This is an optimization exercise on Yosys and OpenROAD, whose aim is small area and a short achievable clock period, not a production implementation.
At most, simulation tests tie the RTL to the original design; equivalence was not proved.
The series may have gaps, and a smaller design here may also do less where the tests do not look.
No functional check of the RTL was part of runs 5 to 10.
No activity file was given, so power comes from the tool's default toggle rates.

--- flow/config.mk ---
export PLATFORM = sky130hd
export DESIGN_NAME = alu
export DESIGN_NICKNAME = alu
export VERILOG_FILES = /design/flow/design.v
export SDC_FILE = /design/flow/constraint.sdc
export NUM_CORES = 4
export LEC_CHECK = 0
export CAP_MARGIN = 20
export CORE_MARGIN = 2
export CORE_UTILIZATION = 40
export SLEW_MARGIN = 20
--- flow/constraint.sdc ---
create_clock -name core_clock -period 5.5 [get_ports {FPUCLK}]
set_input_delay 1.1000 -clock core_clock [delete_from_list [all_inputs] [get_ports {FPUCLK}]]
set_output_delay 1.1000 -clock core_clock [all_outputs]
set_load 0.01 [all_outputs]
--- flow/design.v ---
module cla(
		input  [3:0] A, B,
		input  CIN,
		output COUT,
		output [3:0] S
	);
	wire [3:0] P, G; 
	assign P = A ^ B;
	assign G = A & B;
	wire [3:0] CARRY;
	assign CARRY[0] = G[0] | (P[0] & CIN);																															 
	assign CARRY[1] = G[1] | (P[1] & G[0]) | (P[1] & P[0] & CIN);																							 
	assign CARRY[2] = G[2] | (P[2] & G[1]) | (P[2] & P[1] & G[0]) | (P[2] & P[1] & P[0] & CIN);													 
	assign CARRY[3] = G[3] | (P[3] & G[2]) | (P[3] & P[2] & G[1]) | (P[3] & P[2] & P[1] & G[0]) | (P[3] & P[2] & P[1] & P[0] & CIN);  
	assign COUT  = CARRY[3];
	assign S = P ^ {CARRY[2:0], CIN};
endmodule 
module cla_add(
		input  [23:0] A,B,
		input   CIN,
		output [23:0] OUT,
		output  OF
	);
	wire COUT0, COUT1, COUT2, COUT3, COUT4,COUT5;
	cla claalu_0(.A(A[ 3: 0]), .B(B[ 3: 0]^{4{CIN}}), .CIN(CIN),   .COUT(COUT0), .S(OUT[3:0]));
	cla claalu_1(.A(A[ 7: 4]), .B(B[ 7: 4]^{4{CIN}}), .CIN(COUT0), .COUT(COUT1), .S(OUT[7:4]));
	cla claalu_2(.A(A[11: 8]), .B(B[11: 8]^{4{CIN}}), .CIN(COUT1), .COUT(COUT2), .S(OUT[11:8]));
	cla claalu_3(.A(A[15:12]), .B(B[15:12]^{4{CIN}}), .CIN(COUT2), .COUT(COUT3), .S(OUT[15:12]));
	cla claalu_4(.A(A[19:16]),	.B(B[19:16]^{4{CIN}}), .CIN(COUT3), .COUT(COUT4), .S(OUT[19:16]));
	cla claalu_5(.A(A[23:20]),	.B(B[23:20]^{4{CIN}}), .CIN(COUT4), .COUT(COUT5), .S(OUT[23:20]));
	assign OF = COUT5;
endmodule 
module twos_cla(
		input  [3:0] B,
		input  CIN, 
		output COUT,
		output [3:0] S
	);
	wire [3:0] CARRY;
	assign CARRY[0] = (B[0] & CIN);								 
	assign CARRY[1] = (B[1] & B[0] & CIN);						 
	assign CARRY[2] = (B[2] & B[1] & B[0] & CIN);			 
	assign CARRY[3] = (B[3] & B[2] & B[1] & B[0] & CIN);	 
	assign COUT  = CARRY[3];
	assign S = (B ^ {CARRY[2:0], CIN});
endmodule 
module twoscomp(
		input  [23:0] B,
		output [23:0] OUT
	);
	wire COUT0, COUT1, COUT2, COUT3, COUT4;
	twos_cla t0(.B(~B[ 3: 0]), .CIN(1'b1),   .COUT(COUT0), .S(OUT[3:0]));
	twos_cla t1(.B(~B[ 7: 4]), .CIN(COUT0),  .COUT(COUT1), .S(OUT[7:4]));
	twos_cla t2(.B(~B[11: 8]), .CIN(COUT1),  .COUT(COUT2), .S(OUT[11:8]));
	twos_cla t3(.B(~B[15:12]), .CIN(COUT2),  .COUT(COUT3), .S(OUT[15:12]));
	twos_cla t4(.B(~B[19:16]), .CIN(COUT3),  .COUT(COUT4), .S(OUT[19:16]));
	twos_cla t5(.B(~B[23:20]), .CIN(COUT4),  .COUT(),      .S(OUT[23:20]));
endmodule 
module shifter(
		input  [23:0] IN,
		input  [7:0]  BY,
		input  NEG,				 
		output reg [23:0] OUT
	);
	wire COUT_INT;
	wire [7:0] BY_COMPL;
	twos_cla t_shft0(
		.B(~BY[3:0]), 
		.CIN(1'b1),   
		.COUT(COUT_INT), 
		.S(BY_COMPL[3:0])
	);
	twos_cla t_shft1(
		.B(~BY[7:4]), 
		.CIN(COUT_INT),   
		.COUT(), 
		.S(BY_COMPL[7:4])
	);
	always@(*) begin
		if (NEG == 1'b0) begin	 
			OUT = IN >> BY;
		end else begin					 
			OUT = IN >> BY_COMPL;
		end
	end
endmodule 
module normal(
			input  [23:0] IN,
			input  INOF,
			output reg [22:0] OUT,
			output reg [7:0] COUNT,
			output reg ZEROFLAG
	);
	always@(*) begin
		if (INOF == 1'b1) begin
			OUT   <= IN[23:1];	COUNT <= 8'b1;	  ZEROFLAG <= 1'b0;
		end else begin
			casez (IN)			
				24'b1???????????????????????:
					begin
						OUT <= IN[22:0];	COUNT <= 8'd0;  ZEROFLAG <= 1'b0;
					end 
				24'b01??????????????????????:
					begin
						OUT <= {IN[21:0], 1'b0};  COUNT <= -8'd1;  ZEROFLAG <= 1'b0;
					end
				24'b001?????????????????????:
					begin
						OUT <= {IN[20:0], 2'b0};  COUNT <= -8'd2;  ZEROFLAG <= 1'b0;
					end 
				24'b0001????????????????????:
					begin
						OUT <= {IN[19:0], 3'b0};  COUNT <= -8'd3;  ZEROFLAG <= 1'b0;
					end 
				24'b00001???????????????????:
					begin
						OUT <= {IN[18:0], 4'b0};  COUNT <= -8'd4;  ZEROFLAG <= 1'b0;
					end 
				24'b000001??????????????????:
					begin
						OUT <= {IN[17:0], 5'b0};  COUNT <= -8'd5;  ZEROFLAG <= 1'b0;
					end 
				24'b0000001?????????????????:
					begin
						OUT <= {IN[16:0], 6'b0};  COUNT <= -8'd6;  ZEROFLAG <= 1'b0;
					end 
				24'b00000001????????????????:
					begin
						OUT <= {IN[15:0], 7'b0};  COUNT <= -8'd7;  ZEROFLAG <= 1'b0;
					end 
				24'b000000001???????????????:
					begin
						OUT <= {IN[14:0], 8'b0};  COUNT <= -8'd8;  ZEROFLAG <= 1'b0;
					end 
				24'b0000000001??????????????:
					begin
						OUT <= {IN[13:0], 9'b0};  COUNT <= -8'd9;  ZEROFLAG <= 1'b0;
					end 
				24'b00000000001?????????????:
					begin
						OUT <= {IN[12:0], 10'b0};  COUNT <= -8'd10;  ZEROFLAG <= 1'b0;
					end 
				24'b000000000001????????????:
					begin
						OUT <= {IN[11:0], 11'b0};  COUNT <= -8'd11;  ZEROFLAG <= 1'b0;
					end 
				24'b0000000000001???????????:
					begin
						OUT <= {IN[10:0], 12'b0};  COUNT <= -8'd12;  ZEROFLAG <= 1'b0;
					end 
				24'b00000000000001??????????:
					begin
						OUT <= {IN[9:0], 13'b0};  COUNT <= -8'd13;  ZEROFLAG <= 1'b0;
					end 
				24'b000000000000001?????????:
					begin
						OUT <= {IN[8:0], 14'b0};  COUNT <= -8'd14;  ZEROFLAG <= 1'b0;
					end 
				24'b0000000000000001????????:
					begin
						OUT <= {IN[7:0], 15'b0};  COUNT <= -8'd15;  ZEROFLAG <= 1'b0;
					end 
				24'b00000000000000001???????:
					begin
						OUT <= {IN[6:0], 16'b0};  COUNT <= -8'd16;  ZEROFLAG <= 1'b0;
					end 
				24'b000000000000000001??????:
					begin
						OUT <= {IN[5:0], 17'b0};  COUNT <= -8'd17;  ZEROFLAG <= 1'b0;
					end 
				24'b0000000000000000001?????:
					begin
						OUT <= {IN[4:0], 18'b0};  COUNT <= -8'd18;  ZEROFLAG <= 1'b0;
					end 
				24'b00000000000000000001????:
					begin
						OUT <= {IN[3:0], 19'b0};  COUNT <= -8'd19;  ZEROFLAG <= 1'b0;
					end 
				24'b000000000000000000001???:
					begin
						OUT <= {IN[2:0], 20'b0};  COUNT <= -8'd20;  ZEROFLAG <= 1'b0;
					end 
				24'b0000000000000000000001??:
					begin
						OUT <= {IN[1:0], 21'b0};  COUNT <= -8'd21;  ZEROFLAG <= 1'b0;
					end 
				24'b00000000000000000000001?:
					begin
						OUT <= {IN[0], 22'b0};  COUNT <= -8'd22;  ZEROFLAG <= 1'b0;
					end
				24'b000000000000000000000001:
					begin
						OUT <= {23'b0};  COUNT <= -8'd23;  ZEROFLAG <= 1'b0;
					end
				default:
					begin
						OUT <= {23'b0};  COUNT <= -8'd24;  ZEROFLAG <= 1'b1;
					end 
			endcase
		end
	end
endmodule 
module alu(
		input  FPUCLK,
		input  [31:0] A, B,
		input  [2:0]  CTRL,
		output reg [31:0] OUT
	);
	reg [23:0] APP0, APP1, BPP0, BPP1, RESM;	 
	reg [31:0] OUT0;
	reg ASIGN0, ASIGN1, BSIGN0, BSIGN1, SIGN, OF0;
	reg [2:0]  CTRL1, CTRL2, CTRL3;
	reg [7:0] EXPONENT;
	reg  EXPCIN;				 
	wire [7:0] EXPDIF_w;		 
	wire COUT_EX, COUT_EX1;
	reg [7:0]  EXPCARRY0, EXPCARRY1;						 
	reg  EXPZFLAG0, EXPZFLAG1, EXPZFLAG2;
	cla claexp_0(.A(A[26:23]), .B(B[26:23]^{4{EXPCIN}}), .CIN(EXPCIN),  .COUT(COUT_EX), .S(EXPDIF_w[3:0]));	
	cla claexp_1(.A(A[30:27]),	.B(B[30:27]^{4{EXPCIN}}), .CIN(COUT_EX), .COUT(COUT_EX1), .S(EXPDIF_w[7:4]));
	reg [7:0] EXPDIF0;
	reg EXPLT0;					 
	reg [7:0] AEXP0, BEXP0;		 
	reg [23:0] TBSHIFTED;
	wire [23:0] SHIFTOUT_w;
	shifter shift_0(.IN(TBSHIFTED), .BY(EXPDIF0), .NEG(EXPLT0), .OUT(SHIFTOUT_w));
	reg  [23:0] A_ALUIN, B_ALUIN;
	wire [23:0] ALUOUT;
	reg ALUCIN;
	wire OVERFLOW;
	cla_add cla_add0(
		.A(A_ALUIN),
		.B(B_ALUIN),
		.CIN(ALUCIN),
		.OUT(ALUOUT),
		.OF(OVERFLOW)
	);
	wire [23:0] TWOSOUT;
	twoscomp twosconv0(
		.B(ALUOUT),
		.OUT(TWOSOUT)
	);
	wire [22:0] NORMOUT;
	wire NORMFLAG, NORMZERO;
	wire [7:0] NORM_SHIFT;
	normal normalize0(
		.IN(RESM),
		.INOF(OF0),
		.OUT(NORMOUT),
		.COUNT(NORM_SHIFT),
		.ZEROFLAG(NORMZERO)
	);
	wire COUT_SRES;
	wire [7:0] EXPSRES;
	cla clasresexp_0(.A(EXPCARRY1[3:0]),	.B(NORM_SHIFT[3:0]), .CIN(1'b0),      .COUT(COUT_SRES), .S(EXPSRES[3:0]));
	cla clasresexp_1(.A(EXPCARRY1[7:4]),	.B(NORM_SHIFT[7:4]), .CIN(COUT_SRES), .COUT(),          .S(EXPSRES[7:4]));
	parameter ADD = 3'b000, SUB = 3'b001;
	always@(*) begin
		if (CTRL == ADD | CTRL == SUB) begin
			EXPCIN <= 1'b1;
		end else begin
			EXPCIN <= 1'b0;
		end
		if (CTRL1 == ADD | CTRL1 == SUB) begin			
			if (EXPLT0 == 1'b0) begin			 
				TBSHIFTED <= BPP0;
			end else begin								 
				TBSHIFTED <= APP0;		
			end
		end else begin
			TBSHIFTED <= 24'bX;
		end
		if (CTRL2 == ADD) begin		
			if (((ASIGN1 == 1'b0) & (BSIGN1 == 1'b0)) | ((ASIGN1 == 1'b1) & (BSIGN1 == 1'b1))) begin 	 
				A_ALUIN <= APP1;
				B_ALUIN <= BPP1;
				ALUCIN  <= 1'b0;
			end else if ((ASIGN1 == 1'b0) & (BSIGN1 == 1'b1)) begin
				A_ALUIN <= APP1;	 
				B_ALUIN <= BPP1;
				ALUCIN  <= 1'b1;
			end else if ((ASIGN1 == 1'b1) & (BSIGN1 == 1'b0)) begin
				A_ALUIN <= BPP1;	 
				B_ALUIN <= APP1;
				ALUCIN  <= 1'b1;				
			end else begin
				A_ALUIN <= 24'bX;
				B_ALUIN <= 24'bX;
				ALUCIN  <= 1'bX;
			end			
		end else if (CTRL2 == SUB) begin
			if (((ASIGN1 == 1'b0) & (BSIGN1 == 1'b1)) | ((ASIGN1 == 1'b1) & (BSIGN1 == 1'b0))) begin 	 
				A_ALUIN <= APP1;
				B_ALUIN <= BPP1;
				ALUCIN  <= 1'b0;				
			end else if ((ASIGN1 == 1'b0) & (BSIGN1 == 1'b0)) begin
				A_ALUIN <= APP1;	 
				B_ALUIN <= BPP1;
				ALUCIN  <= 1'b1;				
			end else if ((ASIGN1 == 1'b1) & (BSIGN1 == 1'b1)) begin
				A_ALUIN <= BPP1;	 
				B_ALUIN <= APP1;
				ALUCIN  <= 1'b1;
			end else begin
				A_ALUIN <= 24'bX;
				B_ALUIN <= 24'bX;
				ALUCIN  <= 1'bX;
			end	
		end else begin
			A_ALUIN <= 24'bX;
			B_ALUIN <= 24'bX;
			ALUCIN  <= 1'bX;
		end
		if ((CTRL3 == ADD)|(CTRL3 == SUB)) begin
			if ((EXPZFLAG2 == 1'b1) & (NORMZERO == 1'b1)) begin
				EXPONENT <= 8'b0;
			end else begin
				EXPONENT <= EXPSRES;
			end
		end else begin
			EXPONENT <= EXPSRES;			 
		end
	end
	always@(posedge FPUCLK) begin		
		if (CTRL == ADD | CTRL == SUB) begin
			APP0    <= {1'b1,A[22:0]};
			BPP0    <= {1'b1,B[22:0]};
			ASIGN0  <= A[31];
			BSIGN0  <= B[31];
			EXPDIF0 <= EXPDIF_w;
			EXPLT0  <= ~COUT_EX1;
			AEXP0   <= A[30:23];
			BEXP0   <= B[30:23];
			CTRL1	  <= CTRL;
			if (EXPDIF_w == 8'b0) begin
				EXPZFLAG0 <= 1'b1;
			end else begin
				EXPZFLAG0 <= 1'b0;
			end
		end
		if (CTRL1 == ADD | CTRL1 == SUB) begin
			EXPZFLAG1 <= EXPZFLAG0;
			CTRL2  <= CTRL1;					
			ASIGN1 <= ASIGN0;
			BSIGN1 <= BSIGN0;
			if (EXPLT0 == 1'b0) begin			 
				APP1      <= APP0;
				BPP1      <= SHIFTOUT_w;
				EXPCARRY0  <= AEXP0; 
			end else begin									 
				APP1  	 <= SHIFTOUT_w;
				BPP1      <= BPP0;
				EXPCARRY0  <= BEXP0;					
			end
		end
		if (CTRL2 == ADD) begin
			EXPZFLAG2 <= EXPZFLAG1;
			CTRL3 <= CTRL2;
			if (((ASIGN1 == 1'b0) & (BSIGN1 == 1'b0)) | ((ASIGN1 == 1'b1) & (BSIGN1 == 1'b1))) begin 	 
				RESM <= ALUOUT;
				OF0  <= OVERFLOW;
				EXPCARRY1 <= EXPCARRY0;
				SIGN <= ASIGN1;
			end else if ((ASIGN1 == 1'b0) & (BSIGN1 == 1'b1)) begin
				if (OVERFLOW == 1'b0) begin
					RESM <= TWOSOUT;
				end else begin
					RESM <= ALUOUT;
				end
				OF0 <= 1'b0;
				EXPCARRY1 <= EXPCARRY0;
				SIGN <= ~OVERFLOW;
			end else if ((ASIGN1 == 1'b1) & (BSIGN1 == 1'b0)) begin
				if (OVERFLOW == 1'b0) begin
					RESM <= TWOSOUT;
				end else begin
					RESM <= ALUOUT;
				end
				OF0 <= 1'b0;
				EXPCARRY1 <= EXPCARRY0;
				SIGN <= ~OVERFLOW;
			end
		end else if (CTRL2 == SUB) begin
			CTRL3 <= CTRL2;
			EXPZFLAG2 <= EXPZFLAG1;
			if (((ASIGN1 == 1'b0) & (BSIGN1 == 1'b1)) | ((ASIGN1 == 1'b1) & (BSIGN1 == 1'b0))) begin 	 
				RESM <= ALUOUT;
				OF0 <= OVERFLOW;
				EXPCARRY1 <= EXPCARRY0;
				SIGN <= ASIGN1;
			end else if ((ASIGN1 == 1'b0) & (BSIGN1 == 1'b0)) begin
				if (OVERFLOW == 1'b0) begin
					RESM <= TWOSOUT;
				end else begin
					RESM <= ALUOUT;
				end
				OF0 <= 1'b0;
				EXPCARRY1 <= EXPCARRY0;
				SIGN <= ~OVERFLOW;
			end else if ((ASIGN1 == 1'b1) & (BSIGN1 == 1'b1)) begin
				if (OVERFLOW == 1'b0) begin
					RESM <= TWOSOUT;
				end else begin
					RESM <= ALUOUT;
				end
				OF0 <= 1'b0;
				EXPCARRY1 <= EXPCARRY0;
				SIGN <= ~OVERFLOW;
			end
		end
		if ((CTRL3 == ADD)|(CTRL3 == SUB)) begin
			OUT <= {SIGN, EXPONENT, NORMOUT};
		end
	end
endmodule 
--- flow/run.sh ---
#!/bin/bash
# synth_recipe.tcl (not shown) runs the flow's synth.tcl, then flattens the netlist and writes it again
# the make line also repeats each setting of config.mk as NAME=value (left out here)
make -C /OpenROAD-flow-scripts/flow DESIGN_CONFIG=/design/flow/config.mk WORK_HOME=/design/flow/orfs CLKGATE_MAP_FILE= SYNTH_SCRIPT=/design/flow/synth_recipe.tcl finish
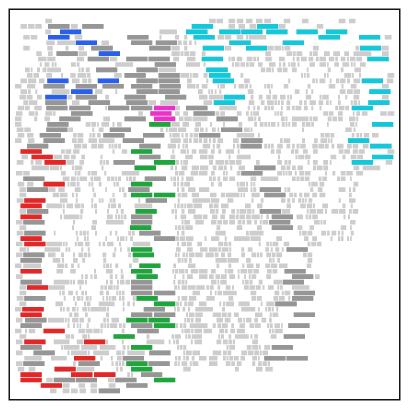
Figure 1: run 1, sequential cells grouped by signal name.
Drawn at 2 px/um. Other sequential cells in the stronger gray, the rest of the logic in the fainter gray.
APP0: shown in red, placed flops 23. OUT: shown in cyan, placed flops 32. APP1: shown in green, placed flops 24. BEXP0: shown in blue, placed flops 8, where top left. CTRL2: shown in magenta, placed flops 3.

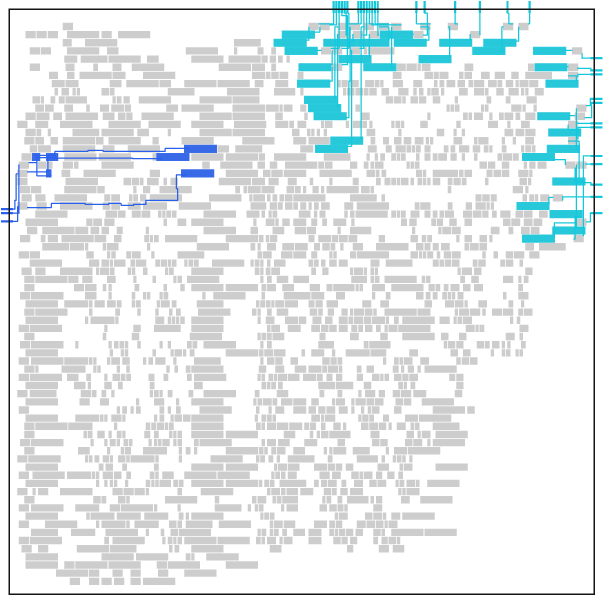
Figure 2: run 1, I/O nets highlighted.
Drawn at 3 px/um.
OUT: shown in cyan, bits 32, direction output, edge 20 top, 12 right, end cells 32, buffers 32, wire 644 um. CTRL: shown in blue, bits 3, direction input, edge left, end cells 6, buffers 3, wire 230 um.
PortBufs: 99
num ports: 100

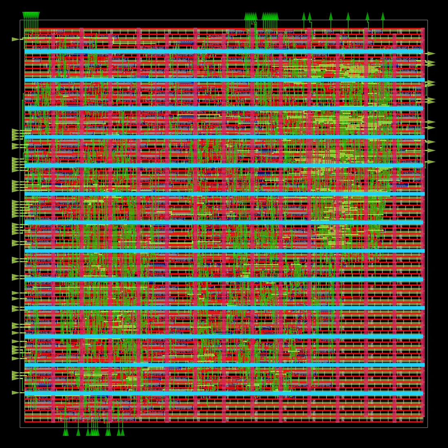
Figure 3: run 1, the whole layout, all layers.
die height: 194.5 um
Layout Utilization: 48.02%

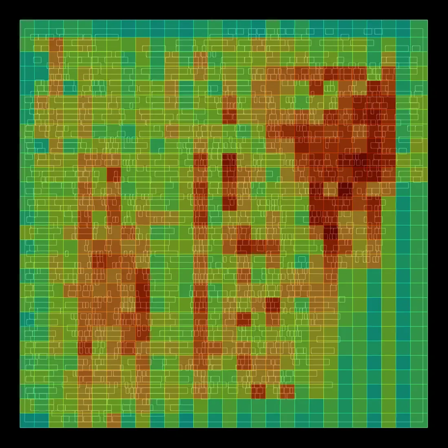
Figure 4: run 1, track usage over the die.
All-Layer GR Usage: 20.62%
met1 Use GR: 27.17%
grt peak-use layer: met2
Routed wire per std cell: 19.02 um

==> run 1: routing by layer <==
metal | vias up | global-route usage (%) | share of wire (%)
met1 | 5675 | 27.17 | 43
li1 | 5876 | - | -
met4 | 0 | 7.806 | 3.6
met3 | 119 | 3.245 | 6.1
met2 | 515 | 34.25 | 47
met5 | - | 0 | 0
==> run 1: state kept, by name, summed over array words and instances, names as in the netlist, 23 cells and up <==
register	cells
APP0	23
OUT	32
BPP0	23
BPP1	24
RESM	24
APP1	24
==> run 1: worst paths after layout <==
kind / depth (start not counted) / to / slack, ns
worst max register to register: 21 / RESM[15] / 0.22
worst min register to register: 0 / EXPCARRY1[0] / 0.42
worst min-delay path: 0 / EXPCARRY1[0] / 0.42
worst max-delay path: 21 / RESM[15] / 0.22
==> run 1: cell usage in the layout, fill, tap and decap left out, types with 33 or more instances in the layout <==
cell type and instances:
mux2_2 44, a221oi_1 49, nand2_1 177, o21ai_0 79
buf_4 81, a21oi_1 103, clkdlybuf4s50_1 99, nor2_1 148
edfxtp_1 208, nor3_1 34, ha_1 48, nand3_1 33
inv_1 38
==> run 1: final cells by class <==
cell class	instances	area (um^2)	share of cell area, %
Clock inverter	17	107.6	0.6285
Sequential cell	208	6246	36.48
Clock buffer	29	640.6	3.742
Timing Repair Buffer	182	1622	9.471
Tap cell	461	576.8	3.369
Inverter	40	150.1	0.8769
Multi-Input combinational cell	1126	7779	45.43
==> run 1: cells by family after synthesis <==
kind of cell,synth area share (%)
AO/OA/AOI/OAI,20.22
XOR/XNOR,3.257
adder cells (fa/ha/maj),5.498
buffers and inverters,4.317
flip-flops,43.02
multiplexers,7.428
AND/OR/NAND/NOR,16.26
==> run 1: what timing repair did <==
action | 4_1_cts | 5_1_grt
gates resized for setup | 0 | 22
endpoints found under the hold margin | 0 | 0
buffers inserted | 0 | 2
setup endpoints to repair | 0 | 7
==> run 1: metrics by stage <==
| stage | util (%) | hold slack [ns] | setup WS, ns |
|---|---|---|---|
| floorplan | - | 0.4003 | 0.04954 |
| global placement | 45.61 | 0.4052 | 0.2773 |
| detailed placement | 45.61 | 0.4045 | 0.1092 |
| CTS | 47.71 | 0.4179 | 0.1002 |
| global route | 48.02 | 0.4237 | -0.04511 |
| finish | 48.02 | 0.4162 | 0.2160 |
==> run 1: power by group <==
part           internal (mW)  switching, mW  total (mW)
logic                   1.39           1.73        3.12
clock network          0.842          0.656        1.50
registers               2.11          0.349        2.46
==> reports/results.ini, run 1 <==
[setup_path]
crit_family = simple AND/OR/NAND/NOR gates
worstPathRequired_ns = 5.81
startpoint = ASIGN1
cpPeakStageDelay_ns = 0.47
crit_path_start_kind = register
worstSetupPathType = reg -> reg
r2r_start = ASIGN1
cp_slowest_cell = or4_1
end_kind = register
cp_max_fo = 7
worst-path-buf-inv = 2
crit_path_cell_trace = inv_1, ha_2, or4_1, nand2_1, nor2_1, nor3_1, a31oi_1, ha_1, nand4_1, nor3_2, buf_4, o21ai_0, a21bo_2, o21a_1, fa_1, xor2_2, and2_4, and3_1, and3_1, or4b_1, o2111a_1
cp_common_cell = and3_1
cp_data_arrival_time_ns = 5.60

[timing]
fmax_mhz = 189.3
slew_violations = 0
fin_tns_setup_ns = 0
finalClockSkew_ns = 0.02030
setup_viol = 0
slew_headroom_pct = 28.04
hold_viol = 0
finalCritPeriodShare_pct = 96.07
finalCriticalPeriod_ns = 5.284
worstMarginPinSlew_ns = 1.079

[die]
coreArea_um2 = 35660
fp.dieW_um = 194.5
row_count = 69
start_util_pct = 40.72
die-area_um2 = 37840

[layout]
fillers = 3357
drive_gt1_share_pct = 13.80
area_growth_pct = 17.91
n_antenna_cell = 0
fin_cells = 2063
design_area_um2 = 17120
nets = 1710

[global_routing]
grt_pass1_vias = 11700
grt_pass1_wl_mm = 63.88
grt_max_degree = 79
antenna_found_initial = 0
overflow = 0

[clock_tree]
postCtsHoldBufs = 0
clock_latency_ns = 0.55
numCtsBuffers = 25
htree_levels = 1
tritoncts = yes
cts_root_buf = clkbuf_16
clkSlewWorstSetupHoldPaths_ns = 0.06
cts_sinks = 208
clk_path_buf_depth = 3

[synthesis]
synth-main-ff-cell = edfxtp_1
yosysWarnings = 3
synth_async_sr_flop_share_pct = 0
yosysSeqAreaShare_pct = 43.02
synth_edf_count = 208
syn_inst = 1499
synth_top_area_cell = edfxtp_1
ys_types = 81
synth_common_cells = edfxtp_1 (208), nand2_1 (177), nor2_1 (152)
yosysMostFrequentCell = edfxtp_1
syn-num-nets = 1626
syn_avg_cell_area_um2 = 9.687
synthTopCellsByArea = edfxtp_1 (43%), nand2_1 (4.6%), ha_1 (4.4%)
synth_top_area_share_pct = 43.02
ys_ff_latch = 208
mappedNetlistArea_um2 = 14520

[place]
hpwlAfterDp_mm = 28.19
placed_area_um2 = 16260
dp_cells = 2015
gp_congestion = 0.9347

[power_and_ir_drop]
power_leakage_nw = 6.154
irDropWorstVdd_mv = 0.2521
power_density_nw_per_um2 = 413.5
total_power_mw = 7.079

[outcome]
status = timing/DRC/antenna clean

[routing]
drt_iter0_markers = 1161
vias = 12190
postRouteAntennaNets = 0
wl_mm = 39.23
drc = 0
first_pass_iters = 6
via_per_inst = 5.906

[worst_hold_path]
hold_class = reg -> reg
hp-start = EXPCARRY0[0]

[flow_run]
maxCapViolCount = 0

==> run 1 -> run 2 <==
==> flow/design.v (replaced) <==
module alu(
		input  FPUCLK,
		input  [31:0] A, B,
		input  [2:0]  CTRL,
		output reg [31:0] OUT
	);
	wire        v_in  = (CTRL[2:1] == 2'b00);
	wire        agb_w = (A[30:0] >= B[30:0]);	 
	reg  [30:0] a0, b0;
	reg         sa0, sb0, agb0, v0;
	always @(posedge FPUCLK) begin
		a0   <= A[30:0];
		b0   <= B[30:0];
		sa0  <= A[31];
		sb0  <= B[31] ^ CTRL[0];		 
		agb0 <= agb_w;
		v0   <= v_in;
	end
	wire [30:0] x1 = agb0 ? a0 : b0;	 
	wire [30:0] y1 = agb0 ? b0 : a0;	 
	wire [7:0]  d1 = x1[30:23] - y1[30:23];
	wire [23:0] ys1 = {1'b1, y1[22:0]} >> d1;
	reg  [22:0] xm1;
	reg  [23:0] ym1;
	reg  [7:0]  e1;
	reg         s1, sub1, v1;
	always @(posedge FPUCLK) begin
		xm1  <= x1[22:0];
		ym1  <= ys1;
		e1   <= x1[30:23];
		s1   <= agb0 ? sa0 : sb0;
		sub1 <= sa0 ^ sb0;
		v1   <= v0;
	end
	wire [24:0] sum2 = {1'b0, 1'b1, xm1} + {1'b0, ym1 ^ {24{sub1}}} + {24'b0, sub1};
	wire [24:0] r2   = {sum2[24] & ~sub1, sum2[23:0]};
	wire        z16 = (r2[24:9] == 16'b0);
	wire [24:0] t16 = z16 ? {r2[8:0], 16'b0} : r2;
	wire        z8  = (t16[24:17] == 8'b0);
	wire [24:0] t8  = z8 ? {t16[16:0], 8'b0} : t16;
	reg  [24:0] m2;
	reg  [1:0]  n2;
	reg  [7:0]  e2;
	reg         s2, v2;
	always @(posedge FPUCLK) begin
		m2 <= t8;
		n2 <= {z16, z8};
		e2 <= e1;
		s2 <= s1;
		v2 <= v1;
	end
	wire        z4  = (m2[24:21] == 4'b0);
	wire [24:0] t4  = z4 ? {m2[20:0], 4'b0} : m2;
	wire        z2  = (t4[24:23] == 2'b0);
	wire [24:0] t2  = z2 ? {t4[22:0], 2'b0} : t4;
	wire        z1  = ~t2[24];
	wire [24:0] t1  = z1 ? {t2[23:0], 1'b0} : t2;
	wire [4:0]  n3  = {n2, z4, z2, z1};
	wire [7:0]  e3  = e2 + 8'd1 - {3'b0, n3};
	wire        zero = ~t1[24];				 
	always @(posedge FPUCLK) begin
		if (v2)
			OUT <= zero ? 32'h00000000 : {s2, e3, t1[23:1]};
	end
endmodule
--- a/flow/config.mk
+++ b/flow/config.mk
@@ -7,2 +7,3 @@
 export LEC_CHECK = 0
+export ABC_CLOCK_PERIOD_IN_PS = 2500
 export CAP_MARGIN = 20
@@ -10,2 +11,3 @@
 export CORE_UTILIZATION = 40
+export SETUP_SLACK_MARGIN = 2.5
 export SLEW_MARGIN = 20
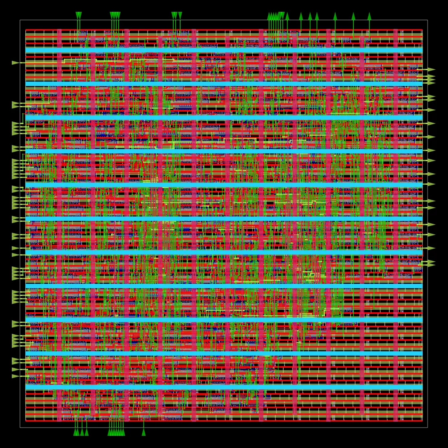
Figure 5: run 2, the whole layout, all layers.
Die X: 164.5 um
post-route cell area: 14140 um^2
fin cells: 1550
DRT Wirelength: 26.33 mm
Layout Utilization: 55.98%

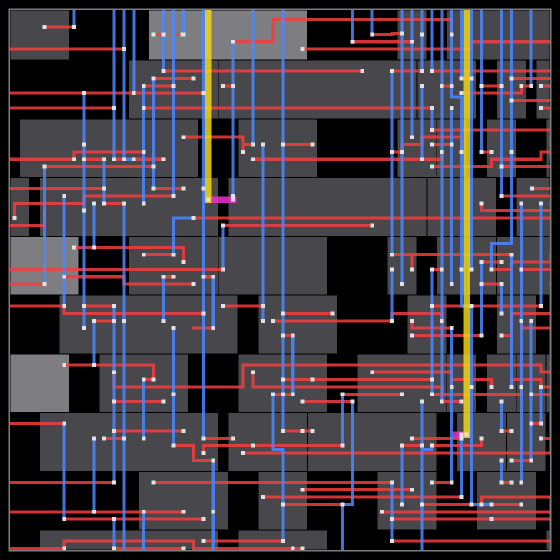
Figure 6: run 2, close-up of the layout.
Window x 29 to 54, y 29 to 54 um. Cells in gray, sequential cells in the stronger gray; small squares are vias.
metal 2: shown in blue. metal 4: shown in yellow. metal 3: shown in magenta. metal 1: shown in red.
Netlist names of flops here include xm1 (1). 41 logic cells have their middle in the window. Sequential cells in the window: 1. Most frequent: nor2_1 (7), mux2_2 (6).

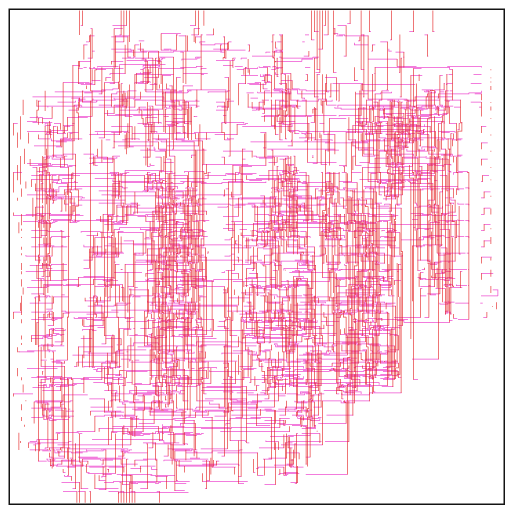
Figure 7: run 2, wiring by layer.
Drawn at 3 px/um. Two of the layers only.
metal 2: shown in red, wire length 13100 um. metal 1: shown in magenta, wire length 11300 um.
Routed wire per std cell: 16.99 um
All-Layer GR Usage: 19.41%

==> run 2 against run 1 <==
  * Worst setup slack improved by 1.7 ns
  * Still clean on timing, DRC and antenna
  * Routed wire length down 33%
  * Largest cell class unchanged
  * Critical endpoint is now m2[17]
  * Global-route usage fell by 1.2 points
  * Via count is 33% lower
  * Fmax increased by 46%
  * Design area down 17%
  * Clock skew down 0.0077 ns
  * Sequential cell count decreased by 15
  * Largest power group unchanged
  * Synthesized cell count down 31%
  * Combinational power is 32% higher
==> reports/results.ini, run 2 <==
[setup_path]
cpPeakStageDelay_ns = 0.50  ; +0.03 ns
r2r-end = m2[17]
cp_max_fo = 5  ; -2
crit_path_start_kind = register
cp_data_arrival_time_ns = 3.97  ; -1.63 ns
r2r_start = sub1
crit_path_cell_trace = buf_12, mux2_4, fa_2, a211oi_4, o31ai_4, a21o_1, o22a_2, a31oi_4, nand4_1, or3b_4, or4_4, o211ai_2
cp_slowest_cell = or4_4
ff2ff_path_depth = 12  ; -43%
worstSetupPathType = reg -> reg
reg2reg_slack_ns = 1.89  ; +1.67 ns
worstPathRequired_ns = 5.85  ; +0.04 ns
end_kind = register

[routing]
drc = 0  ; unchanged
vias = 8197  ; -33%
drt_iter0_markers = 483  ; -58%
wl_met1_mm = 11.29  ; -33%
highest_layer = met4
postRouteAntennaNets = 0  ; unchanged
met3WireLength_um = 777  ; -67%
first_pass_iters = 5  ; -1
wl_met2_mm = 13.08  ; -29%
via_per_inst = 5.288  ; -10%

[die]
ios = 100  ; unchanged
coreArea_um2 = 25250  ; -29%
row_count = 58  ; -16%
start_util_pct = 40.79  ; +0.071 points
die-area_um2 = 27060  ; -29%

[synthesis]
synth_compound_area_share_pct = 16.12  ; -4.1 points
yosysWarnings = 1  ; -2
synth-main-ff-cell = dfxtp_1
yosysMostFrequentCell = dfxtp_1
synth_async_sr_flop_share_pct = 0  ; unchanged
yosys.area_share.xor_xnor_pct = 4.846  ; +1.6 points
syn-num-nets = 1172  ; -28%
ys_ff_latch = 193  ; -7.2%
synth_common_cells = dfxtp_1 (161), nor2_1 (87), ha_1 (70)
syn_avg_cell_area_um2 = 9.993  ; +3.2%
synth_top_area_cell = dfxtp_1
synth_adder_area_share_pct = 9.084  ; +3.6 points
yosysSeqAreaShare_pct = 40.61  ; -2.4 points
synth_edf_count = 32  ; -85%
syn_inst = 1031  ; -31%
synthTopCellsByArea = dfxtp_1 (31%), edfxtp_1 (9.3%), ha_1 (8.5%)
ys_types = 73  ; -9.9%
yosys.area_share.simple_pct = 11.55  ; -4.7 points
mappedNetlistArea_um2 = 10300  ; -29%
muxShareOfSynthArea_pct = 13.98  ; +6.6 points
synth_top_area_share_pct = 31.28  ; -12 points
synth_top_family_by_area = compound AO/OA/AOI/OAI gates

[timing]
finalCriticalPeriod_ns = 3.612  ; -1.672 ns
setup_viol = 0  ; unchanged
hold_viol = 0  ; unchanged
worst_slack_ns = 1.888  ; +1.672 ns
fin_tns_setup_ns = 0  ; unchanged
rsz0062_at_grt = true
slew_headroom_pct = 39.18  ; +11 points
slew_violations = 0  ; unchanged
fmax_mhz = 276.9  ; +46%
worstMarginPinSlew_ns = 0.9089  ; -0.1706 ns
finalCritPeriodShare_pct = 65.67  ; -30 points
finalClockSkew_ns = 0.01257  ; -0.007735 ns

[flow_run]
maxCapViolCount = 0  ; unchanged

[global_routing]
antenna_found_initial = 0  ; unchanged
grt_pass1_vias = 8201  ; -30%
grt_pass1_wl_mm = 41.24  ; -35%
overflow = 0  ; unchanged
grt_max_degree = 47  ; -41%

[power_and_ir_drop]
power_density_nw_per_um2 = 520.9  ; +26%
pwr-share-clk_pct = 17.2  ; -3.9 points
seq_power_share_pct = 26.8  ; -7.9 points
swShare_pct = 41.07  ; +2.4 points
p_comb_share_pct = 56.0  ; +12 points
intPower_mw = 4.340  ; about the same
irDropWorstVdd_mv = 0.2516  ; -0.20%
p_switching_mw = 3.025  ; +10%
power_leakage_nw = 5.800  ; -5.7%

[worst_hold_path]
holdPathStages = 0  ; unchanged
holdPathEnd = e2[6]
hp-start = e1[6]
hold_class = reg -> reg

[clock_tree]
htree_levels = 4  ; +3
clock_latency_ns = 0.44  ; -0.11 ns
clk_path_buf_depth = 2  ; -1
cts_root_buf = clkbuf_16
numCtsBuffers = 17  ; -32%
clkSlewWorstSetupHoldPaths_ns = 0.07  ; about the same
postCtsHoldBufs = 0  ; unchanged
cts_sinks = 193  ; -7.2%
tritoncts = yes

[place]
place_ws_ns = 1.053  ; +0.9442 ns
io_buffers = 99  ; unchanged
gp_congestion = 0.9082  ; -2.8%
dp_cells = 1421  ; -29%
hpwlAfterDp_mm = 18.71  ; -34%

[layout]
area_growth_pct = 37.24
regMostFlops = OUT
final_common_cell = dfxtp_1
n_antenna_cell = 0  ; unchanged
drive_gt1_share_pct = 30.00  ; +16 points
largest_registers = OUT (32), a0 (31), b0 (31)
nets = 1348  ; -21%
multi_input_area_um2 = 6797  ; -13%
final_cell_mix = dfxtp_1 (155), clkdlybuf4s50_1 (91), buf_4 (77)
largest_reg_flops = 32  ; unchanged
fillers = 2234  ; -33%
ff_latch_area_um2 = 4202  ; -33%

[outcome]
status = timing/DRC/antenna clean

==> run 2: cell families (layout without fill, tap and decap cells) <==
group	Yosys count	count (layout)
AND/OR/NAND/NOR	247	250
XOR/XNOR	57	57
AO/OA/AOI/OAI	247	247
adder cells (fa/ha/maj)	73	73
multiplexers	114	114
buffers and inverters	100	286
flip-flops	193	193
==> run 2: worst max-delay path: cells and delay by family (launching register included) <==
kind                       cells  cell delay [ns]
AOI/OAI and AO/OA              6             1.20
and+or+nand+nor                3             1.12
DFF                            1             0.39
adders and majority gates      1             0.39
muxes                          1             0.28
buffers and inverters          1             0.14
==> run 2: power by group through the flow <==
stage / Combinational [mW] / Clock (mW) / Sequential, mW
floorplan: 2.43 / 0 / 1.99
global placement: 3.18 / 0 / 2.01
detailed placement: 3.19 / 0 / 2.01
CTS: 3.75 / 1.29 / 1.98
global route: 4.47 / 1.35 / 2.01
finish: 4.13 / 1.27 / 1.97
==> run 2: area by class of cell <==
type,count,share of cell area (%)
tap,330,2.920
timing repair buffer,198,13.35
sequential,193,29.72
inverter,56,1.628
multi-input combinational,741,48.07
clock inverter,14,1.204
clock buffer,18,3.106
==> run 2: worst max-delay path by stage <==
stage,startpoint,end,slack [ns],depth (start not counted)
floorplan,sub1,m2[17],1.99,14
global placement,sub1,m2[8],1.17,11
detailed placement,sub1,m2[23],1.05,11
CTS,sub1,m2[17],1.85,12
global route,sub1,m2[17],1.81,12
finish,sub1,m2[17],1.89,12
==> run 2: what timing repair did <==
item	4_1_cts	5_1_grt
gates resized for setup	112	90
setup endpoints to repair	76	50
hold endpoints to repair	0	0
cloned	3	2
setup buffers	72	20
pin swaps	44	50
==> run 2: through the flow <==
| stage | area (um^2) | hold WS, ns | power (mW) |
|---|---|---|---|
| floorplan | 10790 | 0.3096 | 4.418 |
| global placement | 11850 | 0.3106 | 5.186 |
| detailed placement | 11850 | 0.3128 | 5.196 |
| CTS | 13530 | 0.3302 | 7.014 |
| global route | 14140 | 0.3327 | 7.823 |
| finish | 14140 | 0.3284 | 7.364 |
==> run 2: per-layer routing <==
metal	GRT usage (%)	up-vias
li1	-	4116
met1	22.91	3824
met2	34.59	189
met3	2.788	68
met4	9.289	0
met5	0	-
==> run 2 -> run 3 <==
--- a/flow/config.mk
+++ b/flow/config.mk
@@ -7,3 +7,2 @@
 export LEC_CHECK = 0
-export ABC_CLOCK_PERIOD_IN_PS = 2500
 export CAP_MARGIN = 20
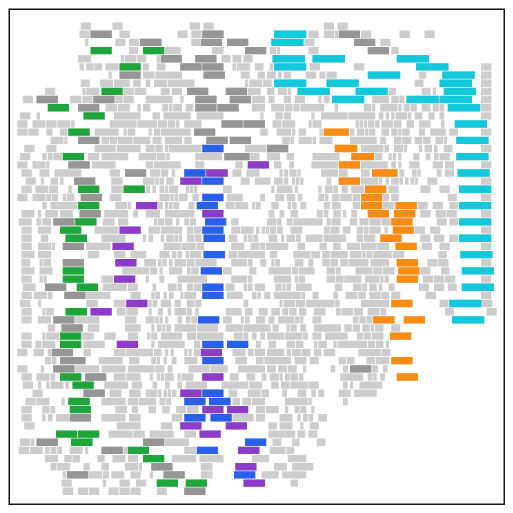
Figure 8: run 3, sequential cells grouped by signal name.
Drawn at 3 px/um. Other sequential cells in the stronger gray, the rest of the logic in the fainter gray.
xm1: shown in purple, placed flops 23. ym1: shown in blue, placed flops 24. OUT: shown in cyan, placed flops 32. a0: shown in green, placed flops 31, where a vertical strip on the left. m2: shown in orange, placed flops 25.
Seq area share: 29.72%
Flop+latch power: 1.97 mW

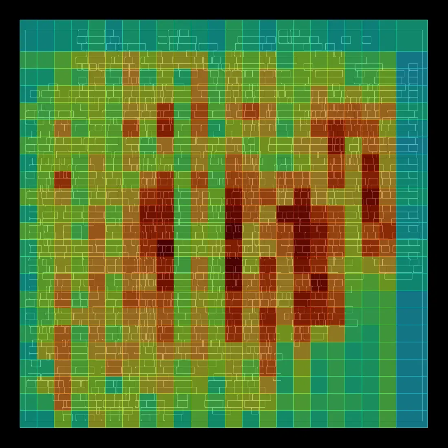
Figure 9: run 3, track usage over the die.
met1 Use GR: 22.91%
M2 GR Usage: 34.59%
M3 GR Usage: 2.788%

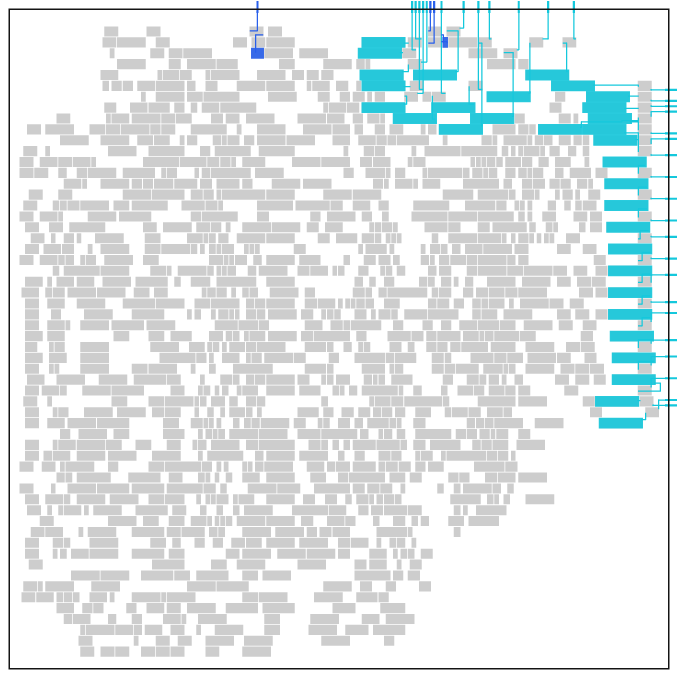
Figure 10: run 3, I/O nets highlighted.
Drawn at 4 px/um.
CTRL: shown in blue, bits 3, direction input, edge top, end cells 2, buffers 3, wire 32.0 um. OUT: shown in cyan, bits 32, direction output, edge 20 right, 12 top, end cells 32, buffers 32, wire 453 um.

==> run 3 against run 2 <==
  * Synthesized cell count unchanged
  * Worst setup slack unchanged
  * Total power unchanged
  * Via count did not move
  * Sequential cell count did not move
  * Non-clock buffer count unchanged
  * Register-to-register slack about the same
  * Combinational power barely moved
  * Still clean on timing, DRC and antenna
  * Design area stayed put
  * Area after synthesis unchanged
==> reports/results.ini, run 3 <==
[synthesis]
yosysWarnings = 1  ; unchanged
syn-num-nets = 1172  ; unchanged
synth_async_sr_flop_share_pct = 0  ; unchanged
ys_ff_latch = 193  ; unchanged
syn_inst = 1031  ; unchanged
ys_types = 73  ; unchanged
syn_avg_cell_area_um2 = 9.993  ; unchanged
synth_top_area_share_pct = 31.28  ; unchanged
synthTopCellsByArea = dfxtp_1 (31%), edfxtp_1 (9.3%), ha_1 (8.5%)
synth_top_area_cell = dfxtp_1
yosysMostFrequentCell = dfxtp_1
yosysSeqAreaShare_pct = 40.61  ; unchanged
mappedNetlistArea_um2 = 10300  ; unchanged
synth_common_cells = dfxtp_1 (161), nor2_1 (87), ha_1 (70)
synth_edf_count = 32  ; unchanged
synth-main-ff-cell = dfxtp_1

[global_routing]
grt_max_degree = 47  ; unchanged
grt_pass1_vias = 8201  ; unchanged
grt_pass1_wl_mm = 41.24  ; unchanged
grt_usage_pct = 19.41  ; unchanged
overflow = 0  ; unchanged
antenna_found_initial = 0  ; unchanged

[die]
start_util_pct = 40.79  ; unchanged
ios = 100  ; unchanged
die-area_um2 = 27060  ; unchanged
fp.dieW_um = 164.5  ; unchanged
coreArea_um2 = 25250  ; unchanged
row_count = 58  ; unchanged
dieHeight_um = 164.5

[timing]
setup_viol = 0  ; unchanged
slew_headroom_pct = 39.18  ; unchanged
fin_tns_setup_ns = 0  ; unchanged
worstMarginPinSlew_ns = 0.9089  ; unchanged
hold_viol = 0  ; unchanged
rsz0062_at_grt = true
fmax_mhz = 276.9  ; unchanged
finalCritPeriodShare_pct = 65.67  ; unchanged
finalCriticalPeriod_ns = 3.612  ; unchanged
finalClockSkew_ns = 0.01257  ; unchanged
slew_violations = 0  ; unchanged

[place]
gp_congestion = 0.9082  ; unchanged
dp_cells = 1421  ; unchanged
hpwlAfterDp_mm = 18.71  ; unchanged
io_buffers = 99  ; unchanged

[layout]
largest_registers = OUT (32), a0 (31), b0 (31)
ff_latch_area_um2 = 4202  ; unchanged
n_antenna_cell = 0  ; unchanged
nets = 1348  ; unchanged
largest_reg_flops = 32  ; unchanged
final_common_cell = dfxtp_1
fin_cells = 1550  ; unchanged
regMostFlops = OUT
multi_input_area_um2 = 6797  ; unchanged
area_growth_pct = 37.24  ; unchanged
drive_gt1_share_pct = 30.00  ; unchanged
fillers = 2234  ; unchanged
final_cell_mix = dfxtp_1 (155), clkdlybuf4s50_1 (91), buf_4 (77)

[routing]
via_per_inst = 5.288  ; unchanged
postRouteAntennaNets = 0  ; unchanged
first_pass_iters = 5  ; unchanged
drc = 0  ; unchanged
vias = 8197  ; unchanged
drt_iter0_markers = 483  ; unchanged
wl_mm = 26.33  ; unchanged
avgRoutedWirePerCell_um = 16.99  ; unchanged

[setup_path]
startpoint = sub1
r2r_start = sub1
ff2ff_path_depth = 12  ; unchanged
end_kind = register
cp_data_arrival_time_ns = 3.97  ; about the same
crit_path_start_kind = register
crit_end = m2[17]
cp_max_fo = 5  ; unchanged
reg2reg_slack_ns = 1.89  ; about the same
worstSetupPathType = reg -> reg
worstPathRequired_ns = 5.85  ; about the same
r2r-end = m2[17]

[clock_tree]
clk_path_buf_depth = 2  ; unchanged
cts_root_buf = clkbuf_16
htree_levels = 4  ; unchanged
cts_sinks = 193  ; unchanged
clkSlewWorstSetupHoldPaths_ns = 0.07  ; about the same
numCtsBuffers = 17  ; unchanged
postCtsHoldBufs = 0  ; unchanged
tritoncts = yes
clock_latency_ns = 0.44  ; about the same

[power_and_ir_drop]
irDropWorstVdd_mv = 0.2516  ; unchanged
power_density_nw_per_um2 = 520.9  ; unchanged
power_leakage_nw = 5.800  ; unchanged

[worst_hold_path]
hold_class = reg -> reg

[outcome]
status = timing/DRC/antenna clean

[flow_run]
maxCapViolCount = 0  ; unchanged

[run 3: cell counts in the layout (fill, tap and decap cells not counted)]
No cell type changed its count.
[run 3: report_power, final]
group	internal [mW]	leakage, nW	switching [mW]
logic	1.87	3.86	2.26
clock network	0.664	0.300	0.601
registers	1.81	1.64	0.164
[run 3: layout make-up]
class / instances / area share [%]
Multi-Input combinational cell: 741 / 48.07
Tap cell: 330 / 2.920
Timing Repair Buffer: 198 / 13.35
Clock buffer: 18 / 3.106
Inverter: 56 / 1.628
Clock inverter: 14 / 1.204
Sequential cell: 193 / 29.72
[run 3: critical path: stages (launching register included)]
cell,delay [ns]
dfxtp_4,0.39
buf_12,0.14
mux2_4,0.28
fa_2,0.39
a211oi_4,0.30
o31ai_4,0.13
a21o_1,0.20
o22a_2,0.27
a31oi_4,0.21
nand4_1,0.14
or3b_4,0.48
or4_4,0.50
o211ai_2,0.09
[run 3: worst min-delay path by stage]
| stage | startpoint | endpoint | slack (ns) | depth (start not counted) |
|---|---|---|---|---|
| after floorplan | e1[0] | e2[0] | 0.31 | 0 |
| after global placement | v1 | v2 | 0.31 | 0 |
| after detailed placement | e1[1] | e2[1] | 0.31 | 0 |
| after CTS | e1[1] | e2[1] | 0.33 | 0 |
| after global routing | e1[1] | e2[1] | 0.33 | 0 |
| final | e1[6] | e2[6] | 0.33 | 0 |
[run 3: repair_timing]
item,CTS,global route
endpoints found under the setup margin,76,50
cloned,3,2
gates resized for setup,112,90
pin swaps,44,50
buffers inserted,72,20
[run 3: metal layers]
| layer | GRT usage [%] | wire length [um] | part of all wire, % | vias to the layer above |
|---|---|---|---|---|
| met5 | 0 | 0 | 0 | - |
| met4 | 9.289 | 1183 | 4.5 | 0 |
| met3 | 2.788 | 777 | 3.0 | 68 |
| met2 | 34.59 | 13080 | 50 | 189 |
| met1 | 22.91 | 11290 | 43 | 3824 |
| li1 | - | - | - | 4116 |
[run 3: through the flow]
step                power (mW)  instance area, um^2  hold slack, ns  setup WS [ns]  util [%]
detailed placement       5.196                11850          0.3128          1.053     46.90
CTS                      7.014                13530          0.3302          1.853     53.56
global route             7.823                14140          0.3327          1.811     55.98
global placement         5.186                11850          0.3106          1.174     46.90
floorplan                4.418                10790          0.3096          1.994         -
finish                   7.364                14140          0.3284          1.888     55.98
[run 3: kinds of logic after synthesis]
logic type      after synthesis  share of synthesized area, %
simple gates                247                         11.55
flops                       193                         40.61
fa+ha+maj                    73                         9.084
xor+xnor                     57                         4.846
buf+inv                     100                         3.813
mux                         114                         13.98
compound gates              247                         16.12
==> run 3 -> run 4 <==
--- a/flow/config.mk
+++ b/flow/config.mk
@@ -10,3 +10,2 @@
 export CORE_UTILIZATION = 40
-export SETUP_SLACK_MARGIN = 2.5
 export SLEW_MARGIN = 20
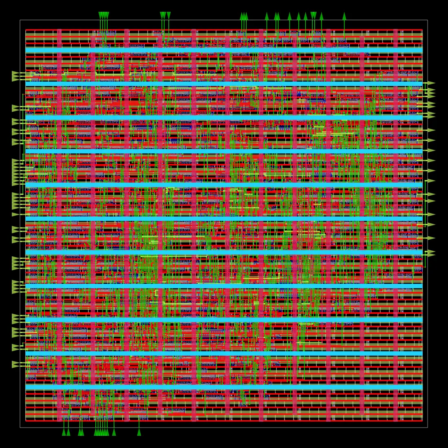
Figure 11: run 4, the whole layout, all layers.
Layout Utilization: 48.37%
die height: 164.5 um
site row count: 58
fin cells: 1458

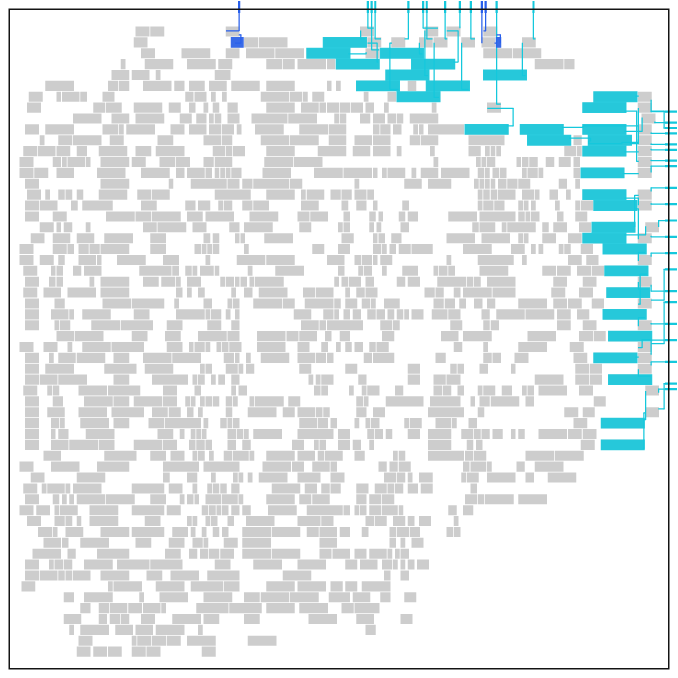
Figure 12: run 4, I/O nets highlighted.
Drawn at 4 px/um.
OUT: shown in cyan, bits 32, direction output, edge 21 right, 11 top, end cells 32, buffers 32, wire 489 um. CTRL: shown in blue, bits 3, direction input, edge top, end cells 2, buffers 3, wire 28.8 um.

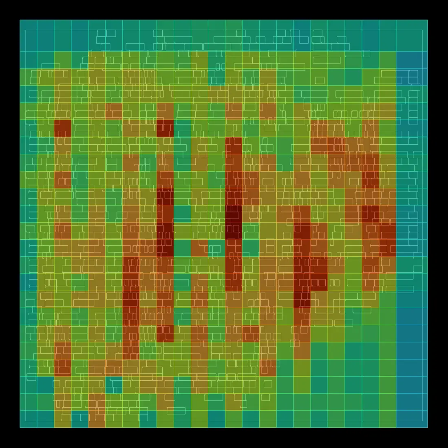
Figure 13: run 4, track usage over the die.
All-Layer GR Usage: 18.04%
met1 Use GR: 22.57%
Routed wire per std cell: 16.07 um
M3 GR Usage: 2.838%

==> run 4 against run 3 <==
  * Largest power group unchanged
  * Critical path depth unchanged
  * Final cell count fell by 5.9%
  * Highest routed layer unchanged
  * Design area fell by 14%
==> reports/results.ini, run 4 <==
[timing]
finalCriticalPeriod_ns = 4.722  ; +1.110 ns
fin_tns_setup_ns = 0  ; unchanged
worstMarginPinSlew_ns = 1.030  ; +0.1207 ns
fmax_mhz = 211.8  ; -24%
finalClockSkew_ns = 0.01201  ; -0.0005575 ns
setup_viol = 0  ; unchanged

[synthesis]
yosysMostFrequentCell = dfxtp_1
synth-main-ff-cell = dfxtp_1
synth_top_area_cell = dfxtp_1
syn-num-nets = 1172  ; unchanged
synth_async_sr_flop_share_pct = 0  ; unchanged
synth_top_family_by_area = compound AO/OA/AOI/OAI gates
yosys.area_share.simple_pct = 11.55  ; unchanged
mappedNetlistArea_um2 = 10300  ; unchanged
synth_edf_count = 32  ; unchanged
syn_avg_cell_area_um2 = 9.993  ; unchanged
synth_adder_area_share_pct = 9.084  ; unchanged
synth_top_area_share_pct = 31.28  ; unchanged
yosys.area_share.xor_xnor_pct = 4.846  ; unchanged
yosysWarnings = 1  ; unchanged
ys_types = 73  ; unchanged
ys_ff_latch = 193  ; unchanged
syn_inst = 1031  ; unchanged
yosysSeqAreaShare_pct = 40.61  ; unchanged
synthTopCellsByArea = dfxtp_1 (31%), edfxtp_1 (9.3%), ha_1 (8.5%)
muxShareOfSynthArea_pct = 13.98  ; unchanged
synth_common_cells = dfxtp_1 (161), nor2_1 (87), ha_1 (70)

[power_and_ir_drop]
power_leakage_nw = 5.059  ; -13%
power_density_nw_per_um2 = 514.1  ; -1.3%
swShare_pct = 40.49  ; -0.59 points
irDropWorstVdd_mv = 0.2178  ; -13%
pwr-share-clk_pct = 19.7  ; +2.5 points
p_comb_share_pct = 49.1  ; -6.9 points
seq_power_share_pct = 31.3  ; +4.5 points
intPower_mw = 3.737  ; -14%
p_switching_mw = 2.542  ; -16%

[clock_tree]
clk_path_buf_depth = 2  ; unchanged
numCtsBuffers = 17  ; unchanged
post_cts_resized = 0  ; -100%
cts_root_buf = clkbuf_16
postCtsSetupBuffers = 0  ; -100%
cts_sinks = 193  ; unchanged
clock_latency_ns = 0.44  ; about the same
htree_levels = 4  ; unchanged
clkSlewWorstSetupHoldPaths_ns = 0.08  ; about the same
postCtsHoldBufs = 0  ; unchanged

[outcome]
status = timing/DRC/antenna clean

[layout]
final_common_cell = dfxtp_1
largest_registers = OUT (32), a0 (31), b0 (31)
largest_reg_flops = 32  ; unchanged
design_area_um2 = 12210  ; -14%
regMostFlops = OUT
final_cell_mix = dfxtp_1 (160), clkdlybuf4s50_1 (99), nor2_1 (87)
nets = 1256  ; -6.8%
fillers = 2395  ; +7.2%
n_antenna_cell = 0  ; unchanged
area_growth_pct = 18.56

[setup_path]
crit_path_cell_trace = xor2_1, fa_1, a211oi_1, o31ai_1, nand2_1, a31oi_1, mux2_2, a2111oi_2, buf_4, inv_1, a2111oi_0, o22ai_1
crit_path_start_kind = register
crit_cells = 12  ; unchanged
cp_data_arrival_time_ns = 5.02  ; +1.05 ns
end_kind = register
cp_max_fo = 14  ; +9
crit_family = compound AO/OA/AOI/OAI gates
cpPeakStageDelay_ns = 0.80  ; +0.30 ns
worstPathRequired_ns = 5.79  ; -0.06 ns
worstSetupPathType = reg -> reg
worst-path-buf-inv = 2  ; +1
cp_slowest_cell = o31ai_1

[place]
hpwlAfterDp_mm = 18.72  ; about the same
placed_area_um2 = 11610  ; -2.0%
gp_congestion = 0.8907  ; -1.9%
io_buffers = 99  ; unchanged

[global_routing]
antenna_found_initial = 0  ; unchanged
overflow = 0  ; unchanged
grt_max_degree = 47  ; unchanged
grt_pass1_vias = 7611  ; -7.2%

[routing]
drt_iter0_markers = 477  ; -1.2%
postRouteAntennaNets = 0  ; unchanged
wl_mm = 23.43  ; -11%
drc = 0  ; unchanged
first_pass_iters = 7  ; +2
via_per_inst = 5.226  ; -1.2%
vias = 7619  ; -7.1%

[worst_hold_path]
holdPathStages = 0  ; unchanged

[die]
start_util_pct = 40.79  ; unchanged
ios = 100  ; unchanged
fp.dieW_um = 164.5  ; unchanged
coreArea_um2 = 25250  ; unchanged
die-area_um2 = 27060  ; unchanged

[run 4: cell families after synthesis]
logic type      after synthesis
buf+inv                     100
xor+xnor                     57
mux                         114
flops                       193
fa+ha+maj                    73
compound gates              247
simple gates                247
[run 4: path summary, 6_finish.rpt]
path / end / startpoint / slack, ns
setup / recovery: m2[9] / sub1 / 0.78
hold / removal: e2[1] / e1[1] / 0.33
setup reg to reg: m2[9] / sub1 / 0.78
hold reg to reg: e2[1] / e1[1] / 0.33
[run 4: layer usage]
layer / track usage (%) / up-vias / share of wire (%)
met5: 0 / - / 0
met4: 5.968 / 0 / 2.1
met3: 2.838 / 31 / 2.8
met2: 31.74 / 162 / 49
met1: 22.57 / 3494 / 46
li1: - / 3932 / -
[run 4: final cells by class]
cell class	count	area [um^2]	area share [%]
Clock inverter	15	182.7	1.496
Clock buffer	17	425.4	3.483
Inverter	56	210.2	1.721
Timing Repair Buffer	109	1066	8.728
Multi-Input combinational cell	738	5732	46.93
Tap cell	330	412.9	3.380
Sequential cell	193	4185	34.27
[run 4: power by group through the flow]
stage	registers (mW)	clock network [mW]	logic, mW
finish	1.96	1.23	3.08
global route	1.99	1.33	3.44
CTS	1.97	1.26	3.08
detailed placement	2.00	0	3.07
global placement	1.99	0	3.06
floorplan	1.98	0	2.21
[run 4: metrics by stage]
step                cells  hold WS (ns)  setup slack [ns]  total power [mW]
finish               1458        0.3255            0.7783             6.280
global route         1458        0.3254            0.4417             6.755
detailed placement   1426        0.3121            0.8813             5.068
floorplan            1031        0.3096            0.8085             4.188
CTS                  1458        0.3251            0.8554             6.311
global placement     1426        0.3099             1.074             5.048
[run 4: worst reg2reg max path, stage by stage, from the launching register on]
cell	delay, ns
dfxtp_1	0.63
xor2_1	0.30
fa_1	0.31
a211oi_1	0.12
o31ai_1	0.80
nand2_1	0.26
a31oi_1	0.33
mux2_2	0.38
a2111oi_2	0.34
buf_4	0.26
inv_1	0.12
a2111oi_0	0.56
o22ai_1	0.18
==> run 4 -> run 5 <==
==> flow/design.v (replaced) <==
module alu(
		input  FPUCLK,
		input  [31:0] A, B,
		input  [2:0]  CTRL,
		output reg [31:0] OUT
	);
	wire        v_in = (CTRL[2:1] == 2'b00);
	wire        agb  = (A[30:0] >= B[30:0]);		 
	wire [8:0]  dab  = {1'b0, A[30:23]} - {1'b0, B[30:23]};
	wire [7:0]  dba  = B[30:23] - A[30:23];
	wire        ageb = ~dab[8];						 
	wire [7:0]  d    = ageb ? dab[7:0] : dba;
	wire [4:0]  d5   = (d[7:5] != 3'b000) ? 5'd31 : d[4:0];
	reg  [22:0] ma0, mb0;
	reg  [7:0]  e0;
	reg  [4:0]  d0;
	reg         sa0, sb0, agb0, v0;
	always @(posedge FPUCLK) begin
		ma0  <= A[22:0];
		mb0  <= B[22:0];
		e0   <= ageb ? A[30:23] : B[30:23];
		d0   <= d5;
		sa0  <= A[31];
		sb0  <= B[31] ^ CTRL[0];		 
		agb0 <= agb;
		v0   <= v_in;
	end
	wire [22:0] x1  = agb0 ? ma0 : mb0;	 
	wire [22:0] y1  = agb0 ? mb0 : ma0;	 
	wire        sub = sa0 ^ sb0;
	wire [23:0] ys1 = {1'b1, y1} >> d0;
	reg  [22:0] xm1;
	reg  [23:0] ym1;
	reg  [7:0]  e1;
	reg         s1, sub1, v1;
	always @(posedge FPUCLK) begin
		xm1  <= x1;
		ym1  <= ys1 ^ {24{sub}};
		e1   <= e0;
		s1   <= agb0 ? sa0 : sb0;
		sub1 <= sub;
		v1   <= v0;
	end
	wire [25:0] sum2 = {2'b01, xm1, 1'b1} + {1'b0, ym1, sub1};
	wire [24:0] r2   = {sum2[25] & ~sub1, sum2[24:1]};
	reg  [24:0] r2q;
	reg  [7:0]  e2;
	reg         s2, v2;
	always @(posedge FPUCLK) begin
		r2q <= r2;
		e2  <= e1 + 8'd1;
		s2  <= s1;
		v2  <= v1;
	end
	wire [31:0] lz_in = {r2q, 7'b0};
	wire [15:0] v_1;  wire [15:0] p_1;
	wire [7:0]  v_2;  wire [15:0] p_2;
	wire [3:0]  v_4;  wire [11:0] p_4;
	wire [1:0]  v_8;  wire [7:0]  p_8;
	wire [4:0]  n3;
	genvar gi;
	generate
		for (gi = 0; gi < 16; gi = gi + 1) begin : l1
			assign v_1[gi] = lz_in[2*gi+1] | lz_in[2*gi];
			assign p_1[gi] = ~lz_in[2*gi+1];
		end
		for (gi = 0; gi < 8; gi = gi + 1) begin : l2
			assign v_2[gi] = v_1[2*gi+1] | v_1[2*gi];
			assign p_2[2*gi+1:2*gi] = v_1[2*gi+1] ? {1'b0, p_1[2*gi+1]} : {1'b1, p_1[2*gi]};
		end
		for (gi = 0; gi < 4; gi = gi + 1) begin : l4
			assign v_4[gi] = v_2[2*gi+1] | v_2[2*gi];
			assign p_4[3*gi+2:3*gi] = v_2[2*gi+1] ? {1'b0, p_2[4*gi+3:4*gi+2]} : {1'b1, p_2[4*gi+1:4*gi]};
		end
		for (gi = 0; gi < 2; gi = gi + 1) begin : l8
			assign v_8[gi] = v_4[2*gi+1] | v_4[2*gi];
			assign p_8[4*gi+3:4*gi] = v_4[2*gi+1] ? {1'b0, p_4[6*gi+5:6*gi+3]} : {1'b1, p_4[6*gi+2:6*gi]};
		end
	endgenerate
	assign n3 = v_8[1] ? {1'b0, p_8[7:4]} : {1'b1, p_8[3:0]};
	wire [24:0] t16 = n3[4] ? {r2q[8:0], 16'b0} : r2q;
	wire [24:0] t8  = n3[3] ? {t16[16:0], 8'b0} : t16;
	wire [24:0] t4  = n3[2] ? {t8[20:0], 4'b0}  : t8;
	wire [24:0] t2  = n3[1] ? {t4[22:0], 2'b0}  : t4;
	wire [24:0] t1  = n3[0] ? {t2[23:0], 1'b0}  : t2;
	wire [7:0]  e3  = e2 - {3'b0, n3};
	wire        zero = (r2q == 25'b0);
	always @(posedge FPUCLK) begin
		if (v2)
			OUT <= zero ? 32'h00000000 : {s2, e3, t1[23:1]};
	end
endmodule
--- a/flow/config.mk
+++ b/flow/config.mk
@@ -10,2 +10,3 @@
 export CORE_UTILIZATION = 40
+export SETUP_SLACK_MARGIN = 3.0
 export SLEW_MARGIN = 20
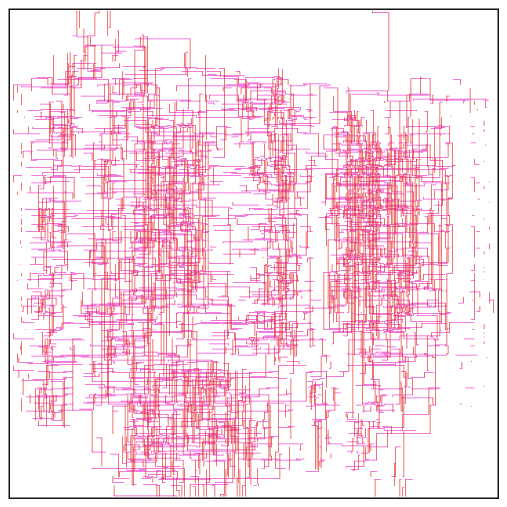
Figure 14: run 5, wiring by layer.
Drawn at 3 px/um. Two of the layers only.
DRT Wirelength: 23.57 mm
Routed wire per std cell: 15.82 um
via count: 7835

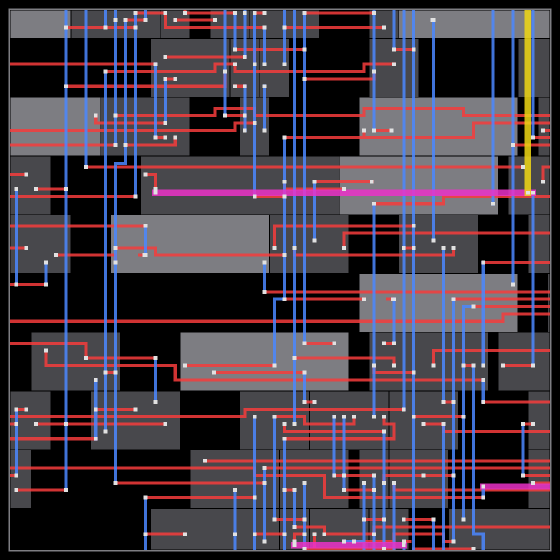
Figure 15: run 5, close-up of the layout.
Window x 28 to 53, y 28 to 53 um. Cells in gray, sequential cells in the stronger gray; small squares are vias.
metal 3: shown in magenta. metal 4: shown in yellow. metal 2: shown in blue. metal 1: shown in red.
Sequential cells in the window: 6. 31 logic cells have their middle in the window. Netlist names of flops here include d0 (4). Most frequent: mux2_2 (5), dfxtp_1 (5), nor2_1 (3).

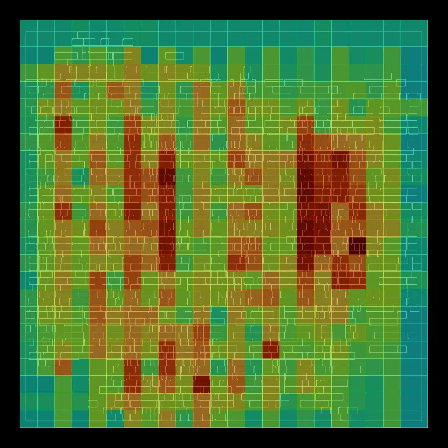
Figure 16: run 5, track usage over the die.
M3 GR Usage: 2.699%
M2 GR Usage: 29.57%
Layout Utilization: 55.78%
met1 Use GR: 22.84%

==> run 5 against run 4 <==
  * Fmax up 49%
  * First-iteration DRC count down 20%
  * Sequential share of layout area down 4.1 points
  * Design area up 12%
  * Core utilization up 7.4 points
  * Count of clock-buffer cells in the layout up 3
  * Sequential cell count down 5
  * Register-to-register slack better by 1.6 ns
  * Clock skew up 0.0017 ns
  * Via count up 2.8%
  * Routed wire length up 0.57%
  * Synthesized cell count down 3.2%
==> reports/results.ini, run 5 <==
[layout]
n_antenna_cell = 0  ; unchanged
final_cell_mix = dfxtp_1 (142), clkdlybuf4s50_1 (64), nor2_1 (63)
regMostFlops = OUT
nets = 1291  ; +2.8%
drive_gt1_share_pct = 30.87
area_growth_pct = 35.82
fillers = 2114  ; -12%
final_common_cell = dfxtp_1
fin_cells = 1490  ; +2.2%
largest_registers = OUT (32), r2q (25), ym1 (24)
largest_reg_flops = 32  ; unchanged

[routing]
drc = 0  ; unchanged
drt_iter0_markers = 380  ; -20%
postRouteAntennaNets = 0  ; unchanged
via_per_inst = 5.258  ; +0.63%
first_pass_iters = 5  ; -2

[worst_hold_path]
holdPathStages = 0  ; unchanged
hold_class = reg -> reg
hp-start = e0[3]
holdPathEnd = e1[3]

[synthesis]
yosysWarnings = 1  ; unchanged
synth_common_cells = dfxtp_1 (156), a21oi_1 (70), ha_1 (66), nor2_1 (66), nand2_1 (63)
synth_async_sr_flop_share_pct = 0  ; unchanged
synth_top_area_share_pct = 31.09  ; -0.20 points
mappedNetlistArea_um2 = 10050  ; -2.5%
synth-main-ff-cell = dfxtp_1
ys_types = 72  ; -1.4%
synth_edf_count = 32  ; unchanged
syn_inst = 998  ; -3.2%
syn-num-nets = 1136  ; -3.1%
synth_top_area_cell = dfxtp_1
syn_avg_cell_area_um2 = 10.07  ; +0.73%
synthTopCellsByArea = dfxtp_1 (31%), edfxtp_1 (9.6%), ha_1 (8.2%)
yosysMostFrequentCell = dfxtp_1
yosysSeqAreaShare_pct = 40.65  ; about the same
ys_ff_latch = 188  ; -2.6%

[setup_path]
worstSetupPathType = reg -> reg
cp_data_arrival_time_ns = 3.31  ; -1.71 ns
r2r_start = r2q[16]
cp_common_cell = buf_6
cp_max_fo = 5  ; -9
r2r-end = OUT[1]
crit_path_cell_trace = nor4_4, nand2_2, a311oi_2, o41ai_2, o311a_4, buf_4, buf_6, buf_6, buf_6, buf_6, buf_6, buf_6, bufbuf_16, and3_4, a21oi_2, nor2_1
crit_family = buffers and inverters
crit_path_start_kind = register
crit_cells = 16  ; +4
reg2reg_slack_ns = 2.34  ; +1.56 ns
worstPathRequired_ns = 5.65  ; -0.14 ns
worst-path-buf-inv = 8  ; +6
end_kind = register
cpPeakStageDelay_ns = 0.40  ; -0.40 ns
cp_slowest_cell = dfxtp_1
ff2ff_path_depth = 16

[timing]
slew_headroom_pct = 34.81
fin_tns_setup_ns = 0  ; unchanged
rsz0062_at_grt = true
worst_slack_ns = 2.338  ; +1.560 ns
setup_viol = 0  ; unchanged
finalCriticalPeriod_ns = 3.162  ; -1.560 ns
fmax_mhz = 316.3  ; +49%
finalCritPeriodShare_pct = 57.48
finalClockSkew_ns = 0.01373  ; +0.001723 ns
hold_viol = 0
worstMarginPinSlew_ns = 0.9765  ; -0.05312 ns
slew_violations = 0

[global_routing]
grt_max_degree = 33  ; -30%
grt_usage_pct = 17.85  ; -0.20 points
antenna_found_initial = 0  ; unchanged
overflow = 0  ; unchanged
grt_pass1_wl_mm = 37.73
grt_pass1_vias = 7615  ; +0.053%

[die]
row_count = 57  ; -1.7%
coreArea_um2 = 24460  ; -3.1%
start_util_pct = 41.07  ; +0.27 points
dieHeight_um = 162.5  ; -1.2%
fp.dieW_um = 162.5  ; -1.2%
ios = 100  ; unchanged
die-area_um2 = 26400  ; -2.4%

[power_and_ir_drop]
power_density_nw_per_um2 = 446.2  ; -13%
total_power_mw = 6.088  ; -3.1%
irDropWorstVdd_mv = 0.2310  ; +6.0%
power_leakage_nw = 5.419  ; +7.1%

[clock_tree]
cts_root_buf = clkbuf_16
htree_levels = 4  ; unchanged
clock_latency_ns = 0.43  ; about the same
numCtsBuffers = 17  ; unchanged
tritoncts = yes
clkSlewWorstSetupHoldPaths_ns = 0.07  ; about the same
clk_path_buf_depth = 2  ; unchanged
postCtsHoldBufs = 0  ; unchanged
cts_sinks = 188  ; -2.6%

[outcome]
status = timing/DRC/antenna clean

[place]
io_buffers = 99  ; unchanged
place_ws_ns = 1.214  ; +0.3325 ns
dp_cells = 1383  ; -3.0%
gp_congestion = 0.9079  ; +1.9%
hpwlAfterDp_mm = 16.37  ; -13%

[flow_run]
maxCapViolCount = 0

[run 5: stage by stage]
stage | cell area (um^2) | hold WS (ns)
after floorplan | 10290 | 0.3096
after global placement | 11460 | 0.3116
after detailed placement | 11460 | 0.3121
after CTS | 13080 | 0.3291
after global routing | 13640 | 0.3351
final | 13640 | 0.3287
[run 5: worst max path at each step]
stage                   end  startpoint  slack (ns)
floorplan           OUT[30]      r2q[7]        2.14
global placement      d0[1]       A[23]        1.30
detailed placement    d0[1]       A[23]        1.21
CTS                 OUT[30]      r2q[5]        2.34
global route        OUT[30]      r2q[5]        2.16
finish               OUT[1]     r2q[16]        2.34
[run 5: cell families (layout without fill, tap and decap cells)]
family	after synthesis	count (layout)	synth area share, %
compound gates	234	236	15.24
xor+xnor	65	65	5.667
fa+ha+maj	70	70	9.017
buf+inv	107	272	4.608
flops	188	188	40.65
mux	117	117	14.45
simple gates	217	218	10.36
[run 5: final cells by class]
type                    instances  area [um^2]  area share (%)
multi-input cells             706         6506           47.68
clock buffers                  20        478.0           3.503
flip-flops and latches        188         4111           30.13
repair inverters                1        8.758         0.06419
well taps                     324        405.4           2.971
clock inverters                12        116.4          0.8528
inverters                      64        282.8           2.072
repair buffers                175         1735           12.72
[run 5: timing repair]
| item | CTS | global route |
|---|---|---|
| gates cloned | 7 | 0 |
| pin swaps | 59 | 56 |
| setup endpoints to repair | 73 | 51 |
| setup buffers | 50 | 18 |
| gates resized for setup | 179 | 99 |
| endpoints found under the hold margin | 0 | 0 |
[run 5: where the power goes]
group / switching (mW) / internal [mW]
clock network: 0.565 / 0.652
logic: 1.35 / 1.45
registers: 0.289 / 1.78
[run 5: layer usage]
layer | global-route usage (%) | share of wire, % | wire, um | up-vias
li1 | - | - | - | 3919
met1 | 22.84 | 45 | 10670 | 3664
met2 | 29.57 | 47 | 11170 | 192
met3 | 2.699 | 3.4 | 813 | 60
met4 | 8.689 | 3.9 | 917 | 0
met5 | 0 | 0 | 0 | -
==> run 5 -> run 6 <==
--- a/flow/config.mk
+++ b/flow/config.mk
@@ -10,3 +10,3 @@
 export CORE_UTILIZATION = 40
-export SETUP_SLACK_MARGIN = 3.0
+export SETUP_SLACK_MARGIN = 2.5
 export SLEW_MARGIN = 20
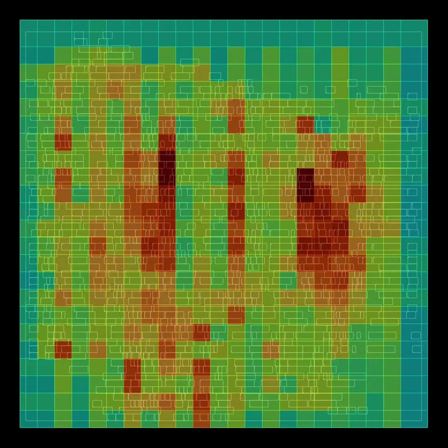
Figure 17: run 6, track usage over the die.
M3 GR Usage: 3.132%
All-Layer GR Usage: 17.28%
Layout Utilization: 52.05%
Routed wire per std cell: 15.17 um

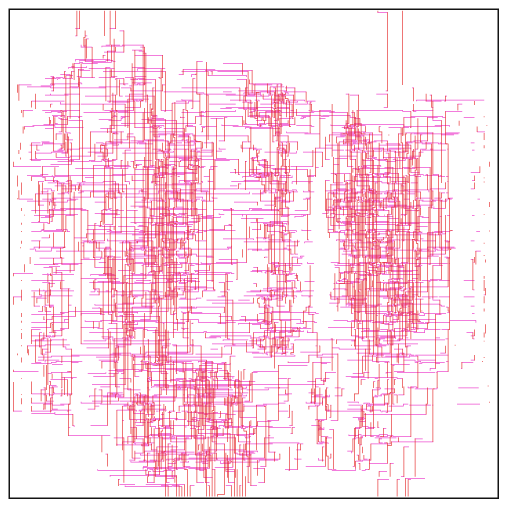
Figure 18: run 6, wiring by layer.
Drawn at 3 px/um. Two of the layers only.
metal 2: shown in red, wire length 10500 um. metal 1: shown in magenta, wire length 10200 um.

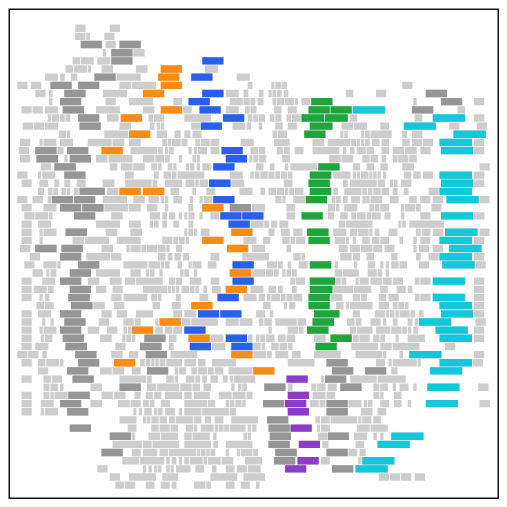
Figure 19: run 6, sequential cells grouped by signal name.
Drawn at 3 px/um. Other sequential cells in the stronger gray, the rest of the logic in the fainter gray.
OUT: shown in cyan, placed flops 32, where a vertical strip on the right. ym1: shown in blue, placed flops 24. xm1: shown in orange, placed flops 23. r2q: shown in green, placed flops 25. e1: shown in purple, placed flops 8, where bottom middle.
Another 76 sequential cells are not colored.
Flop+latch power: 2.04 mW
Seq area share: 32.20%
Storage cell area: 4100 um^2

==> run 6 against run 5 <==
  * Sequential cell count unchanged
  * Critical path depth decreased by 3
  * Non-clock buffer count down 28
  * Core utilization shrank 3.7 points
  * Critical path type unchanged
  * First-iteration DRC count is 4.5% higher
  * Worst setup slack gained 0.0090 ns
  * Still clean on timing, DRC and antenna
  * Largest power group unchanged
==> reports/results.ini, run 6 <==
[outcome]
status = timing/DRC/antenna clean

[synthesis]
synth_top_area_cell = dfxtp_1
ys_ff_latch = 188  ; unchanged
mappedNetlistArea_um2 = 10050  ; unchanged
syn_avg_cell_area_um2 = 10.07  ; unchanged
syn_inst = 998  ; unchanged
yosysSeqAreaShare_pct = 40.65  ; unchanged
yosysWarnings = 1  ; unchanged
synth-main-ff-cell = dfxtp_1
synth_top_area_share_pct = 31.09  ; unchanged
yosysMostFrequentCell = dfxtp_1
synth_common_cells = dfxtp_1 (156), a21oi_1 (70), ha_1 (66), nor2_1 (66), nand2_1 (63)
ys_types = 72  ; unchanged
synth_edf_count = 32  ; unchanged
syn-num-nets = 1136  ; unchanged
synthTopCellsByArea = dfxtp_1 (31%), edfxtp_1 (9.6%), ha_1 (8.2%)
synth_async_sr_flop_share_pct = 0  ; unchanged

[timing]
fin_tns_setup_ns = 0  ; unchanged
slew_headroom_pct = 33.92  ; -0.89 points
finalCritPeriodShare_pct = 57.32  ; -0.16 points
fmax_mhz = 317.2  ; +0.28%
setup_viol = 0  ; unchanged
finalCriticalPeriod_ns = 3.153  ; -0.008960 ns
hold_viol = 0  ; unchanged
worstMarginPinSlew_ns = 0.9898  ; +0.01339 ns
rsz0062_at_grt = true
slew_violations = 0  ; unchanged
finalClockSkew_ns = 0.01282  ; -0.0009140 ns

[power_and_ir_drop]
p_switching_mw = 2.018  ; -8.4%
irDropWorstVdd_mv = 0.1945  ; -16%
power_leakage_nw = 5.062  ; -6.6%
seq_power_share_pct = 36.6  ; +2.7 points
p_comb_share_pct = 41.8  ; -4.3 points
swShare_pct = 36.19  ; about the same
pwr-share-clk_pct = 21.6  ; +1.6 points
intPower_mw = 3.557  ; -8.4%
power_density_nw_per_um2 = 437.8  ; -1.9%

[clock_tree]
tritoncts = yes
cts_root_buf = clkbuf_16
clk_path_buf_depth = 2  ; unchanged
htree_levels = 4  ; unchanged
clkSlewWorstSetupHoldPaths_ns = 0.07  ; about the same
clock_latency_ns = 0.44  ; about the same
cts_sinks = 188  ; unchanged
numCtsBuffers = 17  ; unchanged
postCtsHoldBufs = 0  ; unchanged

[layout]
n_antenna_cell = 0  ; unchanged
final_cell_mix = dfxtp_1 (149), clkdlybuf4s50_1 (83), a21oi_1 (66), nor2_1 (66), nand2_1 (60)
nets = 1263  ; -2.2%
largest_registers = OUT (32), r2q (25), ym1 (24)
largest_reg_flops = 32  ; unchanged
regMostFlops = OUT
final_common_cell = dfxtp_1
area_growth_pct = 26.75
drive_gt1_share_pct = 21.44  ; -9.4 points

[place]
hpwlAfterDp_mm = 16.33  ; -0.24%
io_buffers = 99  ; unchanged
gp_congestion = 0.9029  ; -0.55%

[setup_path]
r2r_start = r2q[5]
worstSetupPathType = reg -> reg
worst-path-buf-inv = 2  ; -6
crit_path_start_kind = register
crit_path_cell_trace = or4_4, nor3b_4, a311oi_2, o41ai_2, o311a_4, buf_12, fa_2, inv_2, a221oi_4, nor2_2, a211oi_2, xnor2_1, nor2_2
cp_common_cell = nor2_2
cpPeakStageDelay_ns = 0.55  ; +0.15 ns
cp_slowest_cell = or4_4
crit_family = compound AO/OA/AOI/OAI gates
cp_max_fo = 3  ; -2
cp_data_arrival_time_ns = 3.33  ; +0.02 ns
reg2reg_slack_ns = 2.35  ; about the same
startpoint = r2q[5]
end_kind = register
worstPathRequired_ns = 5.68  ; +0.03 ns

[routing]
vias = 7616  ; -2.8%
via_per_inst = 5.209  ; -0.93%
postRouteAntennaNets = 0  ; unchanged
drc = 0  ; unchanged
first_pass_iters = 5  ; unchanged
wl_mm = 22.19  ; -5.9%
drt_iter0_markers = 397  ; +4.5%

[die]
dieHeight_um = 162.5  ; unchanged
row_count = 57  ; unchanged
ios = 100  ; unchanged
die-area_um2 = 26400  ; unchanged
start_util_pct = 41.07  ; unchanged
coreArea_um2 = 24460  ; unchanged
fp.dieW_um = 162.5  ; unchanged

[global_routing]
grt_pass1_wl_mm = 36.92  ; -2.2%
grt_pass1_vias = 7493  ; -1.6%
overflow = 0  ; unchanged
grt_max_degree = 33  ; unchanged
antenna_found_initial = 0  ; unchanged

[worst_hold_path]
hp-start = e0[7]
hold_class = reg -> reg

[flow_run]
maxCapViolCount = 0  ; unchanged

==> run 6: cell counts after synthesis <==
No cell type changed its count.
==> run 6: stage by stage <==
step | worst slack [ns] | std cells | cell area, um^2 | hold WS (ns) | total power [mW]
2_1_floorplan | 2.140 | 998 | 10250 | 0.3096 | 3.563
3_3_place_gp | 1.350 | 1384 | 11440 | 0.3111 | 4.068
3_5_place_dp | 1.276 | 1384 | 11450 | 0.3128 | 4.084
4_1_cts | 2.310 | 1456 | 12630 | 0.3305 | 5.564
5_1_grt | 2.146 | 1462 | 12730 | 0.3399 | 5.930
6_report | 2.347 | 1462 | 12730 | 0.3289 | 5.575
==> run 6: worst paths after layout <==
path                                 to  cells after the start
worst max-delay path            OUT[29]                     13
worst min-delay path              e1[7]                      0
worst max register to register  OUT[29]                     13
worst min register to register    e1[7]                      0
==> run 6: cell families after synthesis <==
kind of cell	Yosys count	synth area share (%)
flip-flops	188	40.65
AO/OA/AOI/OAI	234	15.24
AND/OR/NAND/NOR	217	10.36
multiplexers	117	14.45
adder cells (fa/ha/maj)	70	9.017
XOR/XNOR	65	5.667
buffers and inverters	107	4.608
==> run 6: what timing repair did <==
action | in CTS | in global routing
hold endpoints to repair | 0 | 0
gates resized for setup | 90 | 25
endpoints found under the setup margin | 21 | 15
cloned | 5 | 0
setup buffers | 35 | 6
pin swaps | 32 | 16
==> run 6: layout make-up <==
cell class              count  area [um^2]
fillers                  2224        11730
multi-input cells         706         5961
flip-flops and latches    188         4100
repair buffers            147         1383
clock buffers              17        425.4
well taps                 324        405.4
inverters                  64        282.8
clock inverters            15        167.7
repair inverters            1        8.758
==> run 6: power by group through the flow <==
stage               Clock, mW  Sequential, mW  Combinational (mW)
floorplan                   0            1.97                1.60
global placement            0            2.06                2.00
detailed placement          0            2.07                2.02
CTS                      1.24            2.04                2.28
global route             1.29            2.08                2.57
finish                   1.21            2.04                2.33
==> run 6: routing by layer <==
layer	up-vias	global-route usage, %	routed length (um)
li1	3862	-	-
met1	3512	22.03	10230
met2	198	28.97	10470
met3	44	3.132	852
met4	0	7.080	633
met5	-	0	0
==> run 6 -> run 7 <==
--- a/flow/config.mk
+++ b/flow/config.mk
@@ -7,2 +7,3 @@
 export LEC_CHECK = 0
+export ABC_AREA = 1
 export CAP_MARGIN = 20
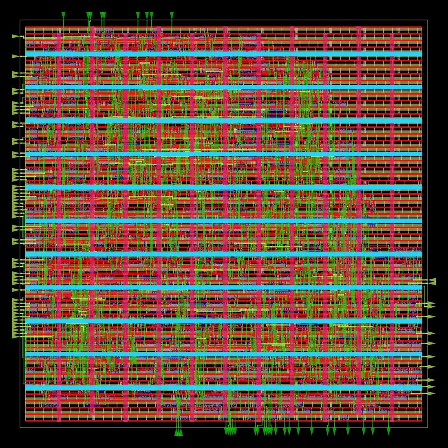
Figure 20: run 7, the whole layout, all layers.
die height: 166.1 um
full die area: 27590 um^2
Layout Utilization: 48.62%
site row count: 59

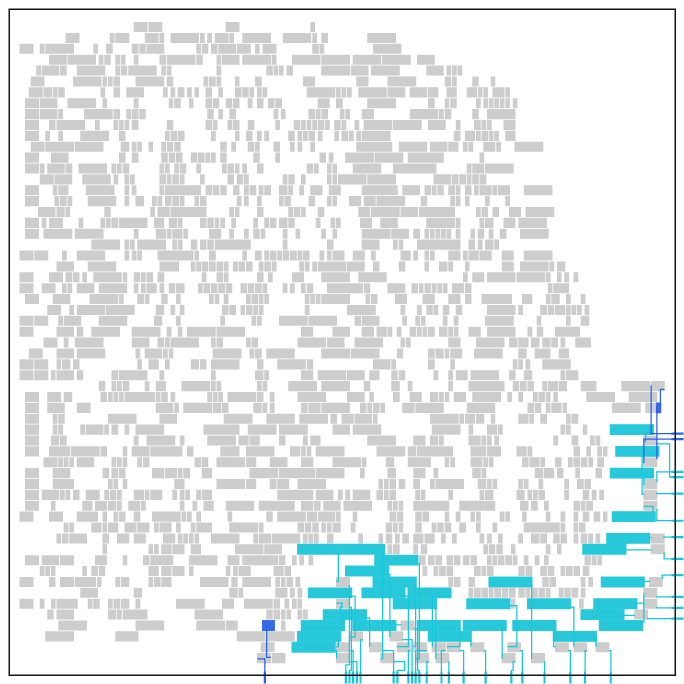
Figure 21: run 7, I/O nets highlighted.
Drawn at 4 px/um.
OUT: shown in cyan, bits 32, direction output, edge 22 bottom, 10 right, end cells 32, buffers 32, wire 517 um. CTRL: shown in blue, bits 3, direction input, edge 2 right, 1 bottom, end cells 2, buffers 3, wire 63.4 um.

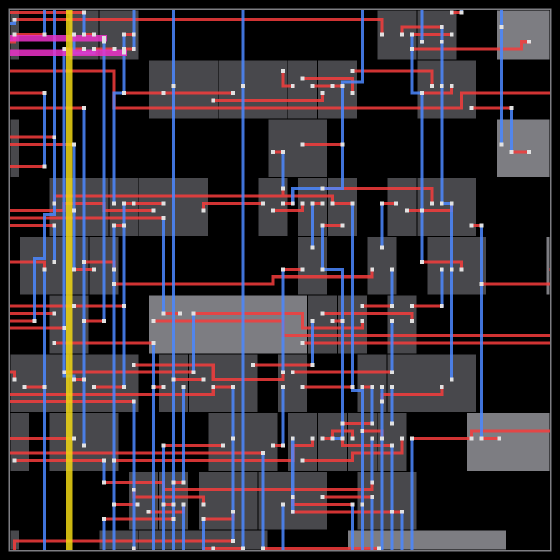
Figure 22: run 7, close-up of the layout.
Window x 29 to 54, y 29 to 54 um. Cells in gray, sequential cells in the stronger gray; small squares are vias.
metal 2: shown in blue. metal 3: shown in magenta. metal 4: shown in yellow. metal 1: shown in red.
Sequential cells in the window: 2. Netlist names of flops here include d0 (1), e0 (1). 47 logic cells have their middle in the window. Most frequent: nand2_1 (19), xor2_1 (8), buf_4 (4).

==> run 7 against run 6 <==
  * Still clean
  * Fmax increased by 10%
  * Routed wire length increased by 21%
  * Register-to-register slack improved by 0.29 ns
  * Largest cell class unchanged
  * Largest power group unchanged
==> reports/results.ini, run 7 <==
[layout]
largest_reg_flops = 32  ; unchanged
largest_registers = OUT (32), r2q (25), ym1 (24)
n_antenna_cell = 0  ; unchanged
fin_cells = 1865  ; +28%
final_cell_mix = nand2_1 (413), nand3_1 (190), dfxtp_1 (154)
final_common_cell = nand2_1
drive_gt1_share_pct = 7.190  ; -14 points
area_growth_pct = 19.84
regMostFlops = OUT
nets = 1655  ; +31%
fillers = 2613  ; +17%

[timing]
worstMarginPinSlew_ns = 0.7656  ; -0.2243 ns
rsz0062_at_grt = true
slew_headroom_pct = 48.91  ; +15 points
worst_slack_ns = 2.633  ; +0.2857 ns
fmax_mhz = 348.8  ; +10%
finalClockSkew_ns = 0.01573  ; +0.002908 ns
slew_violations = 0  ; unchanged
finalCriticalPeriod_ns = 2.867  ; -0.2857 ns
setup_viol = 0  ; unchanged
fin_tns_setup_ns = 0  ; unchanged
hold_viol = 0  ; unchanged
finalCritPeriodShare_pct = 52.13  ; -5.2 points

[global_routing]
grt_usage_pct = 19.31  ; +2.0 points
overflow = 0  ; unchanged
antenna_found_initial = 0  ; unchanged
grt_pass1_wl_mm = 43.46  ; +18%
grt_max_degree = 75  ; +130%
grt_pass1_vias = 8747  ; +17%

[synthesis]
ys_types = 50  ; -31%
synthTopCellsByArea = dfxtp_1 (30%), nand2_1 (15%), edfxtp_1 (9.1%)
syn-num-nets = 1570  ; +38%
yosysMostFrequentCell = nand2_1
yosysWarnings = 1  ; unchanged
syn_avg_cell_area_um2 = 7.340  ; -27%
synth_async_sr_flop_share_pct = 0  ; unchanged
synth_top_area_cell = dfxtp_1
syn_inst = 1432  ; +43%
synth_edf_count = 32  ; unchanged
mappedNetlistArea_um2 = 10510  ; +4.6%
synth_top_area_share_pct = 29.71  ; -1.4 points
yosysSeqAreaShare_pct = 38.85  ; -1.8 points
ys_ff_latch = 188  ; unchanged
synth_common_cells = nand2_1 (418), nand3_1 (191), dfxtp_1 (156)
synth-main-ff-cell = dfxtp_1

[flow_run]
maxCapViolCount = 0  ; unchanged

[clock_tree]
numCtsBuffers = 17  ; unchanged
cts_sinks = 188  ; unchanged
postCtsHoldBufs = 0  ; unchanged
cts_root_buf = clkbuf_16
clk_path_buf_depth = 2  ; unchanged
tritoncts = yes
htree_levels = 4  ; unchanged
clkSlewWorstSetupHoldPaths_ns = 0.07  ; about the same
clock_latency_ns = 0.43  ; about the same

[power_and_ir_drop]
power_leakage_nw = 5.867  ; +16%
power_density_nw_per_um2 = 452.4  ; +3.3%
irDropWorstVdd_mv = 0.2505  ; +29%

[routing]
vias = 9306  ; +22%
via_per_inst = 4.990  ; -4.2%
postRouteAntennaNets = 0  ; unchanged
drc = 0  ; unchanged
avgRoutedWirePerCell_um = 14.45  ; -4.8%
wl_mm = 26.95  ; +21%
drt_iter0_markers = 576  ; +45%
first_pass_iters = 7  ; +2

[die]
start_util_pct = 40.57  ; -0.50 points
fp.dieW_um = 166.1  ; +2.2%
ios = 100  ; unchanged
coreArea_um2 = 25910  ; +5.9%

[setup_path]
end_kind = register
cp_max_fo = 5  ; +2
cp_slowest_cell = clkdlybuf4s50_1
crit_path_start_kind = primary input
worstPathRequired_ns = 5.81  ; +0.13 ns
crit_path_cell_trace = clkdlybuf4s50_1, inv_1, ha_2, fa_2, o21ai_4, nand2_2, nand3_4, inv_2, nand2_1, nand2_1, nor2_4, nand3_1
cp_common_cell = nand2_1
cpPeakStageDelay_ns = 0.51  ; -0.04 ns
reg2reg_slack_ns = 2.64  ; +0.29 ns
cp_data_arrival_time_ns = 3.18  ; -0.15 ns
worstSetupPathType = in -> reg

[place]
dp_cells = 1822  ; +32%
gp_congestion = 0.8915  ; -1.3%
io_buffers = 99  ; unchanged
hpwlAfterDp_mm = 21.24  ; +30%
place_ws_ns = 1.666  ; +0.3904 ns

[worst_hold_path]
hold_class = reg -> reg

[outcome]
status = timing/DRC/antenna clean

## run 7: cell count changes in the layout (fill, tap and decap cells not counted), moves of 27 or more
cell	change
xor2_1	+36
o21ai_0	+34
inv_1	+78
nand2_1	+353
nand3_1	+180
xnor2_1	-39
mux2i_1	-51
mux2_2	-43
buf_4	-27
## run 7: repair_timing
item	CTS	global route
resized for setup	11	27
setup buffers	4	4
pin swaps	3	8
cloned	1	2
endpoints found under the setup margin	9	18
## run 7: final timing paths
check | startpoint | cells after the start | endpoint
worst max-delay path | A[23] | 12 | d0[0]
worst min-delay path | v0 | 0 | v1
worst max register to register | r2q[20] | 17 | OUT[29]
worst min register to register | v0 | 0 | v1
## run 7: kinds of logic after synthesis
logic type / count (synthesis) / synth area share (%)
adder cells (fa/ha/maj): 70 / 8.618
XOR/XNOR: 59 / 4.916
buffers and inverters: 187 / 7.106
flip-flops: 188 / 38.85
AO/OA/AOI/OAI: 187 / 9.939
AND/OR/NAND/NOR: 741 / 30.57
## run 7: power by group
group | leakage [nW] | internal [mW] | switching (mW)
registers | 1.61 | 1.78 | 0.188
logic | 3.95 | 0.952 | 1.53
clock network | 0.304 | 0.727 | 0.526
## run 7: area by class of cell
type                    instances  area [um^2]  area share [%]
multi-input cells            1058         5808           46.11
flip-flops and latches        188         4086           32.44
repair buffers                116         1149           9.118
inverters                     135        520.5           4.132
clock buffers                  21        481.7           3.824
well taps                     335        419.2           3.327
clock inverters                11        127.6           1.013
repair inverters                1        5.005         0.03973
## run 7: layer usage
metal	up-vias	global-route usage, %	wire length (um)
met5	-	0	0
met4	0	5.671	570
met3	37	3.074	954
met2	198	33.14	13030
met1	4197	25.09	12400
li1	4874	-	-
## run 7: worst max-delay path: cells and delay by family
kind | cells | cell delay [ns]
simple gates | 6 | 0.63
compound gates | 1 | 0.17
buf+inv | 3 | 0.64
fa+ha+maj | 2 | 0.65
## run 7: stage by stage
| step | hold slack, ns | total power [mW] | cell area [um^2] | util [%] |
|---|---|---|---|---|
| 4_1_cts | 0.3309 | 5.659 | 12440 | 48.02 |
| 2_1_floorplan | 0.3096 | 3.658 | 10510 | - |
| 6_report | 0.3274 | 5.698 | 12600 | 48.62 |
| 3_5_place_dp | 0.3150 | 4.364 | 11750 | 45.36 |
| 5_1_grt | 0.3371 | 6.155 | 12600 | 48.62 |
| 3_3_place_gp | 0.3114 | 4.370 | 11750 | 45.35 |
==> run 7 -> run 8 <==
--- a/flow/config.mk
+++ b/flow/config.mk
@@ -7,3 +7,2 @@
 export LEC_CHECK = 0
-export ABC_AREA = 1
 export CAP_MARGIN = 20
@@ -11,3 +10,3 @@
 export CORE_UTILIZATION = 40
-export SETUP_SLACK_MARGIN = 2.5
+export SETUP_SLACK_MARGIN = 2.0
 export SLEW_MARGIN = 20
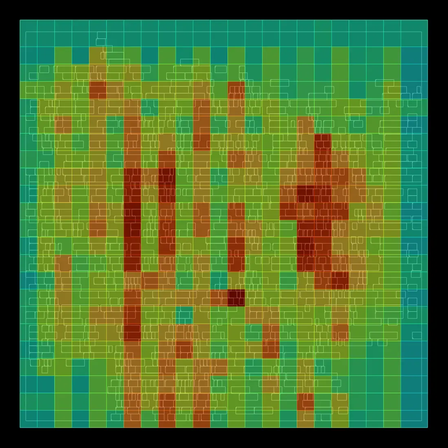
Figure 23: run 8, track usage over the die.
All-Layer GR Usage: 16.85%
met1 Use GR: 22.20%
M2 GR Usage: 28.30%

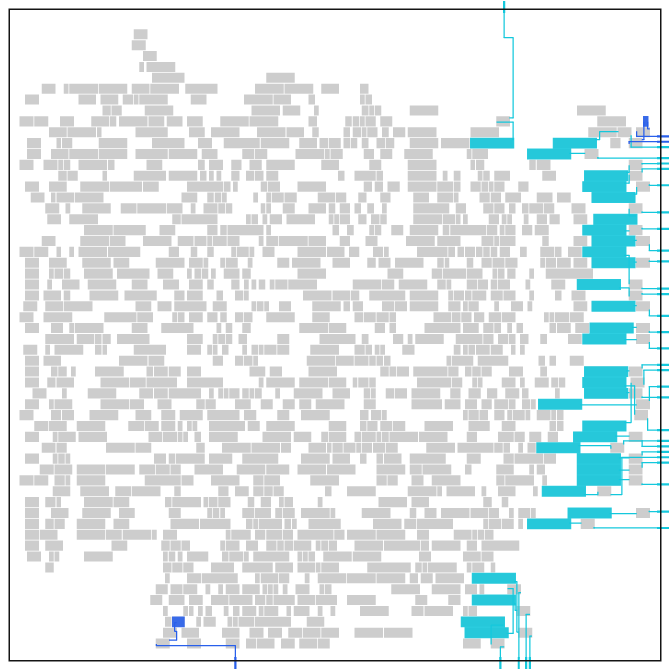
Figure 24: run 8, I/O nets highlighted.
Drawn at 4 px/um.

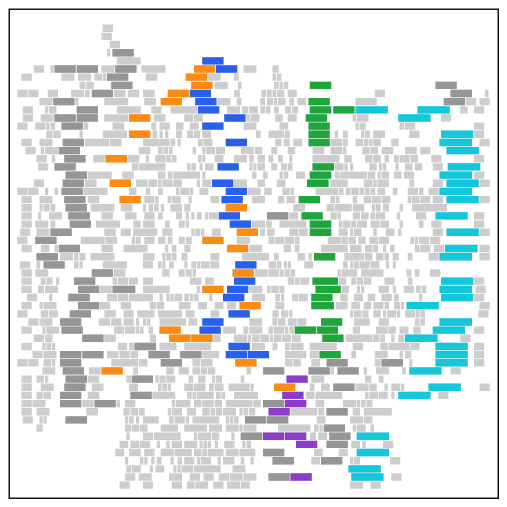
Figure 25: run 8, sequential cells grouped by signal name.
Drawn at 3 px/um. Other sequential cells in the stronger gray, the rest of the logic in the fainter gray.
r2q: shown in green, placed flops 25. e1: shown in purple, placed flops 8, where bottom middle. OUT: shown in cyan, placed flops 32, where a vertical strip on the right. ym1: shown in blue, placed flops 24. xm1: shown in orange, placed flops 23.
Another 76 sequential cells are not colored.

==> run 8 against run 7 <==
  * Clock power is essentially flat
  * Largest cell class unchanged
  * Critical endpoint is now d0[1]
  * Via count shrank 19%
  * Global-route usage shrank 2.5 points
  * Worst hold slack gained 0.0011 ns
  * First-iteration DRC count shrank 45%
  * Routed wire length shrank 19%
==> reports/results.ini, run 8 <==
[outcome]
status = timing/DRC/antenna clean

[layout]
fillers = 2210  ; -15%
area_growth_pct = 24.00
n_antenna_cell = 0  ; unchanged
largest_reg_flops = 32  ; unchanged
regMostFlops = OUT
final_common_cell = dfxtp_1
nets = 1255  ; -24%
largest_registers = OUT (32), r2q (25), ym1 (24)
final_cell_mix = dfxtp_1 (152), clkdlybuf4s50_1 (93), a21oi_1 (66), nor2_1 (66), nand2_1 (62)
drive_gt1_share_pct = 17.26  ; +10 points
post-route-util_pct = 50.92  ; +2.3 points

[synthesis]
ys_types = 72  ; +44%
synth-main-ff-cell = dfxtp_1
syn_avg_cell_area_um2 = 10.07  ; +37%
mappedNetlistArea_um2 = 10050  ; -4.4%
synth_async_sr_flop_share_pct = 0  ; unchanged
synth_common_cells = dfxtp_1 (156), a21oi_1 (70), ha_1 (66), nor2_1 (66), nand2_1 (63)
synth_top_area_share_pct = 31.09  ; +1.4 points
yosysMostFrequentCell = dfxtp_1
syn_inst = 998  ; -30%
yosysSeqAreaShare_pct = 40.65  ; +1.8 points
syn-num-nets = 1136  ; -28%
synthTopCellsByArea = dfxtp_1 (31%), edfxtp_1 (9.6%), ha_1 (8.2%)
synth_top_area_cell = dfxtp_1
ys_ff_latch = 188  ; unchanged
synth_edf_count = 32  ; unchanged
yosysWarnings = 1  ; unchanged

[die]
die-area_um2 = 26400  ; -4.3%
start_util_pct = 41.07  ; +0.50 points
ios = 100  ; unchanged
row_count = 57  ; -3.4%

[setup_path]
cp_data_arrival_time_ns = 3.74  ; +0.56 ns
crit_path_start_kind = primary input
crit_family = compound AO/OA/AOI/OAI gates
end_kind = register
cp_max_fo = 7  ; +2
cp_slowest_cell = clkdlybuf4s50_1
cpPeakStageDelay_ns = 0.50  ; about the same
worst-path-buf-inv = 3  ; unchanged
crit_path_cell_trace = clkdlybuf4s50_1, inv_1, ha_4, a21oi_4, nand2_4, a31oi_4, mux2i_2, a21oi_2, or2_2, o211ai_1, buf_4, o2111ai_1
worstPathRequired_ns = 5.79  ; -0.02 ns

[routing]
drc = 0  ; unchanged
wl_mm = 21.79  ; -19%
first_pass_iters = 5  ; -2
vias = 7563  ; -19%
via_per_inst = 5.202  ; +4.2%
drt_iter0_markers = 318  ; -45%
avgRoutedWirePerCell_um = 14.98  ; +3.7%
postRouteAntennaNets = 0  ; unchanged

[timing]
worstMarginPinSlew_ns = 0.9888  ; +0.2233 ns
finalCriticalPeriod_ns = 3.455  ; +0.5885 ns
setup_viol = 0  ; unchanged
finalCritPeriodShare_pct = 62.82  ; +11 points
rsz0062_at_grt = true
hold_viol = 0  ; unchanged
finalClockSkew_ns = 0.01456  ; -0.001165 ns
slew_headroom_pct = 33.99  ; -15 points
fin_tns_setup_ns = 0  ; unchanged
fmax_mhz = 289.4  ; -17%
slew_violations = 0  ; unchanged

[clock_tree]
tritoncts = yes
postCtsHoldBufs = 0  ; unchanged
clk_path_buf_depth = 2  ; unchanged
numCtsBuffers = 17  ; unchanged
cts_root_buf = clkbuf_16
clkSlewWorstSetupHoldPaths_ns = 0.07  ; about the same
clock_latency_ns = 0.43  ; about the same
cts_sinks = 188  ; unchanged

[global_routing]
grt_max_degree = 33  ; -56%
grt_pass1_wl_mm = 35.91  ; -17%
grt_pass1_vias = 7231  ; -17%
overflow = 0  ; unchanged

[power_and_ir_drop]
p_comb_share_pct = 40.1  ; -3.4 points
pwr-share-clk_pct = 22.4  ; +0.4 points
irDropWorstVdd_mv = 0.1924  ; -23%
power_leakage_nw = 5.020  ; -14%
power_density_nw_per_um2 = 437.1  ; -3.4%
swShare_pct = 35.55  ; -3.8 points
seq_power_share_pct = 37.5  ; +3.0 points
intPower_mw = 3.509  ; +1.5%
p_switching_mw = 1.936  ; -14%

[place]
hpwlAfterDp_mm = 16.36  ; -23%
gp_congestion = 0.8994  ; +0.89%
io_buffers = 99  ; unchanged

[flow_run]
maxCapViolCount = 0  ; unchanged

[worst_hold_path]
hold_class = reg -> reg

run 8: final cells by class:
class	instances	area [um^2]	area share (%)
flip-flops and latches	188	4094	32.86
inverters	64	252.7	2.029
repair buffers	140	1349	10.83
well taps	324	405.4	3.254
clock inverters	15	178.9	1.436
multi-input cells	706	5752	46.17
clock buffers	17	425.4	3.415
run 8: worst register-to-register path, cell delays in order (launching register included):
cell and delay, ns:
dfxtp_4 0.34, or4_4 0.55, nor3b_4 0.24, a311oi_2 0.08, o41ai_2 0.24, o311a_2 0.28, buf_12 0.12, inv_6 0.06
ha_1 0.26, nor2b_1 0.13, o21ai_1 0.11, nand2b_1 0.08, o21ai_1 0.08, a21boi_1 0.11, nor4_2 0.20, xnor2_1 0.15
nor2_1 0.05
run 8: path summary, 6_finish.rpt:
kind | from | end | slack, ns | depth (start not counted)
setup / recovery | A[26] | d0[1] | 2.04 | 12
hold / removal | e0[0] | e1[0] | 0.33 | 0
setup reg to reg | r2q[8] | OUT[30] | 2.15 | 16
hold reg to reg | e0[0] | e1[0] | 0.33 | 0
run 8: per-layer routing:
metal	vias up	routed length [um]	track usage (%)
met5	-	0	0
met4	0	564	5.953
met3	37	750	2.445
met2	189	10160	28.30
met1	3504	10320	22.20
li1	3833	-	-
run 8: repair_timing:
action                                  in CTS  in global routing
resized for setup                           38                 27
pin swaps                                   16                 17
gates cloned                                 4                  0
endpoints found under the setup margin      11                  8
buffers inserted                            22                 10
run 8: logic make-up (layout without fill, tap and decap cells):
family | after synthesis | count (layout) | share of synthesized area, %
AO/OA/AOI/OAI | 234 | 236 | 15.24
AND/OR/NAND/NOR | 217 | 218 | 10.36
flip-flops | 188 | 188 | 40.65
multiplexers | 117 | 117 | 14.45
buffers and inverters | 107 | 236 | 4.608
adder cells (fa/ha/maj) | 70 | 70 | 9.017
XOR/XNOR | 65 | 65 | 5.667
run 8: power groups by stage:
stage                     logic [mW]  clock network, mW  registers (mW)
after global placement          1.97                  0            2.06
after global routing            2.42               1.31            2.08
after CTS                       2.16               1.25            2.03
final                           2.18               1.22            2.04
after detailed placement        1.98                  0            2.06
after floorplan                 1.54                  0            1.96
run 8: through the flow:
step | instances | setup slack [ns] | cell area (um^2) | hold slack (ns) | total power [mW]
3_5_place_dp | 1386 | 0.9284 | 11290 | 0.3121 | 4.039
5_1_grt | 1454 | 1.938 | 12460 | 0.3351 | 5.809
2_1_floorplan | 998 | 2.001 | 10050 | 0.3096 | 3.506
3_3_place_gp | 1385 | 1.031 | 11290 | 0.3109 | 4.024
6_report | 1454 | 2.045 | 12460 | 0.3285 | 5.445
4_1_cts | 1444 | 2.001 | 12250 | 0.3289 | 5.435
==> run 8 -> run 9 <==
--- a/flow/config.mk
+++ b/flow/config.mk
@@ -7,2 +7,3 @@
 export LEC_CHECK = 0
+export ABC_AREA = 1
 export CAP_MARGIN = 20
@@ -10,3 +11,3 @@
 export CORE_UTILIZATION = 40
-export SETUP_SLACK_MARGIN = 2.0
+export SETUP_SLACK_MARGIN = 3.3
 export SLEW_MARGIN = 20
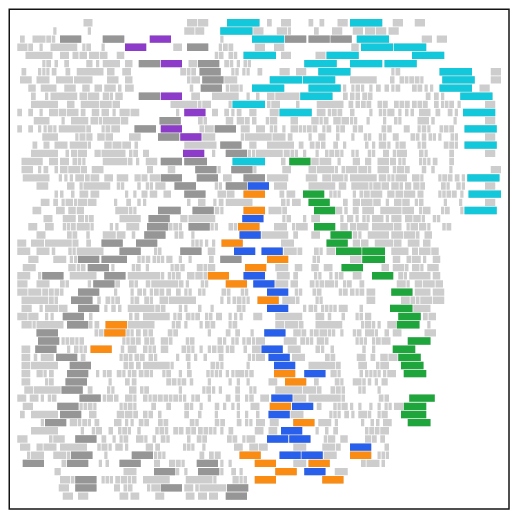
Figure 26: run 9, sequential cells grouped by signal name.
Drawn at 3 px/um. Other sequential cells in the stronger gray, the rest of the logic in the fainter gray.
e1: shown in purple, placed flops 8. OUT: shown in cyan, placed flops 32. ym1: shown in blue, placed flops 24. r2q: shown in green, placed flops 25. xm1: shown in orange, placed flops 23.
Layout Utilization: 53.39%
Seq area share: 29.75%
Storage cell area: 4116 um^2
Flop+latch power: 2.02 mW

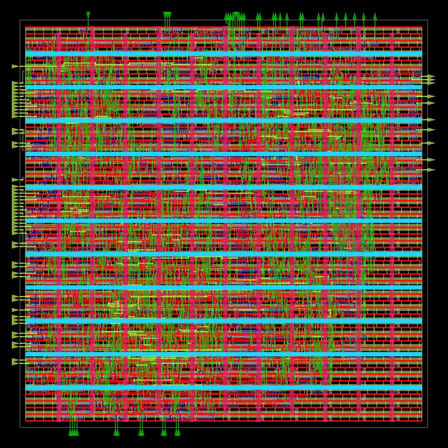
Figure 27: run 9, the whole layout, all layers.
Die X: 166.1 um
DRT Wirelength: 28.95 mm
post-route cell area: 13830 um^2

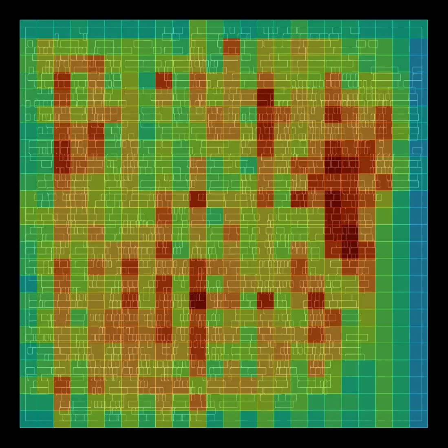
Figure 28: run 9, track usage over the die.
M3 GR Usage: 3.241%
M2 GR Usage: 34.04%
Routed wire per std cell: 14.96 um

==> run 9 against run 8 <==
  * Total power rose by 12%
  * Die area is 4.5% higher
  * First-iteration DRC count increased by 100%
  * Largest cell class unchanged
  * Highest routed layer unchanged
==> reports/results.ini, run 9 <==
[routing]
vias = 9837  ; +30%
postRouteAntennaNets = 0  ; unchanged
via_per_inst = 5.084  ; -2.3%
drc = 0  ; unchanged
drt_iter0_markers = 646  ; +100%
first_pass_iters = 6  ; +1

[timing]
finalClockSkew_ns = 0.02464  ; +0.01008 ns
fin_tns_setup_ns = 0  ; unchanged
fmax_mhz = 405.2  ; +40%
hold_viol = 0  ; unchanged
slew_headroom_pct = 52.04  ; +18 points
slew_violations = 0  ; unchanged
finalCriticalPeriod_ns = 2.468  ; -0.9874 ns
setup_viol = 0  ; unchanged
finalCritPeriodShare_pct = 44.87  ; -18 points
whs_ns = 0.3247  ; -0.003810 ns
rsz0062_at_grt = true
worstMarginPinSlew_ns = 0.7186  ; -0.2702 ns

[layout]
nets = 1725  ; +37%
largest_registers = OUT (32), r2q (25), ym1 (24)
area_growth_pct = 31.62
drive_gt1_share_pct = 20.00  ; +2.7 points
n_antenna_cell = 0  ; unchanged
final_cell_mix = nand2_1 (393), nand3_1 (187), dfxtp_1 (138)
largest_reg_flops = 32  ; unchanged
final_common_cell = nand2_1
regMostFlops = OUT

[setup_path]
worstPathRequired_ns = 5.69  ; -0.10 ns
cpPeakStageDelay_ns = 0.37  ; -0.13 ns
end_kind = register
crit_family = simple AND/OR/NAND/NOR gates
worst-path-buf-inv = 2  ; -1
cp_data_arrival_time_ns = 2.66  ; -1.08 ns
cp_max_fo = 4  ; -3
crit_path_start_kind = register
cp_slowest_cell = fa_2
worstSetupPathType = reg -> reg
crit_path_cell_trace = nor2_4, nand2_4, nor2_4, nand2_2, o211ai_1, nand2_4, nand2_8, inv_6, ha_4, fa_2, inv_2, a21oi_2, a21oi_2, nand2_1, a21oi_1, nor2_1

[die]
start_util_pct = 40.57  ; -0.50 points
die-area_um2 = 27590  ; +4.5%
ios = 100  ; unchanged
coreArea_um2 = 25910
row_count = 59  ; +3.5%

[synthesis]
yosysWarnings = 1  ; unchanged
synth-main-ff-cell = dfxtp_1
synth_common_cells = nand2_1 (418), nand3_1 (191), dfxtp_1 (156)
synth_adder_area_share_pct = 8.618  ; -0.40 points
synthTopCellsByArea = dfxtp_1 (30%), nand2_1 (15%), edfxtp_1 (9.1%)
syn_inst = 1432  ; +43%
synth_edf_count = 32  ; unchanged
synth_top_family_by_area = simple AND/OR/NAND/NOR gates
synth_top_area_share_pct = 29.71  ; -1.4 points
yosysMostFrequentCell = nand2_1
muxShareOfSynthArea_pct = 0  ; -14 points
synth_top_area_cell = dfxtp_1
ys_ff_latch = 188  ; unchanged
mappedNetlistArea_um2 = 10510  ; +4.6%
synth_async_sr_flop_share_pct = 0  ; unchanged
yosys.area_share.xor_xnor_pct = 4.916  ; -0.75 points
yosysSeqAreaShare_pct = 38.85  ; -1.8 points
synth_compound_area_share_pct = 9.939  ; -5.3 points
yosys.area_share.simple_pct = 30.57  ; +20 points
syn-num-nets = 1570  ; +38%
syn_avg_cell_area_um2 = 7.340  ; -27%
ys_types = 50  ; -31%

[power_and_ir_drop]
power_density_nw_per_um2 = 442.0  ; +1.1%
irDropWorstVdd_mv = 0.2313  ; +20%
swShare_pct = 40.41  ; +4.9 points
pwr-share-clk_pct = 21.2  ; -1.2 points
p_switching_mw = 2.471  ; +28%
p_comb_share_pct = 45.8  ; +5.7 points
seq_power_share_pct = 33.0  ; -4.5 points
intPower_mw = 3.644  ; +3.8%
power_leakage_nw = 6.425  ; +28%

[global_routing]
overflow = 0  ; unchanged
grt_pass1_vias = 9197  ; +27%
grt_max_degree = 76  ; +130%
grt_usage_pct = 19.97  ; +3.1 points
grt_pass1_wl_mm = 44.88  ; +25%
antenna_found_initial = 0

[clock_tree]
cts_sinks = 188  ; unchanged
clk_path_buf_depth = 2  ; unchanged
clkSlewWorstSetupHoldPaths_ns = 0.07  ; about the same
cts_root_buf = clkbuf_16
htree_levels = 4
clock_latency_ns = 0.44  ; about the same
tritoncts = yes
numCtsBuffers = 17  ; unchanged

[place]
io_buffers = 99  ; unchanged
hpwlAfterDp_mm = 20.38  ; +25%
gp_congestion = 0.8857  ; -1.5%

[flow_run]
maxCapViolCount = 0  ; unchanged

[outcome]
status = timing/DRC/antenna clean

[worst_hold_path]
hold_class = reg -> reg

[run 9: cell count changes after synthesis, sizes merged, moves of 42 or more]
cell   previous run  this run
nand2            63       423
nand3            10       193
inv              63       133
mux2i            55         0
mux2             44         0
xnor2            51         9
[run 9: area by class of cell]
cell class | count | area (um^2)
inverters | 135 | 558.0
clock buffers | 18 | 429.2
well taps | 335 | 419.2
fillers | 2429 | 12080
multi-input cells | 1062 | 6518
repair buffers | 180 | 1593
repair inverters | 3 | 20.02
clock inverters | 14 | 181.4
flip-flops and latches | 188 | 4116
[run 9: worst reg2reg max path: cells and delay by family, from the launching register on]
family | cells | cell delay (ns)
compound gates | 4 | 0.50
fa+ha+maj | 2 | 0.54
buf+inv | 2 | 0.10
flops | 1 | 0.34
simple gates | 8 | 0.76
[run 9: power by group through the flow]
stage	Clock, mW	Combinational (mW)	Sequential [mW]
2_1_floorplan	0	1.76	1.97
3_3_place_gp	0	2.37	2.00
3_5_place_dp	0	2.38	2.01
4_1_cts	1.32	2.57	1.99
5_1_grt	1.37	3.13	2.05
6_report	1.29	2.80	2.02
[run 9: kinds of logic (layout without fill, tap and decap cells)]
kind of cell	Yosys count	in the layout
buffers and inverters	187	350
AND/OR/NAND/NOR	741	746
adder cells (fa/ha/maj)	70	70
AO/OA/AOI/OAI	187	187
flip-flops	188	188
XOR/XNOR	59	59
[run 9: worst paths after layout]
path | start | endpoint | slack [ns] | cells past startpoint
max reg2reg | r2q[7] | OUT[29] | 3.03 | 16
min reg2reg | e0[0] | e1[0] | 0.32 | 0
max | r2q[7] | OUT[29] | 3.03 | 16
min | e0[0] | e1[0] | 0.32 | 0
[run 9: per-stage QoR]
stage	setup WS, ns	std cells	power, mW	utilization, %	instance area (um^2)
floorplan	2.983	1432	3.726	-	10720
global placement	2.076	1819	4.374	45.87	11890
detailed placement	2.036	1819	4.387	45.88	11890
CTS	3.032	1900	5.877	51.30	13290
global route	2.930	1935	6.552	53.39	13830
finish	3.032	1935	6.114	53.39	13830
[run 9: what timing repair did]
action	in CTS	in global routing
hold buffers	0	0
resized for setup	253	133
gates cloned	5	5
setup buffers	44	30
setup endpoints to repair	99	83
pin swaps	62	53
[run 9: routing by layer]
layer | vias up | global-route usage, % | part of all wire [%]
li1 | 5030 | - | -
met1 | 4472 | 26.07 | 46
met2 | 274 | 34.04 | 47
met3 | 61 | 3.241 | 4.3
met4 | 0 | 5.974 | 2.5
met5 | - | 0 | 0
==> run 9 -> run 10 <==
--- a/flow/config.mk
+++ b/flow/config.mk
@@ -11,3 +11,3 @@
 export CORE_UTILIZATION = 40
-export SETUP_SLACK_MARGIN = 3.3
+export SETUP_SLACK_MARGIN = 3.0
 export SLEW_MARGIN = 20
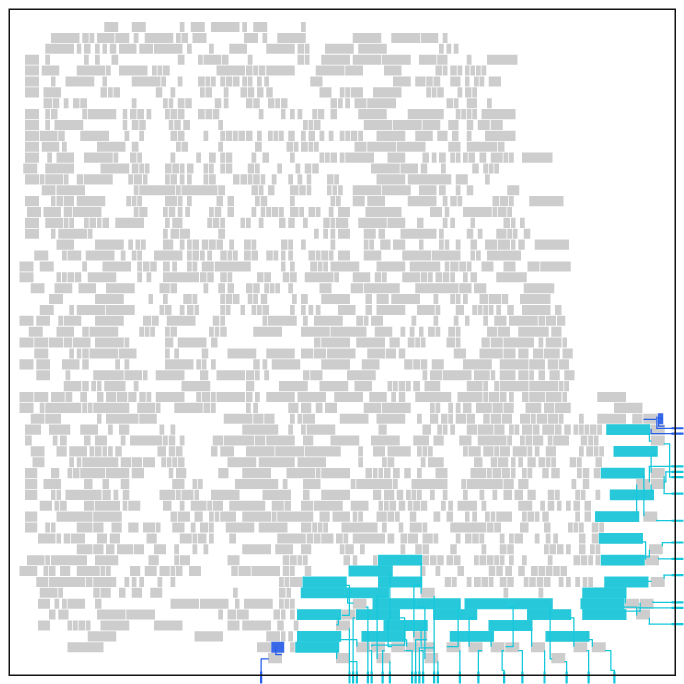
Figure 29: run 10, I/O nets highlighted.
Drawn at 4 px/um.

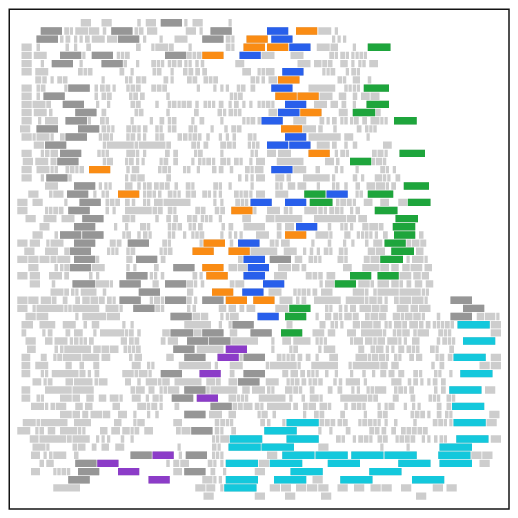
Figure 30: run 10, sequential cells grouped by signal name.
Drawn at 3 px/um. Other sequential cells in the stronger gray, the rest of the logic in the fainter gray.
xm1: shown in orange, placed flops 23. r2q: shown in green, placed flops 25. e1: shown in purple, placed flops 8. ym1: shown in blue, placed flops 24. OUT: shown in cyan, placed flops 32.
Another 76 sequential cells are not colored.

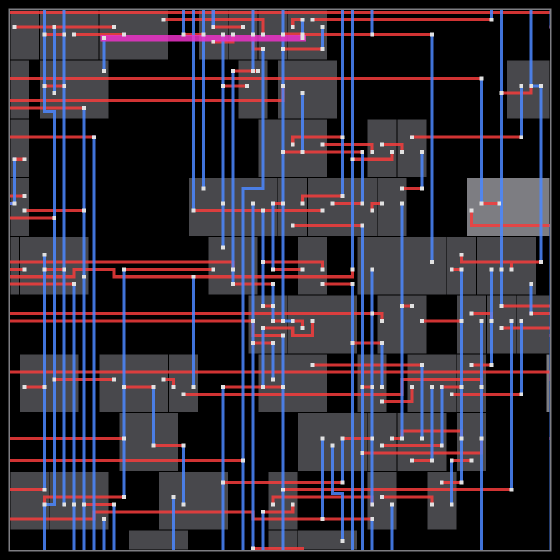
Figure 31: run 10, close-up of the layout.
Window x 29 to 54, y 29 to 54 um. Cells in gray, sequential cells in the stronger gray; small squares are vias.
metal 3: shown in magenta. metal 2: shown in blue. metal 1: shown in red.
Sequential cells in the window: 1. 46 logic cells have their middle in the window. Most frequent: nand2_1 (16), xor2_1 (6), buf_4 (4). Netlist names of flops here include e0 (1).

==> run 10 against run 9 <==
  * Area after synthesis is the same
  * Critical path depth shrank 2
  * Worst setup slack gained 0.018 ns
  * Clock skew shrank 0.011 ns
  * Core utilization shrank 2.2 points
  * Via count shrank 1.7%
  * Non-clock buffer count shrank 27
  * Still clean on timing, DRC and antenna
  * Count of clock-buffer cells in the layout grew 3
  * Largest cell class unchanged
  * Critical endpoint unchanged
==> reports/results.ini, run 10 <==
[timing]
slew_headroom_pct = 47.60  ; -4.4 points
slew_violations = 0  ; unchanged
finalCriticalPeriod_ns = 2.450  ; -0.01765 ns
finalCritPeriodShare_pct = 44.55  ; -0.32 points
worstMarginPinSlew_ns = 0.7852  ; +0.06654 ns
setup_viol = 0  ; unchanged
fmax_mhz = 408.1  ; +0.72%

[outcome]
status = timing/DRC/antenna clean

[place]
hpwlAfterDp_mm = 21.06  ; +3.3%

[routing]
drc = 0  ; unchanged
vias = 9668  ; -1.7%
via_per_inst = 5.072  ; -0.22%
postRouteAntennaNets = 0  ; unchanged
drt_iter0_markers = 618  ; -4.3%

[synthesis]
synthTopCellsByArea = dfxtp_1 (30%), nand2_1 (15%), edfxtp_1 (9.1%)
synth_adder_area_share_pct = 8.618  ; unchanged
muxShareOfSynthArea_pct = 0  ; unchanged
synth_edf_count = 32  ; unchanged
synth_top_area_share_pct = 29.71  ; unchanged
syn-num-nets = 1570  ; unchanged
synth_compound_area_share_pct = 9.939  ; unchanged
yosys.area_share.simple_pct = 30.57  ; unchanged
yosys.area_share.xor_xnor_pct = 4.916  ; unchanged
ys_types = 50  ; unchanged
syn_avg_cell_area_um2 = 7.340  ; unchanged
synth_top_family_by_area = simple AND/OR/NAND/NOR gates
ys_ff_latch = 188  ; unchanged
yosysSeqAreaShare_pct = 38.85  ; unchanged
synth_async_sr_flop_share_pct = 0  ; unchanged
synth_common_cells = nand2_1 (418), nand3_1 (191), dfxtp_1 (156)
yosysMostFrequentCell = nand2_1

[global_routing]
grt_pass1_wl_mm = 44.84  ; -0.11%
grt_usage_pct = 20.05  ; +0.077 points
antenna_found_initial = 0  ; unchanged
grt_pass1_vias = 8928  ; -2.9%
grt_max_degree = 76  ; unchanged

[clock_tree]
clk_path_buf_depth = 2  ; unchanged
cts_sinks = 188  ; unchanged
htree_levels = 4  ; unchanged
tritoncts = yes
clkSlewWorstSetupHoldPaths_ns = 0.07  ; about the same
clock_latency_ns = 0.43  ; about the same

[power_and_ir_drop]
power_leakage_nw = 6.166  ; -4.0%
total_power_mw = 5.997  ; -1.9%
irDropWorstVdd_mv = 0.2101  ; -9.2%
power_density_nw_per_um2 = 452.2  ; +2.3%

[layout]
regMostFlops = OUT
drive_gt1_share_pct = 13.43  ; -6.6 points
largest_reg_flops = 32  ; unchanged
n_antenna_cell = 0  ; unchanged
final_cell_mix = nand2_1 (402), nand3_1 (189), dfxtp_1 (139)

[setup_path]
reg2reg_slack_ns = 3.05  ; +0.02 ns
worstSetupPathType = reg -> reg
cp_slowest_cell = dfxtp_1
cp_data_arrival_time_ns = 2.63  ; -0.03 ns
crit_family = compound AO/OA/AOI/OAI gates
cpPeakStageDelay_ns = 0.34  ; -0.03 ns
worst-path-buf-inv = 2  ; unchanged

[die]
die-area_um2 = 27590  ; unchanged
row_count = 59  ; unchanged

[flow_run]
maxCapViolCount = 0  ; unchanged

[worst_hold_path]
hold_class = reg -> reg

[run 10: cell counts after synthesis]
No cell type changed its count.
[run 10: kinds of logic (layout without fill, tap and decap cells)]
logic type | after synthesis | after routing
AOI/OAI and AO/OA | 187 | 187
xor gates and xnor gates | 59 | 59
adders and majority gates | 70 | 70
buffers and inverters | 187 | 321
DFF | 188 | 188
and+or+nand+nor | 741 | 746
[run 10: final timing paths]
kind / depth (start not counted) / from / end
worst min-delay path: 0 / e0[5] / e1[5]
worst max register to register: 14 / r2q[22] / OUT[29]
worst max-delay path: 14 / r2q[22] / OUT[29]
worst min register to register: 0 / e0[5] / e1[5]
[run 10: through the flow]
step,setup slack (ns),util [%],hold WS [ns]
CTS,2.921,49.94,0.3284
finish,3.050,51.19,0.3284
global route,2.909,51.19,0.3371
floorplan,2.983,-,0.3096
detailed placement,2.028,45.61,0.3121
global placement,2.072,45.60,0.3106
[run 10: report_power, final]
group          internal [mW]  switching [mW]  leakage, nW
registers               1.80           0.223         1.61
clock network          0.764           0.538        0.309
logic                   1.05            1.63         4.24
[run 10: cell type report]
cell class | count | area, um^2
Multi-Input combinational cell | 1062 | 6155
Inverter | 135 | 533.0
Sequential cell | 188 | 4115
Timing Repair inverter | 1 | 5.005
Clock inverter | 11 | 155.1
Fill cell | 2511 | 12650
Clock buffer | 21 | 471.7
Timing Repair Buffer | 153 | 1409
Tap cell | 335 | 419.2
[run 10: timing repair]
| action | 4_1_cts | 5_1_grt |
|---|---|---|
| endpoints found under the setup margin | 43 | 59 |
| pin swaps | 28 | 33 |
| gates cloned | 6 | 0 |
| setup buffers | 30 | 18 |
| gates resized for setup | 78 | 65 |
| endpoints found under the hold margin | 0 | 0 |
[run 10: routing by layer]
layer | up-vias | wire length [um] | GRT usage (%)
li1 | 4972 | - | -
met1 | 4377 | 12940 | 26.75
met2 | 273 | 13350 | 32.98
met3 | 46 | 1213 | 3.027
met4 | 0 | 782 | 7.410
met5 | - | 0 | 0
[run 10: worst register-to-register path: stages (launching register included)]
cell	delay, ns
dfxtp_1	0.34
nor2_2	0.16
nand2_4	0.09
o21ai_0	0.32
a21oi_2	0.11
nand2_4	0.09
inv_2	0.06
ha_4	0.16
fa_2	0.34
inv_1	0.06
a21oi_1	0.06
a21oi_2	0.17
nand2_1	0.10
a21oi_2	0.12
nor2_1	0.05

==> screenshots <==
I/O nets highlighted.
Drawn at 4 px/um.
picture 1
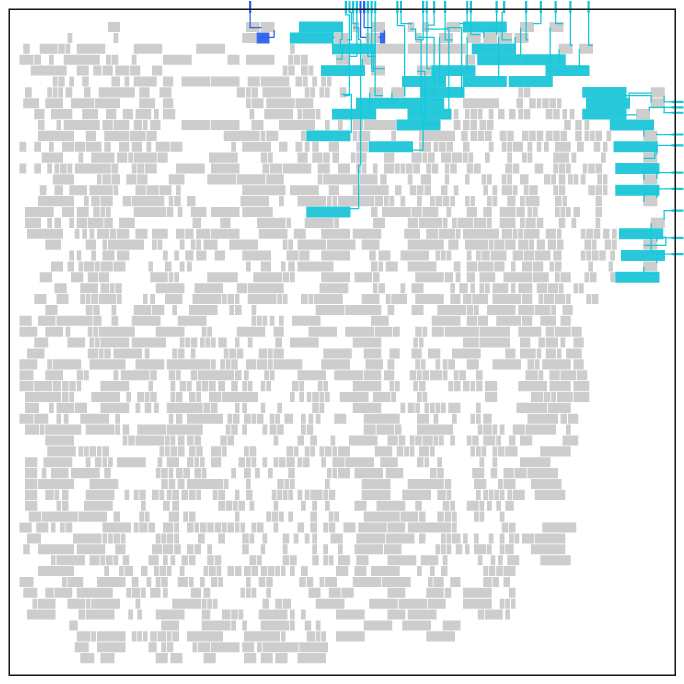
picture 2
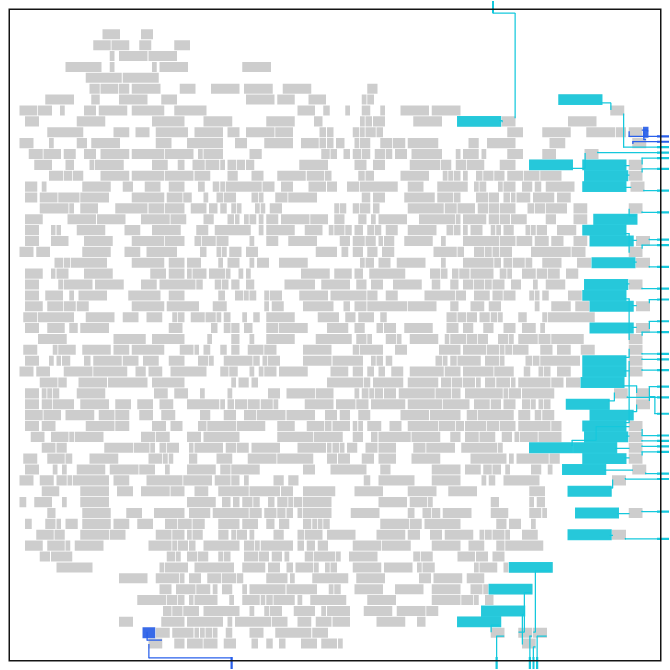
run 9: picture 1
run 5: picture 2
Of these, most cells: picture 1

## re-timing with driven ports
The flow's constraints put no driver on any port. The routed layouts listed below were extracted and timed again, unchanged, in two steps. Step 1 assumes that a clkbuf_16 drives the clock port and a buf_2 every other input. Step 2 adds t to the input delays and takes it off the output delays; t is the mean of the earliest and latest rising clock arrival at the registers after step 1. Input paths then give back, and output paths get back, about the clock's delay inside the block. a / b / c = no drivers / after step 1 / after step 2; a / b = the first two.
| run | t, ns | setup slack, ns | worst setup path at the end |
|---|---|---|---|
| run 1 | 0.593 | 0.216 / 0.216 / 0.216 | register to register |
| run 2 | 0.477 | 1.888 / 1.888 / 1.888 | register to register |
| run 3 | 0.477 | 1.888 / 1.888 / 1.888 | register to register |
| run 4 | 0.475 | 0.778 / 0.778 / 0.778 | register to register |
| run 5 | 0.472 | 2.338 / 2.338 / 1.981 | input to register |
| run 6 | 0.484 | 2.347 / 2.347 / 2.018 | input to register |
| run 7 | 0.470 | 2.633 / 2.639 / 2.179 | input to register |
| run 8 | 0.472 | 2.045 / 2.062 / 1.591 | input to register |
| run 9 | 0.476 | 3.032 / 3.032 / 2.721 | input to register |
| run 10 | 0.470 | 3.050 / 3.050 / 2.632 | input to register |
After both steps every run listed still meets setup and hold.
